This is an optimization exercise on Yosys and OpenROAD, whose aim is a short achievable clock period and few clock cycles per item, not a production implementation.
Where RTL was checked, it was by simulation tests only, not by an equivalence proof against the original.
The series may have gaps, and a smaller design here may also do less where the tests do not look.
The RTL of run 2 was laid out without a check of its function.

`flow/config.mk`:
```
export PLATFORM = sky130hd
export DESIGN_NAME = Raptor64Div
export DESIGN_NICKNAME = Raptor64Div
export VERILOG_FILES = /design/flow/design.v
export SDC_FILE = /design/flow/constraint.sdc
export NUM_CORES = 4
export LEC_CHECK = 0
export CAP_MARGIN = 20
export CORE_MARGIN = 2
export CORE_UTILIZATION = 40
export SLEW_MARGIN = 20
```
`flow/constraint.sdc`:
```
create_clock -name core_clock -period 8.0 [get_ports {clk}]
set_input_delay 1.6000 -clock core_clock [delete_from_list [all_inputs] [get_ports {clk}]]
set_output_delay 1.6000 -clock core_clock [all_outputs]
set_load 0.01 [all_outputs]
```
`flow/design.v`:
```
module Raptor64Div(rst, clk, ld, sgn, isDivi, a, b, imm, qo, ro, dvByZr, done);
parameter DIV=3'd3;
parameter IDLE=3'd4;
parameter DONE=3'd5;
input clk;
input rst;
input ld;
input sgn;
input isDivi;
input [63:0] a;
input [63:0] b;
input [63:0] imm;
output [63:0] qo;
reg [63:0] qo;
output [63:0] ro;
reg [63:0] ro;
output done;
output dvByZr;
reg dvByZr;
reg [63:0] aa,bb;
reg so;
reg [2:0] state;
reg [7:0] cnt;
wire cnt_done = cnt==8'd0;
assign done = state==DONE;
reg ce1;
reg [63:0] q;
reg [64:0] r;
wire b0 = bb <= r;
wire [63:0] r1 = b0 ? r - bb : r;
always @(posedge clk)
if (rst) begin
	aa <= 64'd0;
	bb <= 64'd0;
	q <= 64'd0;
	r <= 64'd0;
	qo <= 64'd0;
	ro <= 64'd0;
	cnt <= 8'd0;
	state <= IDLE;
end
else
begin
if (!cnt_done)
	cnt <= cnt - 8'd1;
case(state)
IDLE:
	if (ld) begin
		if (sgn) begin
			q <= a[63] ? -a : a;
			bb <= isDivi ? (imm[63] ? -imm : imm) :(b[63] ? -b : b);
			so <= isDivi ? a[63] ^ imm[63] : a[63] ^ b[63];
		end
		else begin
			q <= a;
			bb <= isDivi ? imm : b;
			so <= 1'b0;
		end
		dvByZr <= isDivi ? imm==64'd0 : b==64'd0;
		r <= 64'd0;
		cnt <= 8'd65;
		state <= DIV;
	end
DIV:
	if (!cnt_done) begin
		q <= {q[62:0],b0};
		r <= {r1,q[63]};
	end
	else begin
		if (sgn) begin
			if (so) begin
				qo <= -q;
				ro <= -r[64:1];
			end
			else begin
				qo <= q;
				ro <= r[64:1];
			end
		end
		else begin
			qo <= q;
			ro <= r[64:1];
		end
		state <= DONE;
	end
DONE:
	state <= IDLE;
endcase
end
endmodule
```
`flow/run.sh`:
```
#!/bin/bash
# synth_recipe.tcl (not shown) runs the flow's synth.tcl, then flattens the netlist and writes it again
# the make line also repeats each setting of config.mk as NAME=value (left out here)
make -C /OpenROAD-flow-scripts/flow DESIGN_CONFIG=/design/flow/config.mk WORK_HOME=/design/flow/orfs CLKGATE_MAP_FILE= SYNTH_SCRIPT=/design/flow/synth_recipe.tcl finish
```
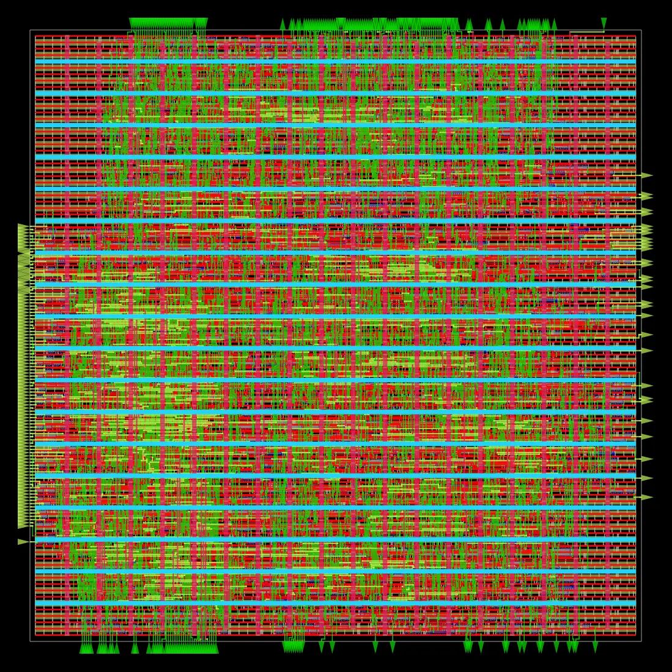
run_1/layout.png
die height: 261.0 um
Die ar.: 68100 um^2
I/O pin count: 327
utilization after layout: 0.4809
Die Wd: 261.0 um

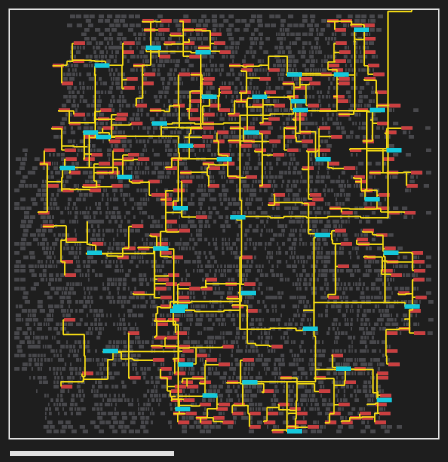
run_1/clk_routes.png
Scale bar: 100 um.
Key: yellow = clock wires [length 5400 um]; red = flip-flops [count 334]; cyan = clock drivers [count 41]
There are 42 routed clock nets. Position of the flops: spread over the die.

==> flow_summary.toml, run 1 <==
[outcome]
status = "no timing/DRC/antenna violations"

[synthesis]
synth_seq_cells = 334
syn-num-nets = 3932
synth_compound_area_frac = 0.2830
synth_edf_count = 2
seq_area_frac_synth = 0.2539
synthTopCellsByCount = "a21oi_1 (371), nor2_1 (364), dfxtp_1 (332)"
synth_top_family_by_area = "compound AO/OA/AOI/OAI gates"
synth_top_cell_area_share = 0.2516
synth_fa_ha_area_frac = 0.06423

[worst_setup_path]
cp_common_cell = "nor3_1"
worst-r2r-setup-slack_ns = 3.11
crit_slowest_cell = "nor3_1"
crit_chain = "clkdlybuf4s50_1 > or4_1 > nor4_1 > nand3_1 > nor3_1 > nand4_1 > nor3_1 > nand2b_1 > a311oi_1 > a221oi_1"
reg2reg_to = "r[52]$_SDFFE_PP0P_"
cp-end-kind = "flip-flop"
arrival_ns = 5.51
cp.depth = 10
worstRegToRegCells = 12
path_class = "primary input to flip-flop"
max_stage_delay_ns = 0.75
crit_path_end = "bb[61]$_SDFFE_PP0P_"

[cts]
insertion_delay_ns = 0.59
clkTransAtPathRegs_ns = 0.06
cts_buffers = 41
h-tree-depth = 2
cts.sinks = 334
cts_hold_repair.buffers = 0

[finish]
buffer_area_frac = 0.1123
regArea_um2 = 6706
seq_cells = 334
layout-drive-gt1-share = 0.04557
area_growth_pct = 19.27
inverters = 179
nClkBuffers = 54
nMultiInputCombCells = 2828
multi_input_area_share = 0.5751
n_fill_cell = 6577

[global_route]
met2_usage = 0.4409
groute.layer.met3.usage = 0.05798
antenna_found_initial = 4
met1_usage = 0.4122
grt_pass1_wl_mm = 154.4
grt_max_degree = 75
gr-total-overflow = 0
top_usage_layer = "met2"
grt.total_usage = 0.2888

[hold_path]
min_from = "ro[57]$_SDFFE_PP0P_"

[drt]
wl_per_cell_um = 22.11
wl_mm = 102.6
dr.pass1.iters = 8
drtAntennaViolNets = 0
remaining_drc_errors = 0
wl_met3_mm = 9.277

[floorplanning]
rows = 94
core_um2 = 65510

[job]
max_cap_violations = 0

[placement]
gp_congestion = 0.9872
post-place-ws_ns = 2.501

[sta]
worst_slew_pin_slew_ns = 1.108
final_max_slew_viol_count = 0
fin_tns_setup_ns = 0
Testbench counts for the RTL of run 1, summed over its fixed seeds: cycles 163,200, items 2,400.
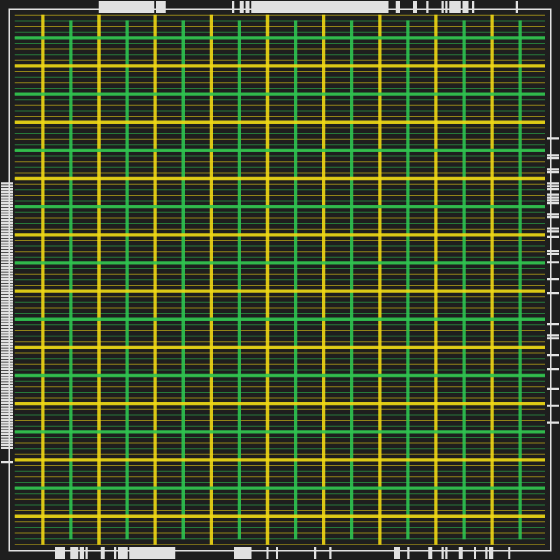
run_1/power_grid.png
Pins as bars on the die edge.
Key: yellow = VSS; green = VDD
327 signal pins sit on the boundary. 95 met1 rails follow the rows.

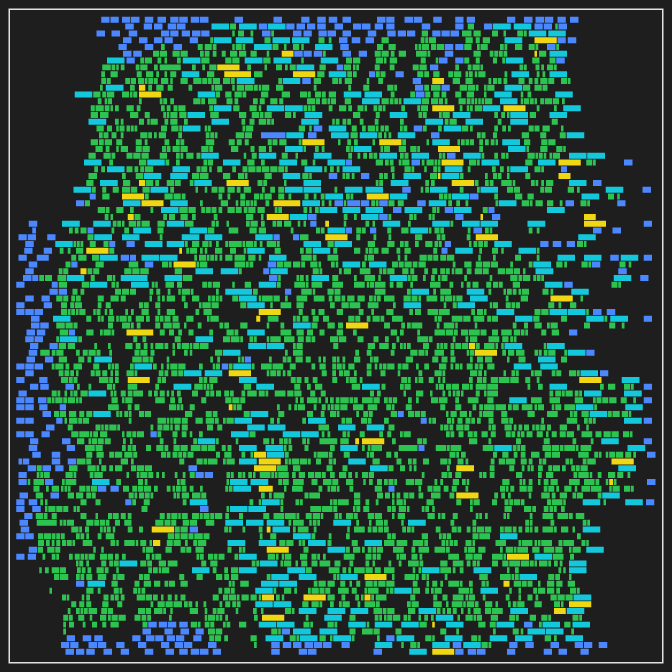
run_1/placement_by_type.png
Key: yellow = clock drivers and dummy loads [cells 73]; blue = other buffers and delay cells [cells 360]; cyan = flops [cells 334]; green = combinational and other logic [cells 3007]

==> run 1: cell usage in the layout (no fill, tap or decap), types with 42 or more instances in the layout <==
cell type,netlist,layout
nand2_1,316,315
a211oi_1,133,133
dfxtp_1,332,332
clkdlybuf4s50_1,0,322
a21oi_1,371,371
ha_1,134,134
mux2i_1,62,62
xor2_1,86,86
nor3_1,86,85
xnor2_1,162,162
or3_1,59,58
o21ai_0,206,206
o31ai_1,65,65
nand3_1,68,68
a21o_1,53,53
or4_1,46,46
nor2_1,364,359
a221oi_1,45,45
inv_1,179,179
clkbuf_16,0,42
==> run 1: through the flow <==
step           instances  area, um^2
3_5_place_dp        4563       30070
5_1_grt             4640       31500
6_report            4640       31500
4_1_cts             4636       31460
2_1_floorplan       3600       26410
3_3_place_gp        4563       30070
==> run 2: a larger rewrite; changed files in full <==
==> flow/design.v <==
module Raptor64Div(rst, clk, ld, sgn, isDivi, a, b, imm, qo, ro, dvByZr, done);
input clk;
input rst;
input ld;
input sgn;
input isDivi;
input [63:0] a;
input [63:0] b;
input [63:0] imm;
output [63:0] qo;
output [63:0] ro;
output done;
output dvByZr;
reg dvByZr;
localparam IDLE = 2'd0;
localparam NORM = 2'd1;
localparam ITER = 2'd2;
localparam DONE = 2'd3;
reg [1:0] state;
assign done = state==DONE;
wire [63:0] dsel = isDivi ? imm : b;
wire sa = sgn & a[63];
wire sd = sgn & dsel[63];
wire [63:0] a_neg = -a;
wire [63:0] d_neg = -dsel;
wire [63:0] a_abs = sa ? a_neg : a;
wire [63:0] d_abs = sd ? d_neg : dsel;
wire [63:0] ta = sa ? ~a : a;
wire [63:0] td = sd ? ~dsel : dsel;
wire pa = sa & (&(~ta[63:1] | ta[62:0]));
wire pd = sd & (&(~td[63:1] | td[62:0]));
wire [6:0] lzta, lztd;
Raptor64Div_lzc u_lza(.x(ta), .n(lzta));
Raptor64Div_lzc u_lzd(.x(td), .n(lztd));
wire [6:0] lza = lzta - {6'd0, pa};
wire [6:0] lzd = lztd - {6'd0, pd};
wire dz = dsel == 64'd0;
wire qk = lza > lzd;		 
reg [63:0] A, D;
reg [6:0] lzA, lzD;
reg so;
wire [6:0] nq = lzD - lzA + 7'd4;		 
wire [4:0] m = nq[6:2];					 
wire [3:0] sh4 = 4'd0 - m[3:0];			 
wire [127:0] ash = {64'd0, A} << {sh4, 2'b00};
wire [67:0] D1 = {4'd0, D};
wire [67:0] D2 = {3'd0, D, 1'b0};
wire [67:0] D4 = {2'd0, D, 2'b0};
wire [67:0] D8 = {1'd0, D, 3'b0};
wire [67:0] D16 = {D, 4'b0};
reg [67:0] M3, M5, M7, M9, M11, M13, M15;
reg [63:0] r;		 
reg [63:0] qs;		 
reg [63:0] Q, QM;	 
reg [4:0] cnt;
reg lst;			 
reg negl;			 
wire [67:0] rp = {r, qs[63:60]};
wire [67:0] M [0:15];
assign M[0] = 68'd0;
assign M[1] = D1;
assign M[2] = D2;
assign M[3] = M3;
assign M[4] = D4;
assign M[5] = M5;
assign M[6] = {M3[66:0], 1'b0};
assign M[7] = M7;
assign M[8] = D8;
assign M[9] = M9;
assign M[10] = {M5[66:0], 1'b0};
assign M[11] = M11;
assign M[12] = {M3[65:0], 2'b0};
assign M[13] = M13;
assign M[14] = {M7[66:0], 1'b0};
assign M[15] = M15;
wire [15:0] ge;
wire [63:0] cand [0:15];
assign ge[0] = 1'b1;
assign cand[0] = negl ? -rp[63:0] : rp[63:0];
genvar j;
generate
for (j = 1; j < 16; j = j + 1) begin : g_cmp
	wire [68:0] df = {1'b0, rp} - {1'b0, M[j]};
	wire [63:0] dn = M[j][63:0] - rp[63:0];
	assign ge[j] = ~df[68];
	assign cand[j] = negl ? dn : df[63:0];
end
endgenerate
wire [15:0] sel;
generate
for (j = 0; j < 15; j = j + 1) begin : g_sel
	assign sel[j] = ge[j] & ~ge[j+1];
end
endgenerate
assign sel[15] = ge[15];
wire [63:0] ao [0:16];
wire [3:0] dgo [0:16];
assign ao[0] = 64'd0;
assign dgo[0] = 4'd0;
generate
for (j = 0; j < 16; j = j + 1) begin : g_ao
	assign ao[j+1] = ao[j] | ({64{sel[j]}} & cand[j]);
	assign dgo[j+1] = dgo[j] | ({4{sel[j]}} & j);
end
endgenerate
wire [63:0] rn = ao[16];
wire [3:0] dg = dgo[16];
wire [63:0] Qn = {Q[59:0], dg};
wire [63:0] QMn = dg != 4'd0 ? {Q[59:0], dg - 4'd1} : {QM[59:0], 4'hF};
always @(posedge clk)
if (rst) begin
	state <= IDLE;
end
else begin
case(state)
IDLE:
	if (ld) begin
		A <= a_abs;
		D <= d_abs;
		lzA <= lza;
		lzD <= lzd;
		so <= sa ^ sd;
		dvByZr <= dz;
		if (dz) begin
			Q <= sa ? 64'd1 : {64{1'b1}};
			r <= a;
			state <= DONE;
		end
		else if (qk) begin
			Q <= 64'd0;
			r <= sd ? a_neg : a;
			state <= DONE;
		end
		else
			state <= NORM;
	end
NORM:
	begin
		r <= ash[127:64];
		qs <= ash[63:0];
		Q <= 64'd0;
		QM <= {64{1'b1}};
		cnt <= m;
		lst <= m == 5'd1;
		negl <= (m == 5'd1) & so;
		M3 <= D2 + D1;
		M5 <= D4 + D1;
		M7 <= D8 - D1;
		M9 <= D8 + D1;
		M11 <= D8 + D2 + D1;
		M13 <= D16 - D2 - D1;
		M15 <= D16 - D1;
		state <= ITER;
	end
ITER:
	begin
		r <= rn;
		qs <= {qs[59:0], 4'd0};
		Q <= Qn;
		QM <= QMn;
		cnt <= cnt - 5'd1;
		lst <= cnt == 5'd2;
		negl <= (cnt == 5'd2) & so;
		if (lst) begin
			Q <= so ? ~QMn : Qn;
			state <= DONE;
		end
	end
DONE:
	state <= IDLE;
endcase
end
assign qo = Q;
assign ro = r;
endmodule
module Raptor64Div_lzc(input [63:0] x, output [6:0] n);
wire [15:0] v1;
wire [31:0] c1;
genvar i;
generate
for (i = 0; i < 16; i = i + 1) begin : g_n
	wire [3:0] w = x[4*i+3:4*i];
	assign v1[i] = |w;
	assign c1[2*i+1:2*i] = w[3] ? 2'd0 : w[2] ? 2'd1 : w[1] ? 2'd2 : 2'd3;
end
endgenerate
wire [7:0] v2;
wire [23:0] c2;
generate
for (i = 0; i < 8; i = i + 1) begin : g_2
	assign v2[i] = v1[2*i+1] | v1[2*i];
	assign c2[3*i+2:3*i] = v1[2*i+1] ? {1'b0, c1[4*i+3:4*i+2]} : {1'b1, c1[4*i+1:4*i]};
end
endgenerate
wire [3:0] v3;
wire [15:0] c3;
generate
for (i = 0; i < 4; i = i + 1) begin : g_3
	assign v3[i] = v2[2*i+1] | v2[2*i];
	assign c3[4*i+3:4*i] = v2[2*i+1] ? {1'b0, c2[6*i+5:6*i+3]} : {1'b1, c2[6*i+2:6*i]};
end
endgenerate
wire [1:0] v4;
wire [9:0] c4;
generate
for (i = 0; i < 2; i = i + 1) begin : g_4
	assign v4[i] = v3[2*i+1] | v3[2*i];
	assign c4[5*i+4:5*i] = v3[2*i+1] ? {1'b0, c3[8*i+7:8*i+4]} : {1'b1, c3[8*i+3:8*i]};
end
endgenerate
assign n = v4[1] ? {2'b00, c4[9:5]} : v4[0] ? {2'b01, c4[4:0]} : 7'd64;
endmodule
==> flow/config.mk <==
export PLATFORM = sky130hd
export DESIGN_NAME = Raptor64Div
export DESIGN_NICKNAME = Raptor64Div
export VERILOG_FILES = /design/flow/design.v
export SDC_FILE = /design/flow/constraint.sdc
export NUM_CORES = 4
export LEC_CHECK = 0
export CAP_MARGIN = 20
export CORE_MARGIN = 2
export CORE_UTILIZATION = 40
export SETUP_SLACK_MARGIN = 4.0
export SLEW_MARGIN = 20
==> flow_summary.toml, run 2 <==
[outcome]
status = "aborted with a tool error"
failed_stage = "5_1_grt"
firstError = "[ERROR GRT-0116] Global routing finished with congestion. Check the congestion regions in the DRC Viewer."

[floorplanning]
boundaryPins = 327
fp.dieW_um = 684.0
rows = 249
die_h_um = 684.0
start_util = 0.4019

[synthesis]
synth_area_leaders = "ha_1 (16%), edfxtp_1 (14%), a21oi_1 (9.3%), o21ai_0 (5.9%), xnor2_1 (5.2%)"
synth_top_family_by_area = "compound AO/OA/AOI/OAI gates"
synth_fa_ha_area_frac = 0.1798
synth_flop_cell = "edfxtp_1"
synth_top_cell_area_share = 0.1644
syn-num-nets = 28170
netlist_area_um2 = 184900
synth_edf_count = 864
synthTopCellsByCount = "a21oi_1 (3423), ha_1 (2430), nand2_1 (2323)"
synthSimpleGateAreaFrac = 0.1712
seq_area_frac_synth = 0.1405
synth_compound_area_frac = 0.3627
syn-instance-count = 25400
synth_cell_types = 106
async_reset_ff_frac = 0
syn_avg_cell_area_um2 = 7.283
yosys.area_share.xor_xnor = 0.07425
synth_seq_cells = 866
synth_largest_area_cell = "ha_1"
synth_mux_area_frac = 0.01853
yosysWarningCount = 1
synth_most_common_cell = "a21oi_1"

[global_route]
grt_pass1_vias = 254700
grt.total_usage = 0.6802
grt_pass1_wl_mm = 2200
gr-total-overflow = 11
grt_max_degree = 131

[placement]
placed_area_um2 = 202400
dp_cells = 31850
post-place-ws_ns = -0.5223
gp_congestion = 1.282
dp_hpwl_mm = 1232
io_buffers = 326

[cts]
h-tree-depth = 4
clockBufferDepth = 4
root_buffer = "clkbuf_16"
cts_buffers = 137
cts.sinks = 866
==> run 2: cell count changes after synthesis, sizes merged, moves of 424 or more <==
cell,delta
a21o,+798
a21oi,+3053
clkbuf,+928
edfxtp,+862
ha,+2296
inv,+1005
nand2,+2007
nand4,+424
nor2,+1599
o21ai,+2036
o21bai,+549
xnor2,+939
==> run 2: how the worst min path moves through the flow <==
stage / end / slack (ns) / depth (start not counted)
2_1_floorplan: state[1]$_SDFFE_PP0P_ / 0.49 / 2
3_3_place_gp: qs[48]$_DFFE_PP_ / 0.51 / 2
3_5_place_dp: qs[4]$_DFFE_PP_ / 0.52 / 1
4_1_cts: qs[21]$_DFFE_PP_ / 0.50 / 1
==> run 2: kinds of logic after synthesis <==
group,Yosys count
adder cells (fa/ha/maj),2572
AND/OR/NAND/NOR,6866
flip-flops,866
buffers and inverters,2567
XOR/XNOR,1568
AO/OA/AOI/OAI,10640
multiplexers,321
==> run 2: repair_timing <==
item | 4_1_cts
setup buffers | 1107
hold buffers | 0
resized for setup | 4183
gates cloned | 38
setup endpoints to repair | 822
pin swaps | 786
==> run 2: per-layer routing <==
layer  overflow  global-route usage
met5          0              0.1918
met1          0              0.6775
met3          1              0.4820
met2          4              0.8792
met4          6              0.6919
## Run 3: files that changed since run 2, shown whole
==> flow/design.v <==
module Raptor64Div(rst, clk, ld, sgn, isDivi, a, b, imm, qo, ro, dvByZr, done);
input clk;
input rst;
input ld;
input sgn;
input isDivi;
input [63:0] a;
input [63:0] b;
input [63:0] imm;
output [63:0] qo;
output [63:0] ro;
output done;
output dvByZr;
reg dvByZr;
localparam IDLE = 3'd0;
localparam NORM = 3'd1;
localparam ITER = 3'd2;
localparam DONE = 3'd3;
localparam NEG = 3'd4;
reg [2:0] state;
assign done = state==DONE;
wire [63:0] dsel = isDivi ? imm : b;
wire sa = sgn & a[63];
wire sd = sgn & dsel[63];
wire [63:0] a_neg = -a;
wire [63:0] d_neg = -dsel;
wire [63:0] a_abs = sa ? a_neg : a;
wire [63:0] d_abs = sd ? d_neg : dsel;
wire [63:0] ta = sa ? ~a : a;
wire [63:0] td = sd ? ~dsel : dsel;
wire pa = sa & (&(~ta[63:1] | ta[62:0]));
wire pd = sd & (&(~td[63:1] | td[62:0]));
wire [6:0] lzta, lztd;
Raptor64Div_lzc u_lza(.x(ta), .n(lzta));
Raptor64Div_lzc u_lzd(.x(td), .n(lztd));
wire [6:0] lza = lzta - {6'd0, pa};
wire [6:0] lzd = lztd - {6'd0, pd};
wire lz_gt = lzta > lztd;
wire lz_ge = lzta >= lztd;
wire lz_gt1 = lzta > lztd + 7'd1;
wire dz = dsel == 64'd0;
wire qk = (pa == pd) ? lz_gt : pa ? lz_gt1 : lz_ge;
reg [63:0] A, D;
reg [6:0] lzA, lzD;
reg so;
wire [7:0] nb = {1'b0, lzD} - {1'b0, lzA} + 8'd4;	 
wire [4:0] m = nb / 4;				 
wire [4:0] shd = 16 - m;			 
wire [127:0] ash = {64'd0, A} << (shd * 4);
reg [63:0] r;			 
reg [63:0] qs;		 
reg [63:0] Q, QM;		 
reg [4:0] cnt;
reg lst;				 
wire [67:0] rp = {r, qs[63:60]};
wire [67:0] DD = {4'd0, D};
wire [67:0] M [0:15];
assign M[0] = 68'd0;
assign M[1] = {4'd0, D};
assign M[2] = {M[1][66:0], 1'd0};
reg [67:0] M3;
assign M[3] = M3;
wire [67:0] M3_n = (DD << 1) + (DD << 0);
assign M[4] = {M[1][65:0], 2'd0};
reg [67:0] M5;
assign M[5] = M5;
wire [67:0] M5_n = (DD << 2) + (DD << 0);
assign M[6] = {M[3][66:0], 1'd0};
reg [67:0] M7;
assign M[7] = M7;
wire [67:0] M7_n = (DD << 3) - (DD << 0);
assign M[8] = {M[1][64:0], 3'd0};
reg [67:0] M9;
assign M[9] = M9;
wire [67:0] M9_n = (DD << 3) + (DD << 0);
assign M[10] = {M[5][66:0], 1'd0};
reg [67:0] M11;
assign M[11] = M11;
wire [67:0] M11_s0 = (DD << 3) ^ (DD << 1) ^ (DD << 0);
wire [67:0] M11_c0x = ((DD << 3) & (DD << 1)) | ((DD << 3) & (DD << 0)) | ((DD << 1) & (DD << 0));
wire [67:0] M11_c0 = {M11_c0x[66:0], 1'b0};
wire [67:0] M11_n = M11_s0 + M11_c0;
assign M[12] = {M[3][65:0], 2'd0};
reg [67:0] M13;
assign M[13] = M13;
wire [67:0] M13_s0 = (DD << 3) ^ (DD << 2) ^ (DD << 0);
wire [67:0] M13_c0x = ((DD << 3) & (DD << 2)) | ((DD << 3) & (DD << 0)) | ((DD << 2) & (DD << 0));
wire [67:0] M13_c0 = {M13_c0x[66:0], 1'b0};
wire [67:0] M13_n = M13_s0 + M13_c0;
assign M[14] = {M[7][66:0], 1'd0};
reg [67:0] M15;
assign M[15] = M15;
wire [67:0] M15_n = (DD << 4) - (DD << 0);
wire [15:0] ge;
wire [63:0] cand [0:15];
assign ge[0] = 1'b1;
assign cand[0] = rp[63:0];
genvar j;
generate
for (j = 1; j < 16; j = j + 1) begin : g_cmp
	wire [68:0] df = {1'b0, rp} - {1'b0, M[j]};
	Raptor64Div_ge u_ge(.x(rp), .y(M[j]), .ge(ge[j]));
	assign cand[j] = df[63:0];
end
endgenerate
wire [15:0] sel;
generate
for (j = 0; j < 15; j = j + 1) begin : g_sel
	assign sel[j] = ge[j] & ~ge[j+1];
end
endgenerate
assign sel[15] = ge[15];
wire [63:0] ao [0:16];
wire [3:0] dgo [0:16];
assign ao[0] = 64'd0;
assign dgo[0] = 4'd0;
generate
for (j = 0; j < 16; j = j + 1) begin : g_ao
	assign ao[j+1] = ao[j] | ({64{sel[j]}} & cand[j]);
	assign dgo[j+1] = dgo[j] | ({4{sel[j]}} & j);
end
endgenerate
wire [63:0] rn = ao[16];
wire [3:0] dg = dgo[16];
wire [63:0] Qn = {Q[59:0], dg};
wire [63:0] QMn = dg != 4'd0 ? {Q[59:0], dg - 4'd1} : {QM[59:0], {4{1'b1}}};
always @(posedge clk)
if (rst)
	state <= IDLE;
else
	case (state)
	IDLE: if (ld) state <= (dz | qk) ? DONE : NORM;
	NORM: state <= ITER;
	ITER: if (lst) state <= so ? NEG : DONE;
	DONE: state <= IDLE;
	default: state <= DONE;
	endcase
always @(posedge clk)
begin
case (state)
IDLE, DONE:
	begin
		A <= a_abs;
		D <= d_abs;
		lzA <= lza;
		lzD <= lzd;
		so <= sa ^ sd;
		dvByZr <= dz;
		Q <= {{63{dz & ~sa}}, dz};
		r <= sd ? a_neg : a;
	end
NORM:
	begin
		r <= ash[127:64];
		qs <= ash[63:0];
		Q <= 64'd0;
		QM <= {64{1'b1}};
		cnt <= m;
		lst <= m == 1;
	end
NEG:
	r <= -r;
default:	 
	begin
		r <= rn;
		qs <= {qs[59:0], 4'd0};
		Q <= lst ? (so ? ~QMn : Qn) : Qn;
		QM <= QMn;
		cnt <= cnt - 1'd1;
		lst <= cnt == 2;
	end
endcase
	M3 <= M3_n;
	M5 <= M5_n;
	M7 <= M7_n;
	M9 <= M9_n;
	M11 <= M11_n;
	M13 <= M13_n;
	M15 <= M15_n;
end
assign qo = Q;
assign ro = r;
endmodule
module Raptor64Div_lzc(input [63:0] x, output [6:0] n);
wire [15:0] v1;
wire [31:0] c1;
genvar i;
generate
for (i = 0; i < 16; i = i + 1) begin : g_n
	wire [3:0] w = x[4*i+3:4*i];
	assign v1[i] = |w;
	assign c1[2*i+1:2*i] = w[3] ? 2'd0 : w[2] ? 2'd1 : w[1] ? 2'd2 : 2'd3;
end
endgenerate
wire [7:0] v2;
wire [23:0] c2;
generate
for (i = 0; i < 8; i = i + 1) begin : g_2
	assign v2[i] = v1[2*i+1] | v1[2*i];
	assign c2[3*i+2:3*i] = v1[2*i+1] ? {1'b0, c1[4*i+3:4*i+2]} : {1'b1, c1[4*i+1:4*i]};
end
endgenerate
wire [3:0] v3;
wire [15:0] c3;
generate
for (i = 0; i < 4; i = i + 1) begin : g_3
	assign v3[i] = v2[2*i+1] | v2[2*i];
	assign c3[4*i+3:4*i] = v2[2*i+1] ? {1'b0, c2[6*i+5:6*i+3]} : {1'b1, c2[6*i+2:6*i]};
end
endgenerate
wire [1:0] v4;
wire [9:0] c4;
generate
for (i = 0; i < 2; i = i + 1) begin : g_4
	assign v4[i] = v3[2*i+1] | v3[2*i];
	assign c4[5*i+4:5*i] = v3[2*i+1] ? {1'b0, c3[8*i+7:8*i+4]} : {1'b1, c3[8*i+3:8*i]};
end
endgenerate
assign n = v4[1] ? {2'b00, c4[9:5]} : v4[0] ? {2'b01, c4[4:0]} : 7'd64;
endmodule
module Raptor64Div_ge(input [67:0] x, input [67:0] y, output ge);
wire [127:0] g0, p0;
assign g0[0] = x[0] | ~y[0];
assign p0[0] = 1'b0;
assign g0[67:1] = x[67:1] & ~y[67:1];
assign p0[67:1] = x[67:1] | ~y[67:1];
assign g0[127:68] = 60'd0;
assign p0[127:68] = {60{1'b1}};
wire [63:0] g1, p1;
genvar i1;
generate
for (i1 = 0; i1 < 64; i1 = i1 + 1) begin : t1
	assign g1[i1] = g0[2*i1+1] | p0[2*i1+1] & g0[2*i1];
	assign p1[i1] = p0[2*i1+1] & p0[2*i1];
end
endgenerate
wire [31:0] g2, p2;
genvar i2;
generate
for (i2 = 0; i2 < 32; i2 = i2 + 1) begin : t2
	assign g2[i2] = g1[2*i2+1] | p1[2*i2+1] & g1[2*i2];
	assign p2[i2] = p1[2*i2+1] & p1[2*i2];
end
endgenerate
wire [15:0] g3, p3;
genvar i3;
generate
for (i3 = 0; i3 < 16; i3 = i3 + 1) begin : t3
	assign g3[i3] = g2[2*i3+1] | p2[2*i3+1] & g2[2*i3];
	assign p3[i3] = p2[2*i3+1] & p2[2*i3];
end
endgenerate
wire [7:0] g4, p4;
genvar i4;
generate
for (i4 = 0; i4 < 8; i4 = i4 + 1) begin : t4
	assign g4[i4] = g3[2*i4+1] | p3[2*i4+1] & g3[2*i4];
	assign p4[i4] = p3[2*i4+1] & p3[2*i4];
end
endgenerate
wire [3:0] g5, p5;
genvar i5;
generate
for (i5 = 0; i5 < 4; i5 = i5 + 1) begin : t5
	assign g5[i5] = g4[2*i5+1] | p4[2*i5+1] & g4[2*i5];
	assign p5[i5] = p4[2*i5+1] & p4[2*i5];
end
endgenerate
wire [1:0] g6, p6;
genvar i6;
generate
for (i6 = 0; i6 < 2; i6 = i6 + 1) begin : t6
	assign g6[i6] = g5[2*i6+1] | p5[2*i6+1] & g5[2*i6];
	assign p6[i6] = p5[2*i6+1] & p5[2*i6];
end
endgenerate
wire [0:0] g7, p7;
genvar i7;
generate
for (i7 = 0; i7 < 1; i7 = i7 + 1) begin : t7
	assign g7[i7] = g6[2*i7+1] | p6[2*i7+1] & g6[2*i7];
	assign p7[i7] = p6[2*i7+1] & p6[2*i7];
end
endgenerate
assign ge = g7[0];
endmodule
==> flow/config.mk <==
export PLATFORM = sky130hd
export DESIGN_NAME = Raptor64Div
export DESIGN_NICKNAME = Raptor64Div
export VERILOG_FILES = /design/flow/design.v
export SDC_FILE = /design/flow/constraint.sdc
export NUM_CORES = 4
export LEC_CHECK = 0
export CAP_MARGIN = 20
export CORE_MARGIN = 2
export CORE_UTILIZATION = 25
export PLACE_DENSITY = 0.45
export SETUP_SLACK_MARGIN = 4.0
export SLEW_MARGIN = 20
==> flow_summary.toml, run 3 <==
[cts]
cts_tree = "yes"
cts_hold_repair.buffers = 0
cts_setup_buffers = 810
cts.sinks = 864
cts_resized = 2501
cts_buffers = 141
root_buffer = "clkbuf_16"
clockBufferDepth = 4
h-tree-depth = 4

[finish]
final_util = 0.3386
area_growth_pct = 35.18
nNetsFinal = 23580
final_common_cell = "ha_1"

[floorplanning]
die_h_um = 766.6
start_util = 0.2505
rows = 280
boundaryPins = 327
fp.dieW_um = 766.6

[placement]
io_buffers = 326
gp_congestion = 1.054
placed_area_um2 = 164400
dp_cells = 27310
post-place-ws_ns = 0.5501
dp_hpwl_mm = 808.5

[global_route]
top_usage_layer = "met2"
grt_pass1_wl_mm = 1337
met1_usage = 0.4153
met2_usage = 0.4892
grt_max_degree = 112
groute.layer.met3.usage = 0.08085
gr-total-overflow = 0
grt.total_usage = 0.3230
grt_pass1_vias = 162200

[job]
max_cap_violations = 0

[synthesis]
yosys.area_share.xor_xnor = 0.08939
synth_mux_area_frac = 0.01585
synth_largest_area_cell = "ha_1"
synth_flop_cell = "dfxtp_1"
synthSimpleGateAreaFrac = 0.1803
synth_area_leaders = "ha_1 (20%), dfxtp_1 (7.2%), a21oi_1 (7.1%), edfxtp_1 (7.0%), xnor2_1 (6.1%)"
synth_top_cell_area_share = 0.2013
synth_edf_count = 338
synthTopCellsByCount = "ha_1 (2339), a21oi_1 (2066), nand2_1 (1506)"
netlist_area_um2 = 145400
synth_fa_ha_area_frac = 0.2213
syn_avg_cell_area_um2 = 7.554
yosysWarningCount = 1
syn-num-nets = 21920
synth_top_family_by_area = "compound AO/OA/AOI/OAI gates"
seq_area_frac_synth = 0.1422
syn-instance-count = 19250
async_reset_ff_frac = 0
synth_cell_types = 96
synth_most_common_cell = "ha_1"
synth_compound_area_frac = 0.2935
synth_seq_cells = 864

[hold_path]
min_path_cells = 2

[worst_setup_path]
start_kind = "flip-flop"
crit_fanout = 7
arrival_ns = 6.60

[drt]
wl_per_cell_um = 35.01
remaining_drc_errors = 0

[sta]
worst_slew_pin_slew_ns = 1.330
post-route-min-period_ns = 5.982
final.setup_skew_ns = 0.1003
fin_crit_sh = 0.7478
layout_setup_ws_ns = 2.018

[outcome]
status = "no timing/DRC/antenna violations"
Testbench counts for the RTL of run 3, summed over its fixed seeds: cycles 14,287, items 2,400.
-- run 3: cell types whose count changed after synthesis, sizes merged, moves of 178 or more --
| cell | previous run | this run |
|---|---|---|
| o21bai | 562 | 289 |
| edfxtp | 864 | 338 |
| a21oi | 3424 | 2066 |
| a211oi | 551 | 211 |
| dfxtp | 2 | 526 |
| o211ai | 359 | 119 |
| nand2 | 2323 | 1506 |
| o22ai | 293 | 115 |
| nor2 | 1963 | 1372 |
| o21ai | 2242 | 1280 |
| clkbuf | 1166 | 677 |
-- run 3: area by class of cell --
| type | count | area (um^2) | share of cell area |
|---|---|---|---|
| diodes | 36 | 90.09 | 0.0004583 |
| clock inverters | 76 | 872.1 | 0.004437 |
| flip-flops and latches | 864 | 20860 | 0.1061 |
| clock buffers | 174 | 3857 | 0.01963 |
| repair buffers | 2325 | 23340 | 0.1187 |
| well taps | 7755 | 9703 | 0.04937 |
| multi-input cells | 16250 | 132400 | 0.6737 |
| inverters | 1325 | 5418 | 0.02756 |
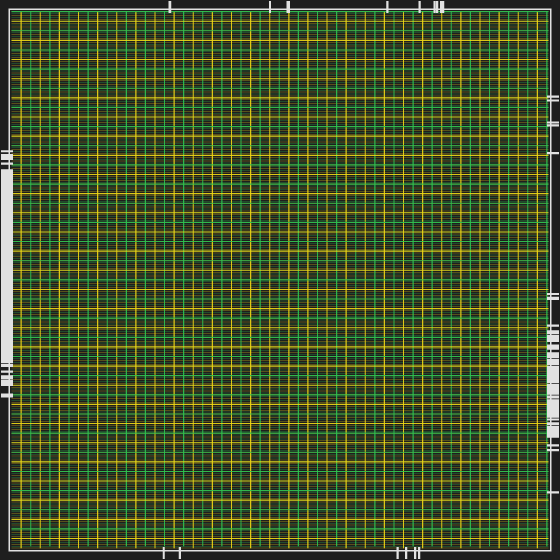
run_3/power_grid.png
Pins as bars on the die edge.
Key: yellow = VSS; green = VDD
281 met1 rails follow the rows. 327 signal pins sit on the boundary.

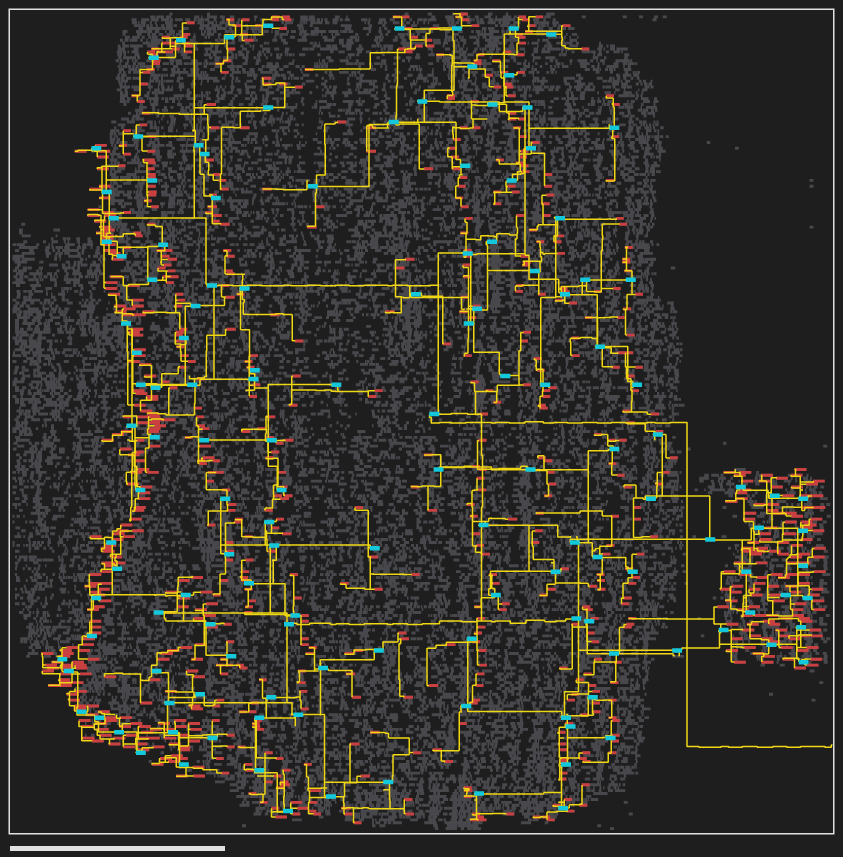
run_3/clk_routes.png
Scale bar: 200 um.
Key: red = flip-flops [count 864]; cyan = clock drivers [count 141]; yellow = clock wires [length 22.7 mm]
There are 142 routed clock nets. Position of the flops: spread over the die.

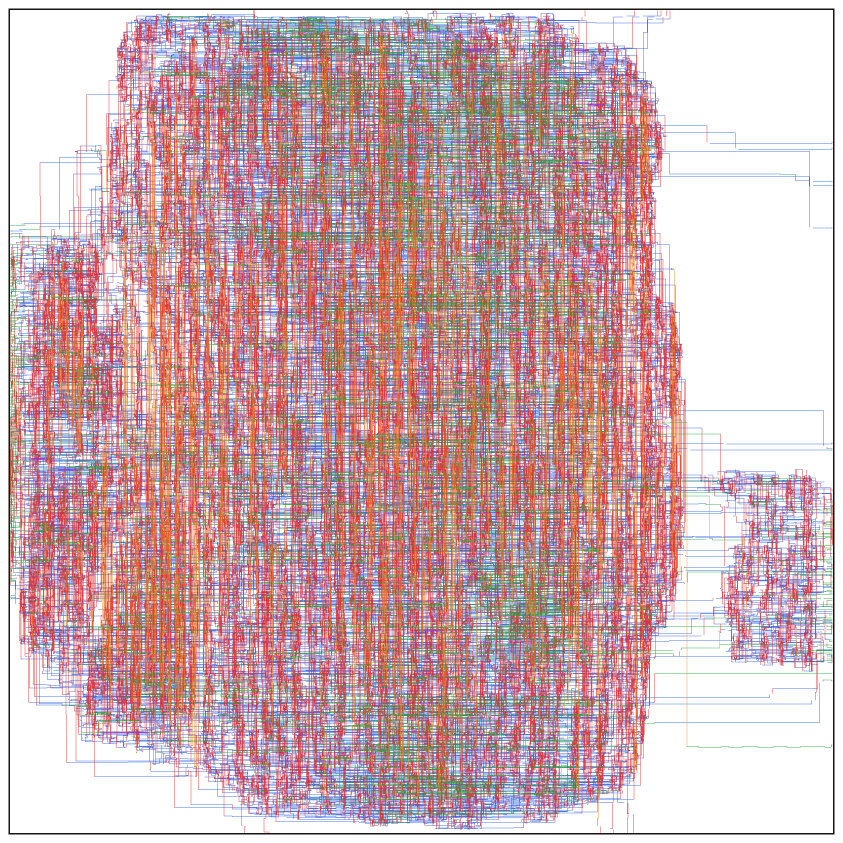
run_3/wires.png
Key: red = metal 2 [wire length 418 mm]; purple = metal 5 [wire length 214 um]; orange = metal 4 [wire length 76.9 mm]; green = metal 3 [wire length 103 mm]; blue = metal 1 [wire length 410 mm]

==> run 4, diff against run 3 <==
--- a/flow/design.v
+++ b/flow/design.v
@@ -46,6 +46,79 @@
 wire [7:0] nb = {1'b0, lzD} - {1'b0, lzA} + 8'd4;	 
-wire [4:0] m = nb / 4;				 
-wire [4:0] shd = 16 - m;			 
-wire [127:0] ash = {64'd0, A} << (shd * 4);
+reg [4:0] m;				 
+reg [6:0] shamt;			 
+always @*
+	case (nb)
+	8'd0: begin m = 5'd1; shamt = 7'd60; end
+	8'd1: begin m = 5'd1; shamt = 7'd60; end
+	8'd2: begin m = 5'd1; shamt = 7'd60; end
+	8'd3: begin m = 5'd1; shamt = 7'd60; end
+	8'd4: begin m = 5'd1; shamt = 7'd60; end
+	8'd5: begin m = 5'd1; shamt = 7'd60; end
+	8'd6: begin m = 5'd1; shamt = 7'd60; end
+	8'd7: begin m = 5'd1; shamt = 7'd60; end
+	8'd8: begin m = 5'd2; shamt = 7'd56; end
+	8'd9: begin m = 5'd2; shamt = 7'd56; end
+	8'd10: begin m = 5'd2; shamt = 7'd56; end
+	8'd11: begin m = 5'd2; shamt = 7'd56; end
+	8'd12: begin m = 5'd3; shamt = 7'd52; end
+	8'd13: begin m = 5'd3; shamt = 7'd52; end
+	8'd14: begin m = 5'd3; shamt = 7'd52; end
+	8'd15: begin m = 5'd3; shamt = 7'd52; end
+	8'd16: begin m = 5'd4; shamt = 7'd48; end
+	8'd17: begin m = 5'd4; shamt = 7'd48; end
+	8'd18: begin m = 5'd4; shamt = 7'd48; end
+	8'd19: begin m = 5'd4; shamt = 7'd48; end
+	8'd20: begin m = 5'd5; shamt = 7'd44; end
+	8'd21: begin m = 5'd5; shamt = 7'd44; end
+	8'd22: begin m = 5'd5; shamt = 7'd44; end
+	8'd23: begin m = 5'd5; shamt = 7'd44; end
+	8'd24: begin m = 5'd6; shamt = 7'd40; end
+	8'd25: begin m = 5'd6; shamt = 7'd40; end
+	8'd26: begin m = 5'd6; shamt = 7'd40; end
+	8'd27: begin m = 5'd6; shamt = 7'd40; end
+	8'd28: begin m = 5'd7; shamt = 7'd36; end
+	8'd29: begin m = 5'd7; shamt = 7'd36; end
+	8'd30: begin m = 5'd7; shamt = 7'd36; end
+	8'd31: begin m = 5'd7; shamt = 7'd36; end
+	8'd32: begin m = 5'd8; shamt = 7'd32; end
+	8'd33: begin m = 5'd8; shamt = 7'd32; end
+	8'd34: begin m = 5'd8; shamt = 7'd32; end
+	8'd35: begin m = 5'd8; shamt = 7'd32; end
+	8'd36: begin m = 5'd9; shamt = 7'd28; end
+	8'd37: begin m = 5'd9; shamt = 7'd28; end
+	8'd38: begin m = 5'd9; shamt = 7'd28; end
+	8'd39: begin m = 5'd9; shamt = 7'd28; end
+	8'd40: begin m = 5'd10; shamt = 7'd24; end
+	8'd41: begin m = 5'd10; shamt = 7'd24; end
+	8'd42: begin m = 5'd10; shamt = 7'd24; end
+	8'd43: begin m = 5'd10; shamt = 7'd24; end
+	8'd44: begin m = 5'd11; shamt = 7'd20; end
+	8'd45: begin m = 5'd11; shamt = 7'd20; end
+	8'd46: begin m = 5'd11; shamt = 7'd20; end
+	8'd47: begin m = 5'd11; shamt = 7'd20; end
+	8'd48: begin m = 5'd12; shamt = 7'd16; end
+	8'd49: begin m = 5'd12; shamt = 7'd16; end
+	8'd50: begin m = 5'd12; shamt = 7'd16; end
+	8'd51: begin m = 5'd12; shamt = 7'd16; end
+	8'd52: begin m = 5'd13; shamt = 7'd12; end
+	8'd53: begin m = 5'd13; shamt = 7'd12; end
+	8'd54: begin m = 5'd13; shamt = 7'd12; end
+	8'd55: begin m = 5'd13; shamt = 7'd12; end
+	8'd56: begin m = 5'd14; shamt = 7'd8; end
+	8'd57: begin m = 5'd14; shamt = 7'd8; end
+	8'd58: begin m = 5'd14; shamt = 7'd8; end
+	8'd59: begin m = 5'd14; shamt = 7'd8; end
+	8'd60: begin m = 5'd15; shamt = 7'd4; end
+	8'd61: begin m = 5'd15; shamt = 7'd4; end
+	8'd62: begin m = 5'd15; shamt = 7'd4; end
+	8'd63: begin m = 5'd15; shamt = 7'd4; end
+	8'd64: begin m = 5'd16; shamt = 7'd0; end
+	8'd65: begin m = 5'd16; shamt = 7'd0; end
+	8'd66: begin m = 5'd16; shamt = 7'd0; end
+	8'd67: begin m = 5'd16; shamt = 7'd0; end
+	default: begin m = 5'd16; shamt = 7'd0; end
+	endcase
+wire [127:0] ash = {64'd0, A} << shamt;
 reg [63:0] r;			 
+reg [63:0] rc1;			 
 reg [63:0] qs;		 
@@ -55,2 +128,5 @@
 wire [67:0] rp = {r, qs[63:60]};
+wire [67:0] rpc [0:1];
+assign rpc[0] = rp;
+assign rpc[1] = {rc1 ^ {64{1'b1}}, qs[63:60]};
 wire [67:0] DD = {4'd0, D};
@@ -100,4 +176,4 @@
 for (j = 1; j < 16; j = j + 1) begin : g_cmp
-	wire [68:0] df = {1'b0, rp} - {1'b0, M[j]};
-	Raptor64Div_ge u_ge(.x(rp), .y(M[j]), .ge(ge[j]));
+	wire [68:0] df = {1'b0, rpc[j % 2]} - {1'b0, M[j]};
+	Raptor64Div_ge u_ge(.x(rpc[j % 2]), .y(M[j]), .ge(ge[j]));
 	assign cand[j] = df[63:0];
@@ -150,2 +226,3 @@
 		r <= sd ? a_neg : a;
+		rc1 <= (sd ? a_neg : a) ^ {64{1'b1}};
 	end
@@ -154,2 +231,3 @@
 		r <= ash[127:64];
+		rc1 <= (ash[127:64]) ^ {64{1'b1}};
 		qs <= ash[63:0];
@@ -161,3 +239,6 @@
 NEG:
-	r <= -r;
+	begin
+		r <= -r;
+		rc1 <= (-r) ^ {64{1'b1}};
+	end
 default:	 
@@ -165,2 +246,3 @@
 		r <= rn;
+		rc1 <= (rn) ^ {64{1'b1}};
 		qs <= {qs[59:0], 4'd0};
--- a/flow/config.mk
+++ b/flow/config.mk
@@ -7,3 +7,3 @@
 export LEC_CHECK = 0
-export CAP_MARGIN = 20
+export CAP_MARGIN = 30
 export CORE_MARGIN = 2
@@ -12,2 +12,2 @@
 export SETUP_SLACK_MARGIN = 4.0
-export SLEW_MARGIN = 20
+export SLEW_MARGIN = 40
==> flow_summary.toml, run 4 <==
[worst_setup_path]
worstRegToRegCells = 20
startpoint = "r[35]$_DFF_P_"
r2r-start = "r[35]$_DFF_P_"
cp-end-kind = "flip-flop"
crit_path_end = "Q[9]$_DFFE_PN_"
worst-r2r-setup-slack_ns = 2.17
cp.required_ns = 8.60
cp_top_family = "simple AND/OR/NAND/NOR gates"
path_class = "flip-flop to flip-flop"
max_stage_delay_ns = 0.63
crit_slowest_cell = "a31oi_4"
worst-path-buf-inv = 4
reg2reg_to = "Q[9]$_DFFE_PN_"
arrival_ns = 6.43
crit_fanout = 8
crit_chain = "clkinvlp_4 > ha_2 > or4_1 > nor2_4 > o211a_4 > nand4_1 > a31oi_4 > a311oi_4 > and2_4 > nor4_4 > and4_4 > ha_4 > nor2b_4 > and4_4 > buf_12 > buf_12 > buf_16 > nand2_1 > a22oi_1 > o21ai_1"
start_kind = "flip-flop"
cp.depth = 20

[finish]
largest_reg_flops = 68
reg_top3 = "M15: 68 flops, M13: 67 flops"
antennaDiodeCount = 43
seqAreaFraction = 0.1083
regMostFlops = "M15"
multiInputGateArea_um2 = 136300
final_common_cell = "ha_1"
final_util = 0.3450
n_fill_cell = 62200
multi_input_area_share = 0.6656
seq_cells = 928
nNetsFinal = 24230
final_cells = 29540
final_cell_mix = "ha_1 (2192), a21oi_1 (1696), buf_4 (1467), nand2_1 (1447)"
nMultiInputCombCells = 16500
area_growth_pct = 37.51
layout-drive-gt1-share = 0.2419
largest_class = "multi-input gates"
inverters = 1421
buffer_area_frac = 0.1261
nClkBuffers = 188
clk_share = 0.02360
buffers = 2552
regArea_um2 = 22190

[job]
max_cap_violations = 0

[floorplanning]
nWellTaps = 7837
start_util = 0.2509
die_area_um2 = 602000
boundaryPins = 327

[sta]
final_max_slew_viol_count = 0
slew_headroom = 0.2649
worst_slew_pin_slew_ns = 1.099
final.setup_skew_ns = 0.1298
finalSetupViolCount = 0
post-route-min-period_ns = 5.834
finalHoldViolations = 0
fin_crit_sh = 0.7293
layout_setup_ws_ns = 2.166
hold_ws_ns = 0.4996
fmax_mhz = 171.4
fin_tns_setup_ns = 0
rsz0062_at_grt = "true"

[cts]
cts_tree = "yes"
insertion_delay_ns = 0.99
clkTransAtPathRegs_ns = 0.07
root_buffer = "clkbuf_16"
cts_buffers = 147
h-tree-depth = 4
clockBufferDepth = 4
cts.sinks = 928
cts_hold_repair.buffers = 0

[hold_path]
min_from = "qs[26]$_DFFE_PN_"
hold_path_end = "qs[30]$_DFFE_PN_"
min_path_cells = 2
hp-class = "flip-flop to flip-flop"

[drt]
vias = 177400
wl_per_cell_um = 37.06
wl_mm = 1095
vias_per_cell = 6.004
remaining_drc_errors = 0
drt_iter0_markers = 23750
drtAntennaViolNets = 0
dr.pass1.iters = 9

[global_route]
grt_max_degree = 79
grt.total_usage = 0.3417
antenna_found_initial = 123
grt_pass1_wl_mm = 1419
gr-total-overflow = 0
grt_pass1_vias = 166000

[synthesis]
synth_top_cell_area_share = 0.1967
syn-num-nets = 22350
synth_cell_types = 113
async_reset_ff_frac = 0
seq_area_frac_synth = 0.1474
synth_seq_cells = 928
syn-instance-count = 19670
synth_largest_area_cell = "ha_1"
netlist_area_um2 = 149000
synth_edf_count = 338
synth_area_leaders = "ha_1 (20%), dfxtp_1 (7.9%), edfxtp_1 (6.8%), a21oi_1 (6.8%), xnor2_1 (5.8%)"
yosysWarningCount = 1
synth_flop_cell = "dfxtp_1"
syn_avg_cell_area_um2 = 7.573
synthTopCellsByCount = "ha_1 (2342), a21oi_1 (2011), nand2_1 (1565)"
synth_most_common_cell = "ha_1"

[placement]
dp_hpwl_mm = 891.7
placed_area_um2 = 168500
post-place-ws_ns = 0.3667
gp_congestion = 1.081
dp_cells = 27810
io_buffers = 326

[outcome]
status = "no timing/DRC/antenna violations"
Testbench counts for the RTL of run 4, summed over its fixed seeds: cycles 14,287, items 2,400.
## run 4: routing by layer
| metal | vias up | global-route usage | routed length, um |
|---|---|---|---|
| met4 | 62 | 0.1606 | 69150 |
| met1 | 89110 | 0.4522 | 449000 |
| li1 | 75830 | - | - |
| met3 | 1930 | 0.1174 | 139100 |
| met2 | 10430 | 0.4942 | 437200 |
| met5 | - | 0.0001581 | 411 |
## run 4: cell families after synthesis
family	after synthesis	synth area share
AO/OA/AOI/OAI	6702	0.2916
XOR/XNOR	1443	0.08484
adder cells (fa/ha/maj)	2487	0.2157
buffers and inverters	2250	0.05876
flip-flops	928	0.1474
multiplexers	289	0.01998
AND/OR/NAND/NOR	5571	0.1816
## run 4: tightest hold or removal path: stages (launching register included)
cell	delay (ns)
edfxtp_1	0.32
nand2_1	0.04
o21ai_1	0.06
## run 4: what timing repair did
action | CTS | global route
gates cloned | 40 | 11
endpoints found under the setup margin | 880 | 660
setup buffers | 902 | 472
gates resized for setup | 2923 | 1111
pin swaps | 871 | 777
hold endpoints to repair | 0 | 0
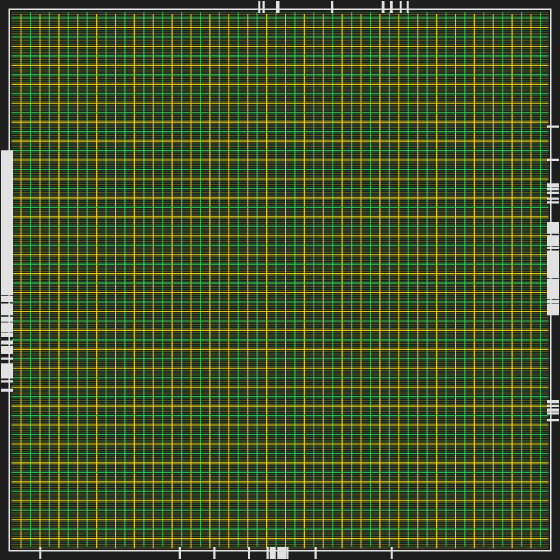
run_4/power_grid.png
Pins as bars on the die edge.
Die Wd: 775.9 um
core area: 593800 um^2
die height: 775.9 um

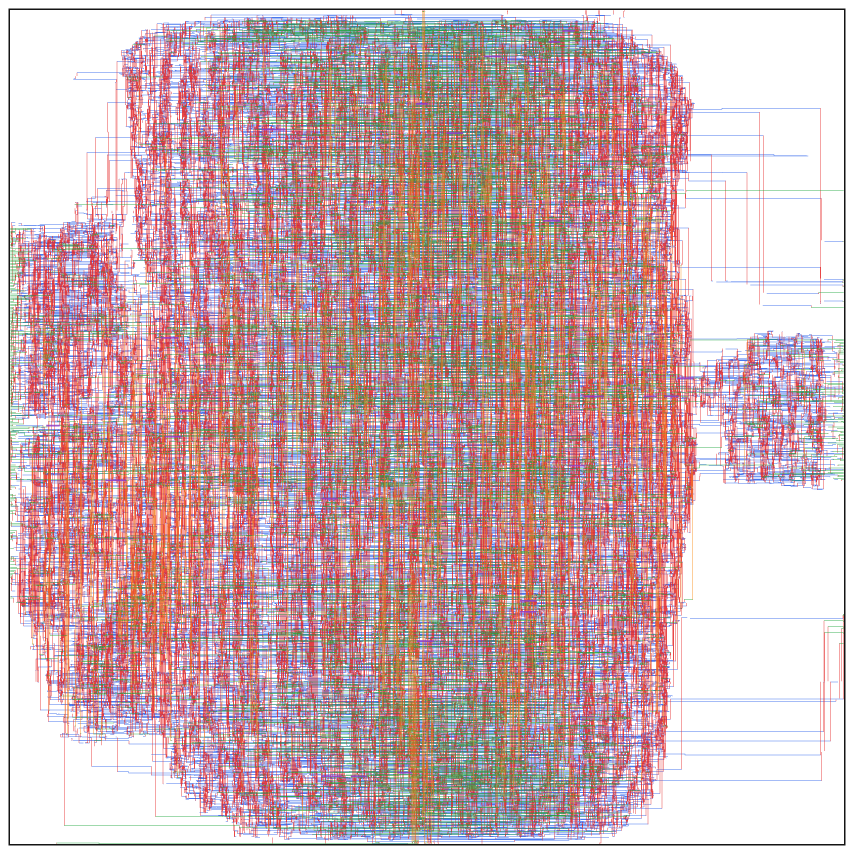
run_4/wires.png
Key: blue = metal 1 [wire length 449 mm]; red = metal 2 [wire length 437 mm]; green = metal 3 [wire length 139 mm]; purple = metal 5 [wire length 412 um]; orange = metal 4 [wire length 69.2 mm]

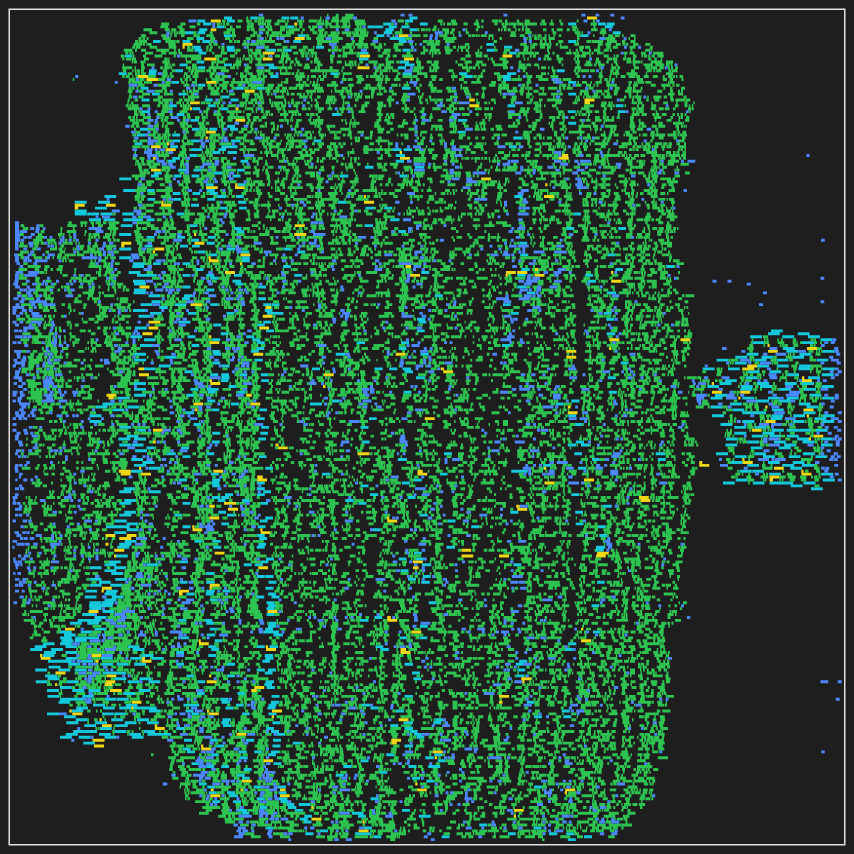
run_4/placement_by_type.png
final instance area: 204800 um^2
FP Rows: 283

==> run 5, diff against run 4 <==
--- a/flow/design.v
+++ b/flow/design.v
@@ -37,5 +37,13 @@
 wire [6:0] lzd = lztd - {6'd0, pd};
-wire lz_gt = lzta > lztd;
-wire lz_ge = lzta >= lztd;
-wire lz_gt1 = lzta > lztd + 7'd1;
+wire [63:0] ls0 = td;
+wire [63:0] ls1 = ls0 | {1'd0, ls0[63:1]};
+wire [63:0] ls2 = ls1 | {2'd0, ls1[63:2]};
+wire [63:0] ls3 = ls2 | {4'd0, ls2[63:4]};
+wire [63:0] ls4 = ls3 | {8'd0, ls3[63:8]};
+wire [63:0] ls5 = ls4 | {16'd0, ls4[63:16]};
+wire [63:0] ls6 = ls5 | {32'd0, ls5[63:32]};
+wire [63:0] ls = ls6;
+wire lz_ge = ~|(ta & ~ls);						 
+wire lz_gt = ls[0] & ~|(ta & ~{1'b0, ls[63:1]});	 
+wire lz_gt1 = ls[1] & ~|(ta & ~{2'b0, ls[63:2]});	 
 wire dz = dsel == 64'd0;
@@ -43,3 +51,6 @@
 reg [63:0] A, D;
-reg [6:0] lzA, lzD;
+reg [6:0] lzTA, lzTD;
+reg pA, pD;
+wire [6:0] lzA = lzTA - {6'd0, pA};
+wire [6:0] lzD = lzTD - {6'd0, pD};
 reg so;
@@ -201,3 +212,12 @@
 wire [63:0] Qn = {Q[59:0], dg};
-wire [63:0] QMn = dg != 4'd0 ? {Q[59:0], dg - 4'd1} : {QM[59:0], {4{1'b1}}};
+wire [3:0] dgmo [0:16];
+assign dgmo[0] = 4'd0;
+assign dgmo[1] = 4'd0;
+generate
+for (j = 1; j < 16; j = j + 1) begin : g_dgm
+	assign dgmo[j+1] = dgmo[j] | ({4{sel[j]}} & (j - 1));
+end
+endgenerate
+wire [3:0] dgm1 = dgmo[16];	 
+wire [63:0] QMn = sel[0] ? {QM[59:0], {4{1'b1}}} : {Q[59:0], dgm1};
 always @(posedge clk)
@@ -207,3 +227,3 @@
 	case (state)
-	IDLE: if (ld) state <= (dz | qk) ? DONE : NORM;
+	IDLE: if (ld) state <= dz ? DONE : qk ? (sd ? NEG : DONE) : NORM;
 	NORM: state <= ITER;
@@ -220,4 +240,6 @@
 		D <= d_abs;
-		lzA <= lza;
-		lzD <= lzd;
+		lzTA <= lzta;
+		lzTD <= lztd;
+		pA <= pa;
+		pD <= pd;
 		so <= sa ^ sd;
@@ -225,4 +247,5 @@
 		Q <= {{63{dz & ~sa}}, dz};
-		r <= sd ? a_neg : a;
-		rc1 <= (sd ? a_neg : a) ^ {64{1'b1}};
+		QM <= {64{1'b1}};
+		r <= a;
+		rc1 <= (a) ^ {64{1'b1}};
 	end
@@ -242,2 +265,3 @@
 		rc1 <= (-r) ^ {64{1'b1}};
+		Q <= ~QM;
 	end
@@ -248,3 +272,3 @@
 		qs <= {qs[59:0], 4'd0};
-		Q <= lst ? (so ? ~QMn : Qn) : Qn;
+		Q <= Qn;
 		QM <= QMn;
==> flow_summary.toml, run 5 <==
[floorplanning]
die_area_um2 = 613200
start_util = 0.2506
boundaryPins = 327
rows = 286

[finish]
multi_input_area_share = 0.6582
regArea_um2 = 21770
inverters = 1431
buffers = 2942
nClkBuffers = 199
layout-drive-gt1-share = 0.2621
multiInputGateArea_um2 = 140500
seqAreaFraction = 0.1020
reg_top3 = "M15: 68 flops, M13: 67 flops"
nMultiInputCombCells = 16950
clk_share = 0.02454
largest_reg_flops = 68
final_common_cell = "ha_1"
nNetsFinal = 25060
area_growth_pct = 40.64

[sta]
final.setup_skew_ns = 0.1040
hold_ws_ns = 0.5065
finalSetupViolCount = 0
fin_crit_sh = 0.7172
post-route-min-period_ns = 5.737
worst_slew_pin_slew_ns = 1.140
final_max_slew_viol_count = 0
layout_setup_ws_ns = 2.263
finalHoldViolations = 0
rsz0062_at_grt = "true"
fin_tns_setup_ns = 0

[worst_setup_path]
worst-r2r-setup-slack_ns = 2.26
arrival_ns = 6.50
path_class = "flip-flop to flip-flop"
crit_slowest_cell = "or4b_1"
cp.required_ns = 8.76
max_stage_delay_ns = 0.53
cp_top_family = "simple AND/OR/NAND/NOR gates"
start_kind = "flip-flop"
crit_fanout = 5
startpoint = "pD$_DFFE_PN_"
worstRegToRegCells = 23
worst-path-buf-inv = 4
reg2reg_to = "r[53]$_DFF_P_"

[cts]
cts_hold_repair.buffers = 0
cts_buffers = 147
clockBufferDepth = 4
insertion_delay_ns = 0.97
cts_setup_buffers = 1145
cts.sinks = 934
cts_resized = 3380
cts_tree = "yes"
h-tree-depth = 4

[hold_path]
min_from = "Q[21]$_DFF_P_"
min_path_cells = 2

[synthesis]
synth_area_leaders = "ha_1 (19%), dfxtp_1 (8.6%), a21oi_1 (6.9%), xnor2_1 (5.7%), edfxtp_1 (5.5%)"
synth_flop_cell = "dfxtp_1"
synth_largest_area_cell = "ha_1"
yosysWarningCount = 1
synthTopCellsByCount = "ha_1 (2324), a21oi_1 (2090), nand2_1 (1618)"
syn_avg_cell_area_um2 = 7.532
synth_top_cell_area_share = 0.1916
seq_area_frac_synth = 0.1417
async_reset_ff_frac = 0
synth_edf_count = 280
synth_seq_cells = 934
syn-instance-count = 20150
syn-num-nets = 22810
netlist_area_um2 = 151700

[drt]
wl_mm = 1242
wl_per_cell_um = 40.52
vias = 187600
vias_per_cell = 6.121
drt_iter0_markers = 27020

[placement]
placed_area_um2 = 172500
dp_hpwl_mm = 1009
post-place-ws_ns = 0.6609
dp_cells = 28690
gp_congestion = 1.078

[outcome]
status = "no timing/DRC/antenna violations"

[global_route]
grt_pass1_vias = 174600
gr-total-overflow = 0
grt_max_degree = 86
grt.total_usage = 0.3807
Testbench counts for the RTL of run 5, summed over its fixed seeds: cycles 14,496, items 2,400.
-- run 5: changes by cell type after synthesis, sizes merged, moves of 61 or more --
cell / before / now
nand2b: 235 / 299
a21oi: 2013 / 2090
o21ai: 1272 / 1190
a21boi: 57 / 132
buf: 157 / 221
dfxtp: 590 / 654
nor3: 373 / 440
a22oi: 225 / 164
a21o: 790 / 706
-- run 5: routing by layer --
metal / global-route usage / vias to the layer above / share of wire
met5: 0 / - / 0.00031
met2: 0.5461 / 11870 / 0.40
met3: 0.1265 / 2370 / 0.12
li1: - / 78560 / -
met4: 0.2002 / 58 / 0.071
met1: 0.5020 / 94700 / 0.41
-- run 5: tightest hold or removal path: cells and delay by family, from the launching register on --
kind	cells	cell delay [ns]
compound gates	1	0.04
simple gates	1	0.10
flops	1	0.32
-- run 5: cells by family (layout without fill, tap and decap cells) --
kind of cell	Yosys count	in the layout	share of synthesized area
AO/OA/AOI/OAI	6784	6784	0.2918
buffers and inverters	2269	4636	0.05911
other	0	61	0
XOR/XNOR	1450	1450	0.08369
AND/OR/NAND/NOR	5992	5996	0.1966
multiplexers	248	248	0.01680
flip-flops	934	934	0.1417
adder cells (fa/ha/maj)	2469	2469	0.2103
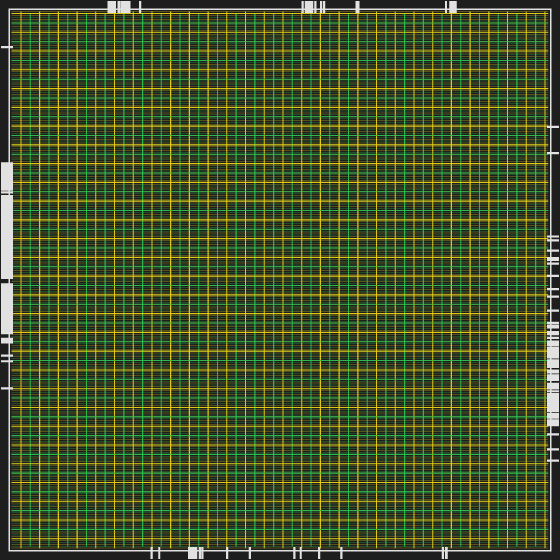
run_5/power_grid.png
Pins as bars on the die edge.
die height: 783.1 um
Die Wd: 783.1 um
core area: 605500 um^2

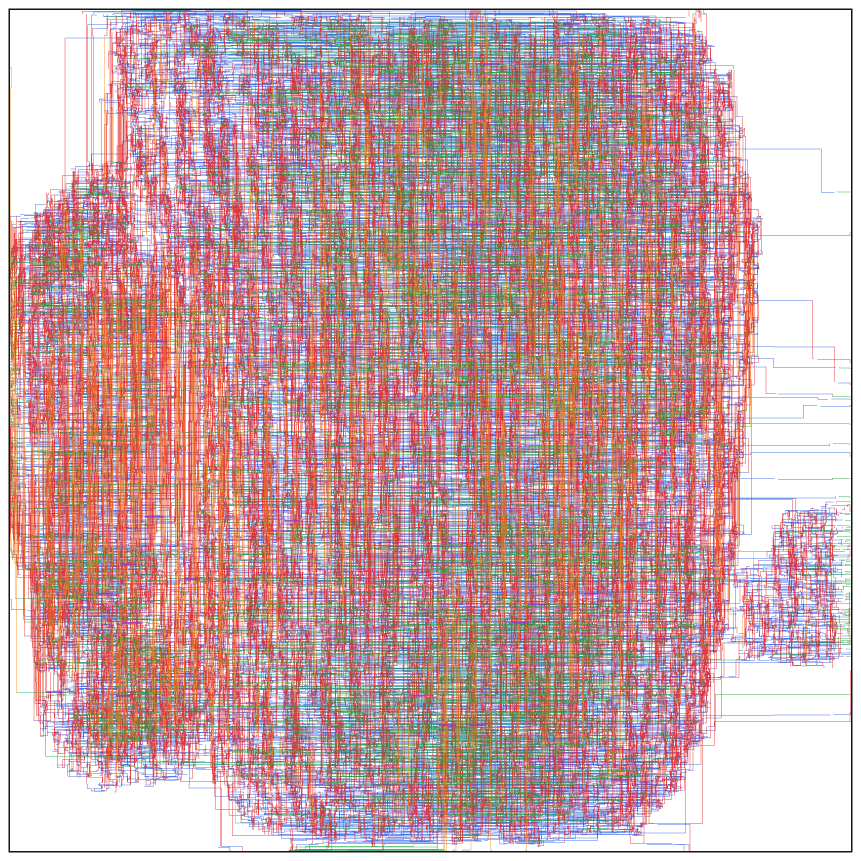
run_5/wires.png
Key: purple = metal 5 [wire length 385 um]; orange = metal 4 [wire length 88.3 mm]; green = metal 3 [wire length 155 mm]; blue = metal 1 [wire length 504 mm]; red = metal 2 [wire length 494 mm]

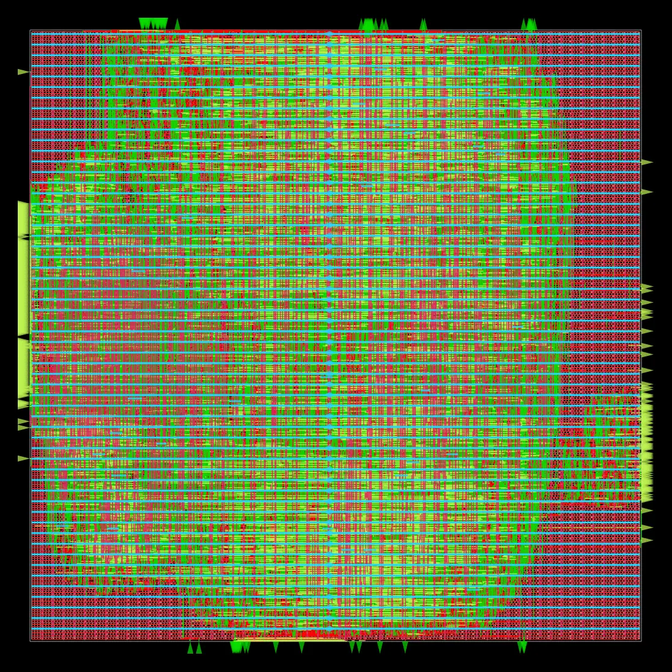
run_5/layout.png
utilization after layout: 0.3525
Final Non-Filler Cells: 30.64k

==> run 6, diff against run 5 <==
--- a/flow/config.mk
+++ b/flow/config.mk
@@ -9,4 +9,4 @@
 export CORE_MARGIN = 2
-export CORE_UTILIZATION = 25
-export PLACE_DENSITY = 0.45
+export CORE_UTILIZATION = 32
+export PLACE_DENSITY = 0.55
 export SETUP_SLACK_MARGIN = 4.0
==> flow_summary.toml, run 6 <==
[placement]
placed_area_um2 = 170000
dp_cells = 26860
io_buffers = 326
post-place-ws_ns = 0.2728
gp_congestion = 1.129
dp_hpwl_mm = 973.3

[worst_setup_path]
worstRegToRegCells = 21
cp-end-kind = "flip-flop"
worst-path-buf-inv = 2
r2r-start = "lzTD[0]$_DFFE_PN_"
worst-r2r-setup-slack_ns = 2.19
cp_top_family = "simple AND/OR/NAND/NOR gates"
start_kind = "flip-flop"
crit_chain = "inv_2 > ha_4 > nand2_4 > nor2_4 > xor2_4 > ha_4 > ha_4 > a311o_1 > a221o_2 > nor2_1 > nor2_4 > nand2_8 > or3_4 > a211oi_4 > buf_6 > or3_4 > a221oi_2 > nand3_1 > or4b_4 > nand3b_1 > o32a_1"
arrival_ns = 6.59
max_stage_delay_ns = 0.56
crit_slowest_cell = "or4b_4"
crit_fanout = 13
cp_common_cell = "ha_4"
path_class = "flip-flop to flip-flop"
reg2reg_to = "r[53]$_DFF_P_"
cp.required_ns = 8.78

[finish]
final_cells = 28850
regMostFlops = "M15"
nNetsFinal = 25110
final_cell_mix = "ha_1 (2123), buf_4 (1789), a21oi_1 (1786), nand2_1 (1451), inv_1 (1249)"
design_area_um2 = 210400
area_growth_pct = 38.66
largest_reg_flops = 68
final_common_cell = "ha_1"
reg_top3 = "M15: 68 flops, M13: 67 flops"
layout-drive-gt1-share = 0.2621

[cts]
clockBufferDepth = 4
cts_tree = "yes"
cts.sinks = 934
h-tree-depth = 4
cts_buffers = 142
clkTransAtPathRegs_ns = 0.06
insertion_delay_ns = 0.97
root_buffer = "clkbuf_16"

[global_route]
antenna_found_initial = 135
gr-total-overflow = 0
grt.total_usage = 0.4748
grt_max_degree = 91
met1_usage = 0.6029
grt_pass1_vias = 176200
met2_usage = 0.6320
grt_pass1_wl_mm = 1559
top_usage_layer = "met2"
groute.layer.met3.usage = 0.2434

[synthesis]
synth_top_cell_area_share = 0.1916
synth_largest_area_cell = "ha_1"
synth_compound_area_frac = 0.2918
synth_mux_area_frac = 0.01680
synth_area_leaders = "ha_1 (19%), dfxtp_1 (8.6%), a21oi_1 (6.9%), xnor2_1 (5.7%), edfxtp_1 (5.5%)"
synth_fa_ha_area_frac = 0.2103
seq_area_frac_synth = 0.1417
synthTopCellsByCount = "ha_1 (2324), a21oi_1 (2090), nand2_1 (1618)"
syn-num-nets = 22810
synth_edf_count = 280
synth_flop_cell = "dfxtp_1"
yosys.area_share.xor_xnor = 0.08369
syn-instance-count = 20150
netlist_area_um2 = 151700
synth_seq_cells = 934
synth_cell_types = 121
yosysWarningCount = 1
synth_most_common_cell = "ha_1"
async_reset_ff_frac = 0
synth_top_family_by_area = "compound AO/OA/AOI/OAI gates"
synthSimpleGateAreaFrac = 0.1966
syn_avg_cell_area_um2 = 7.532

[sta]
finalSetupViolCount = 0
final.setup_skew_ns = 0.1095
slew_headroom = 0.2769
fin_crit_sh = 0.7262
worst_slew_pin_slew_ns = 1.077
post-route-min-period_ns = 5.810
hold_ws_ns = 0.5163
layout_setup_ws_ns = 2.190
fmax_mhz = 172.1
final_max_slew_viol_count = 0
rsz0062_at_grt = "true"
fin_tns_setup_ns = 0
finalHoldViolations = 0

[drt]
remaining_drc_errors = 0
wl_per_cell_um = 42.17
drtAntennaViolNets = 0
wl_met3_mm = 196.7
vias_per_cell = 6.662
dr.pass1.iters = 10
vias = 192200
drt-met1-wl_mm = 473.5
dr.max_layer_used = "met5"
drt_iter0_markers = 28350
wl_met2_mm = 451.6
wl_mm = 1217

[floorplanning]
start_util = 0.3217
fp.dieW_um = 692.6
boundaryPins = 327
die_area_um2 = 479700

[outcome]
status = "no timing/DRC/antenna violations"

[hold_path]
min_from = "Q[10]$_DFF_P_"
min_path_cells = 2

[job]
max_cap_violations = 0
-- run 6: cell counts after synthesis --
Identical to the previous run, type by type.
-- run 6: cell type report --
type	count	area, um^2
antenna	72	180.2
clock buffer	187	4008
clock inverter	66	765.7
fill	46980	261300
inverter	1429	5866
multi-input combinational	16950	140000
sequential	934	21840
tap	6223	7786
timing repair buffer	2993	29920
timing repair inverter	1	16.27
-- run 6: worst max path at each step --
stage	start	to	slack [ns]	cells after the start
finish	lzTD[0]$_DFFE_PN_	r[53]$_DFF_P_	2.19	21
global route	lzTA[2]$_DFFE_PN_	r[53]$_DFF_P_	2.14	19
CTS	pD$_DFFE_PN_	r[53]$_DFF_P_	2.44	20
detailed placement	imm[63]	state[2]$_SDFFE_PP0P_	0.27	18
global placement	D[29]$_DFFE_PN_	r[23]$_DFF_P_	-1.35	14
floorplan	isDivi	Q[3]$_DFF_P_	2.23	26
-- run 6: what timing repair did --
| action | in CTS | in global routing |
|---|---|---|
| setup buffers | 1214 | 393 |
| hold buffers | 0 | 0 |
| pin swaps | 895 | 707 |
| resized for setup | 3452 | 1142 |
| endpoints found under the setup margin | 865 | 671 |
| endpoints found under the hold margin | 0 | 0 |
| gates cloned | 48 | 8 |
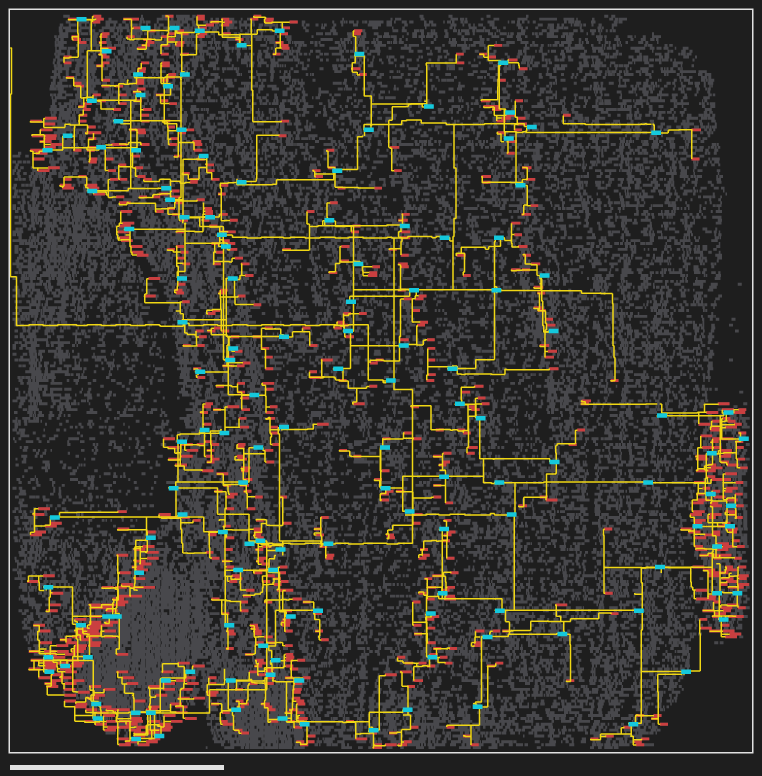
run_6/clk_routes.png
Scale bar: 200 um.
Key: cyan = clock drivers [count 142]; yellow = clock wires [length 21.4 mm]; red = flip-flops [count 934]
Position of the flops: spread over the die. There are 143 routed clock nets.

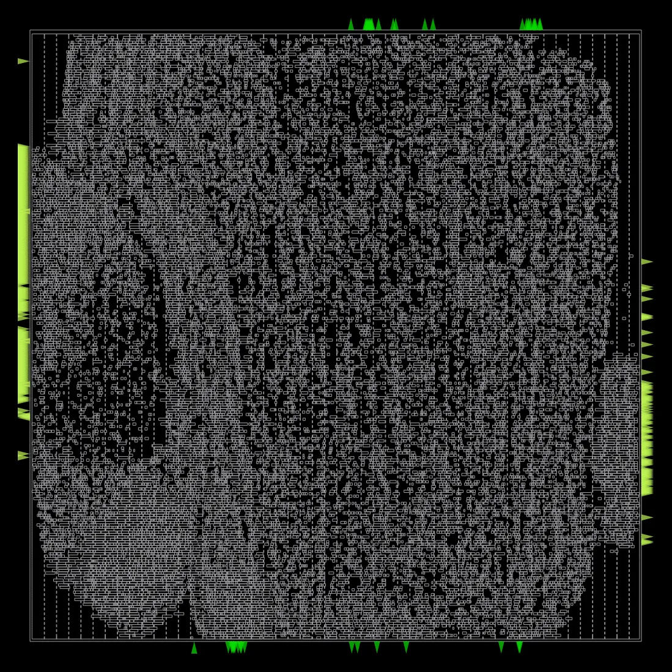
run_6/placement.png
utilization after layout: 0.4461
tap cells: 6223
Fillers: 46.98k
FP Rows: 252

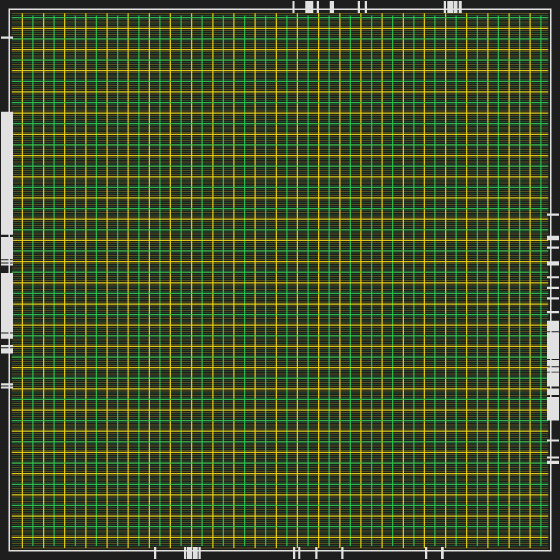
run_6/power_grid.png
Pins as bars on the die edge.
core area: 471700 um^2
die height: 692.6 um


==> screenshots <==
Full-chip view from the flow's report step.
panel A
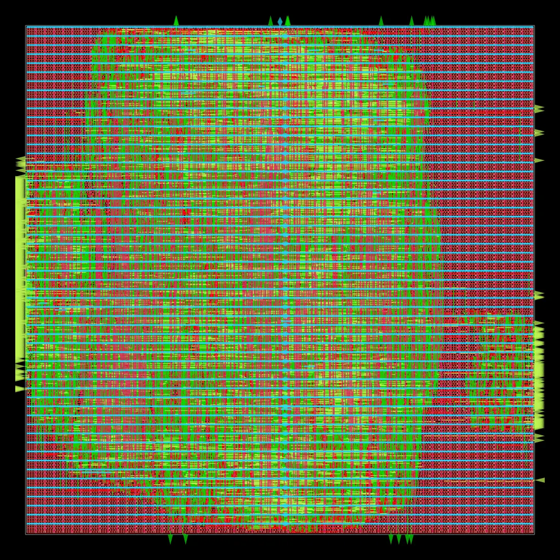
panel B
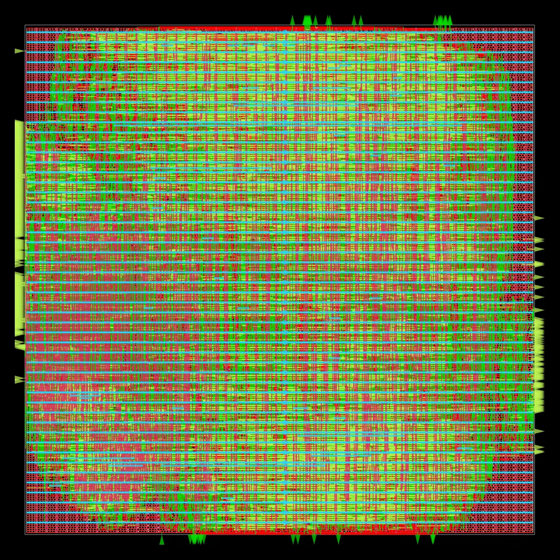
panel C
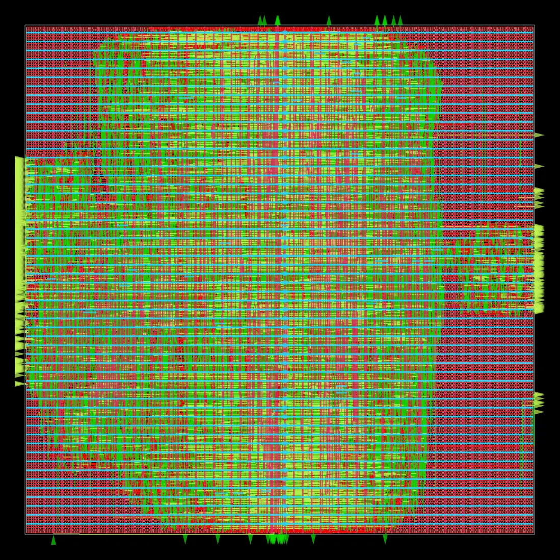
| from | picture |
|---|---|
| run 4 | panel C |
| run 6 | panel B |
| run 3 | panel A |
The one with the highest utilization is panel B.


## Gallery

Placed cells, one colour a class.
picture 1
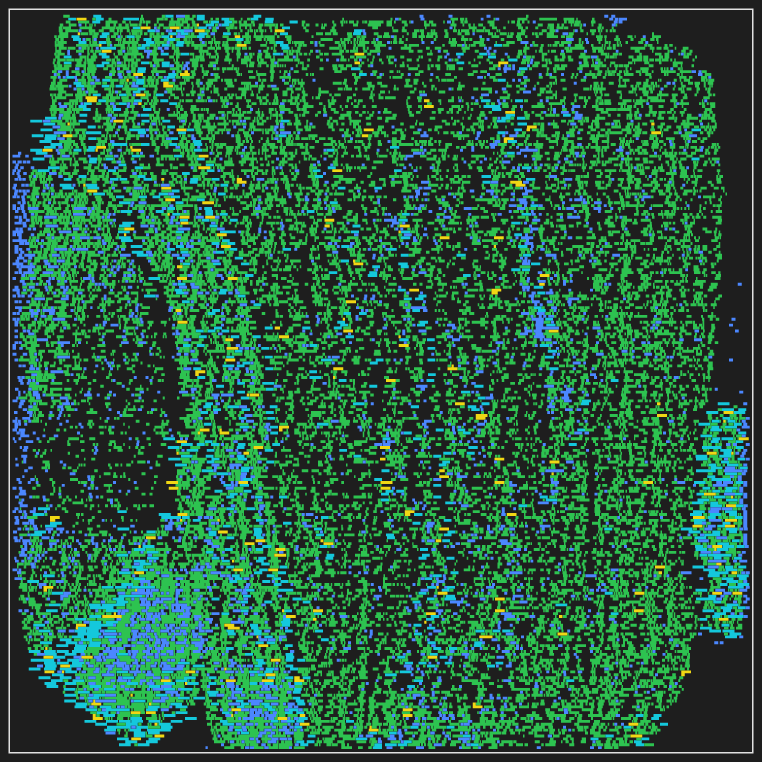
picture 2
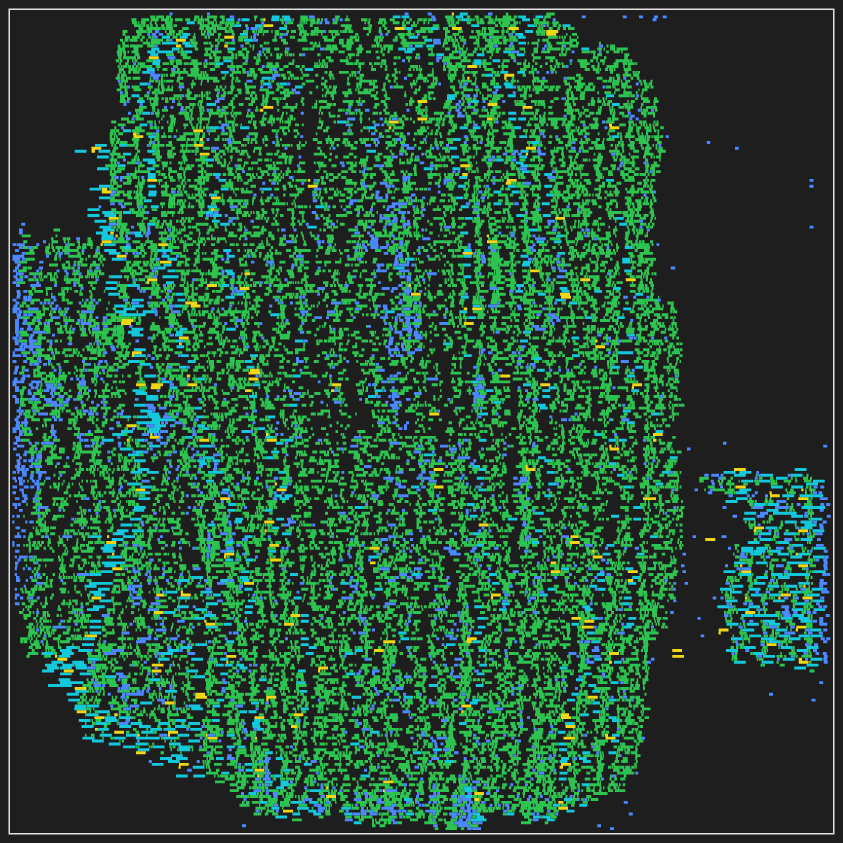
picture 2 -> run 3
picture 1 -> run 6
Of these, highest utilization: picture 1

Key to picture 1:
Key: green = combinational and other logic [cells 18378]; cyan = flops [cells 934]; yellow = clock drivers and dummy loads [cells 253]; blue = other buffers and delay cells [cells 2993]

## what the ideal ports hide
Ports are ideal in the flow. The routed layouts listed here were re-timed in OpenROAD.
Step 1: set_driving_cell puts a clkbuf_16 on clk and a buf_2 on each other input, an assumption about the parent block.
Step 2 times the ports against the registers' clock, not the clock port: input delays grow and output delays shrink by t, the midpoint of the rising clock arrivals with the driver on.
Slacks: no drivers / after step 1 / after step 2; pairs: no drivers / after step 1.
run	t (ns)	setup slack, ns	worst setup path after step 2	slew at the worst register clock pin (ns)	cell pins on the clock port's net
run 1	0.637	2.975 / 3.013 / 2.376	input to register	0.07 / 0.07	1
run 3	1.055	2.018 / 2.018 / 1.609	input to register	0.08 / 0.08	1
run 4	1.053	2.166 / 2.166 / 1.572	input to register	0.07 / 0.07	1
run 5	1.062	2.263 / 2.263 / 2.176	input to register	0.08 / 0.08	1
run 6	1.057	2.190 / 2.190 / 1.994	input to register	0.08 / 0.08	1
After both steps every run listed still meets setup and hold. For run 1, which loses most, drivers alone change the setup slack by +0.038 ns; drivers and shift together by -0.599 ns.
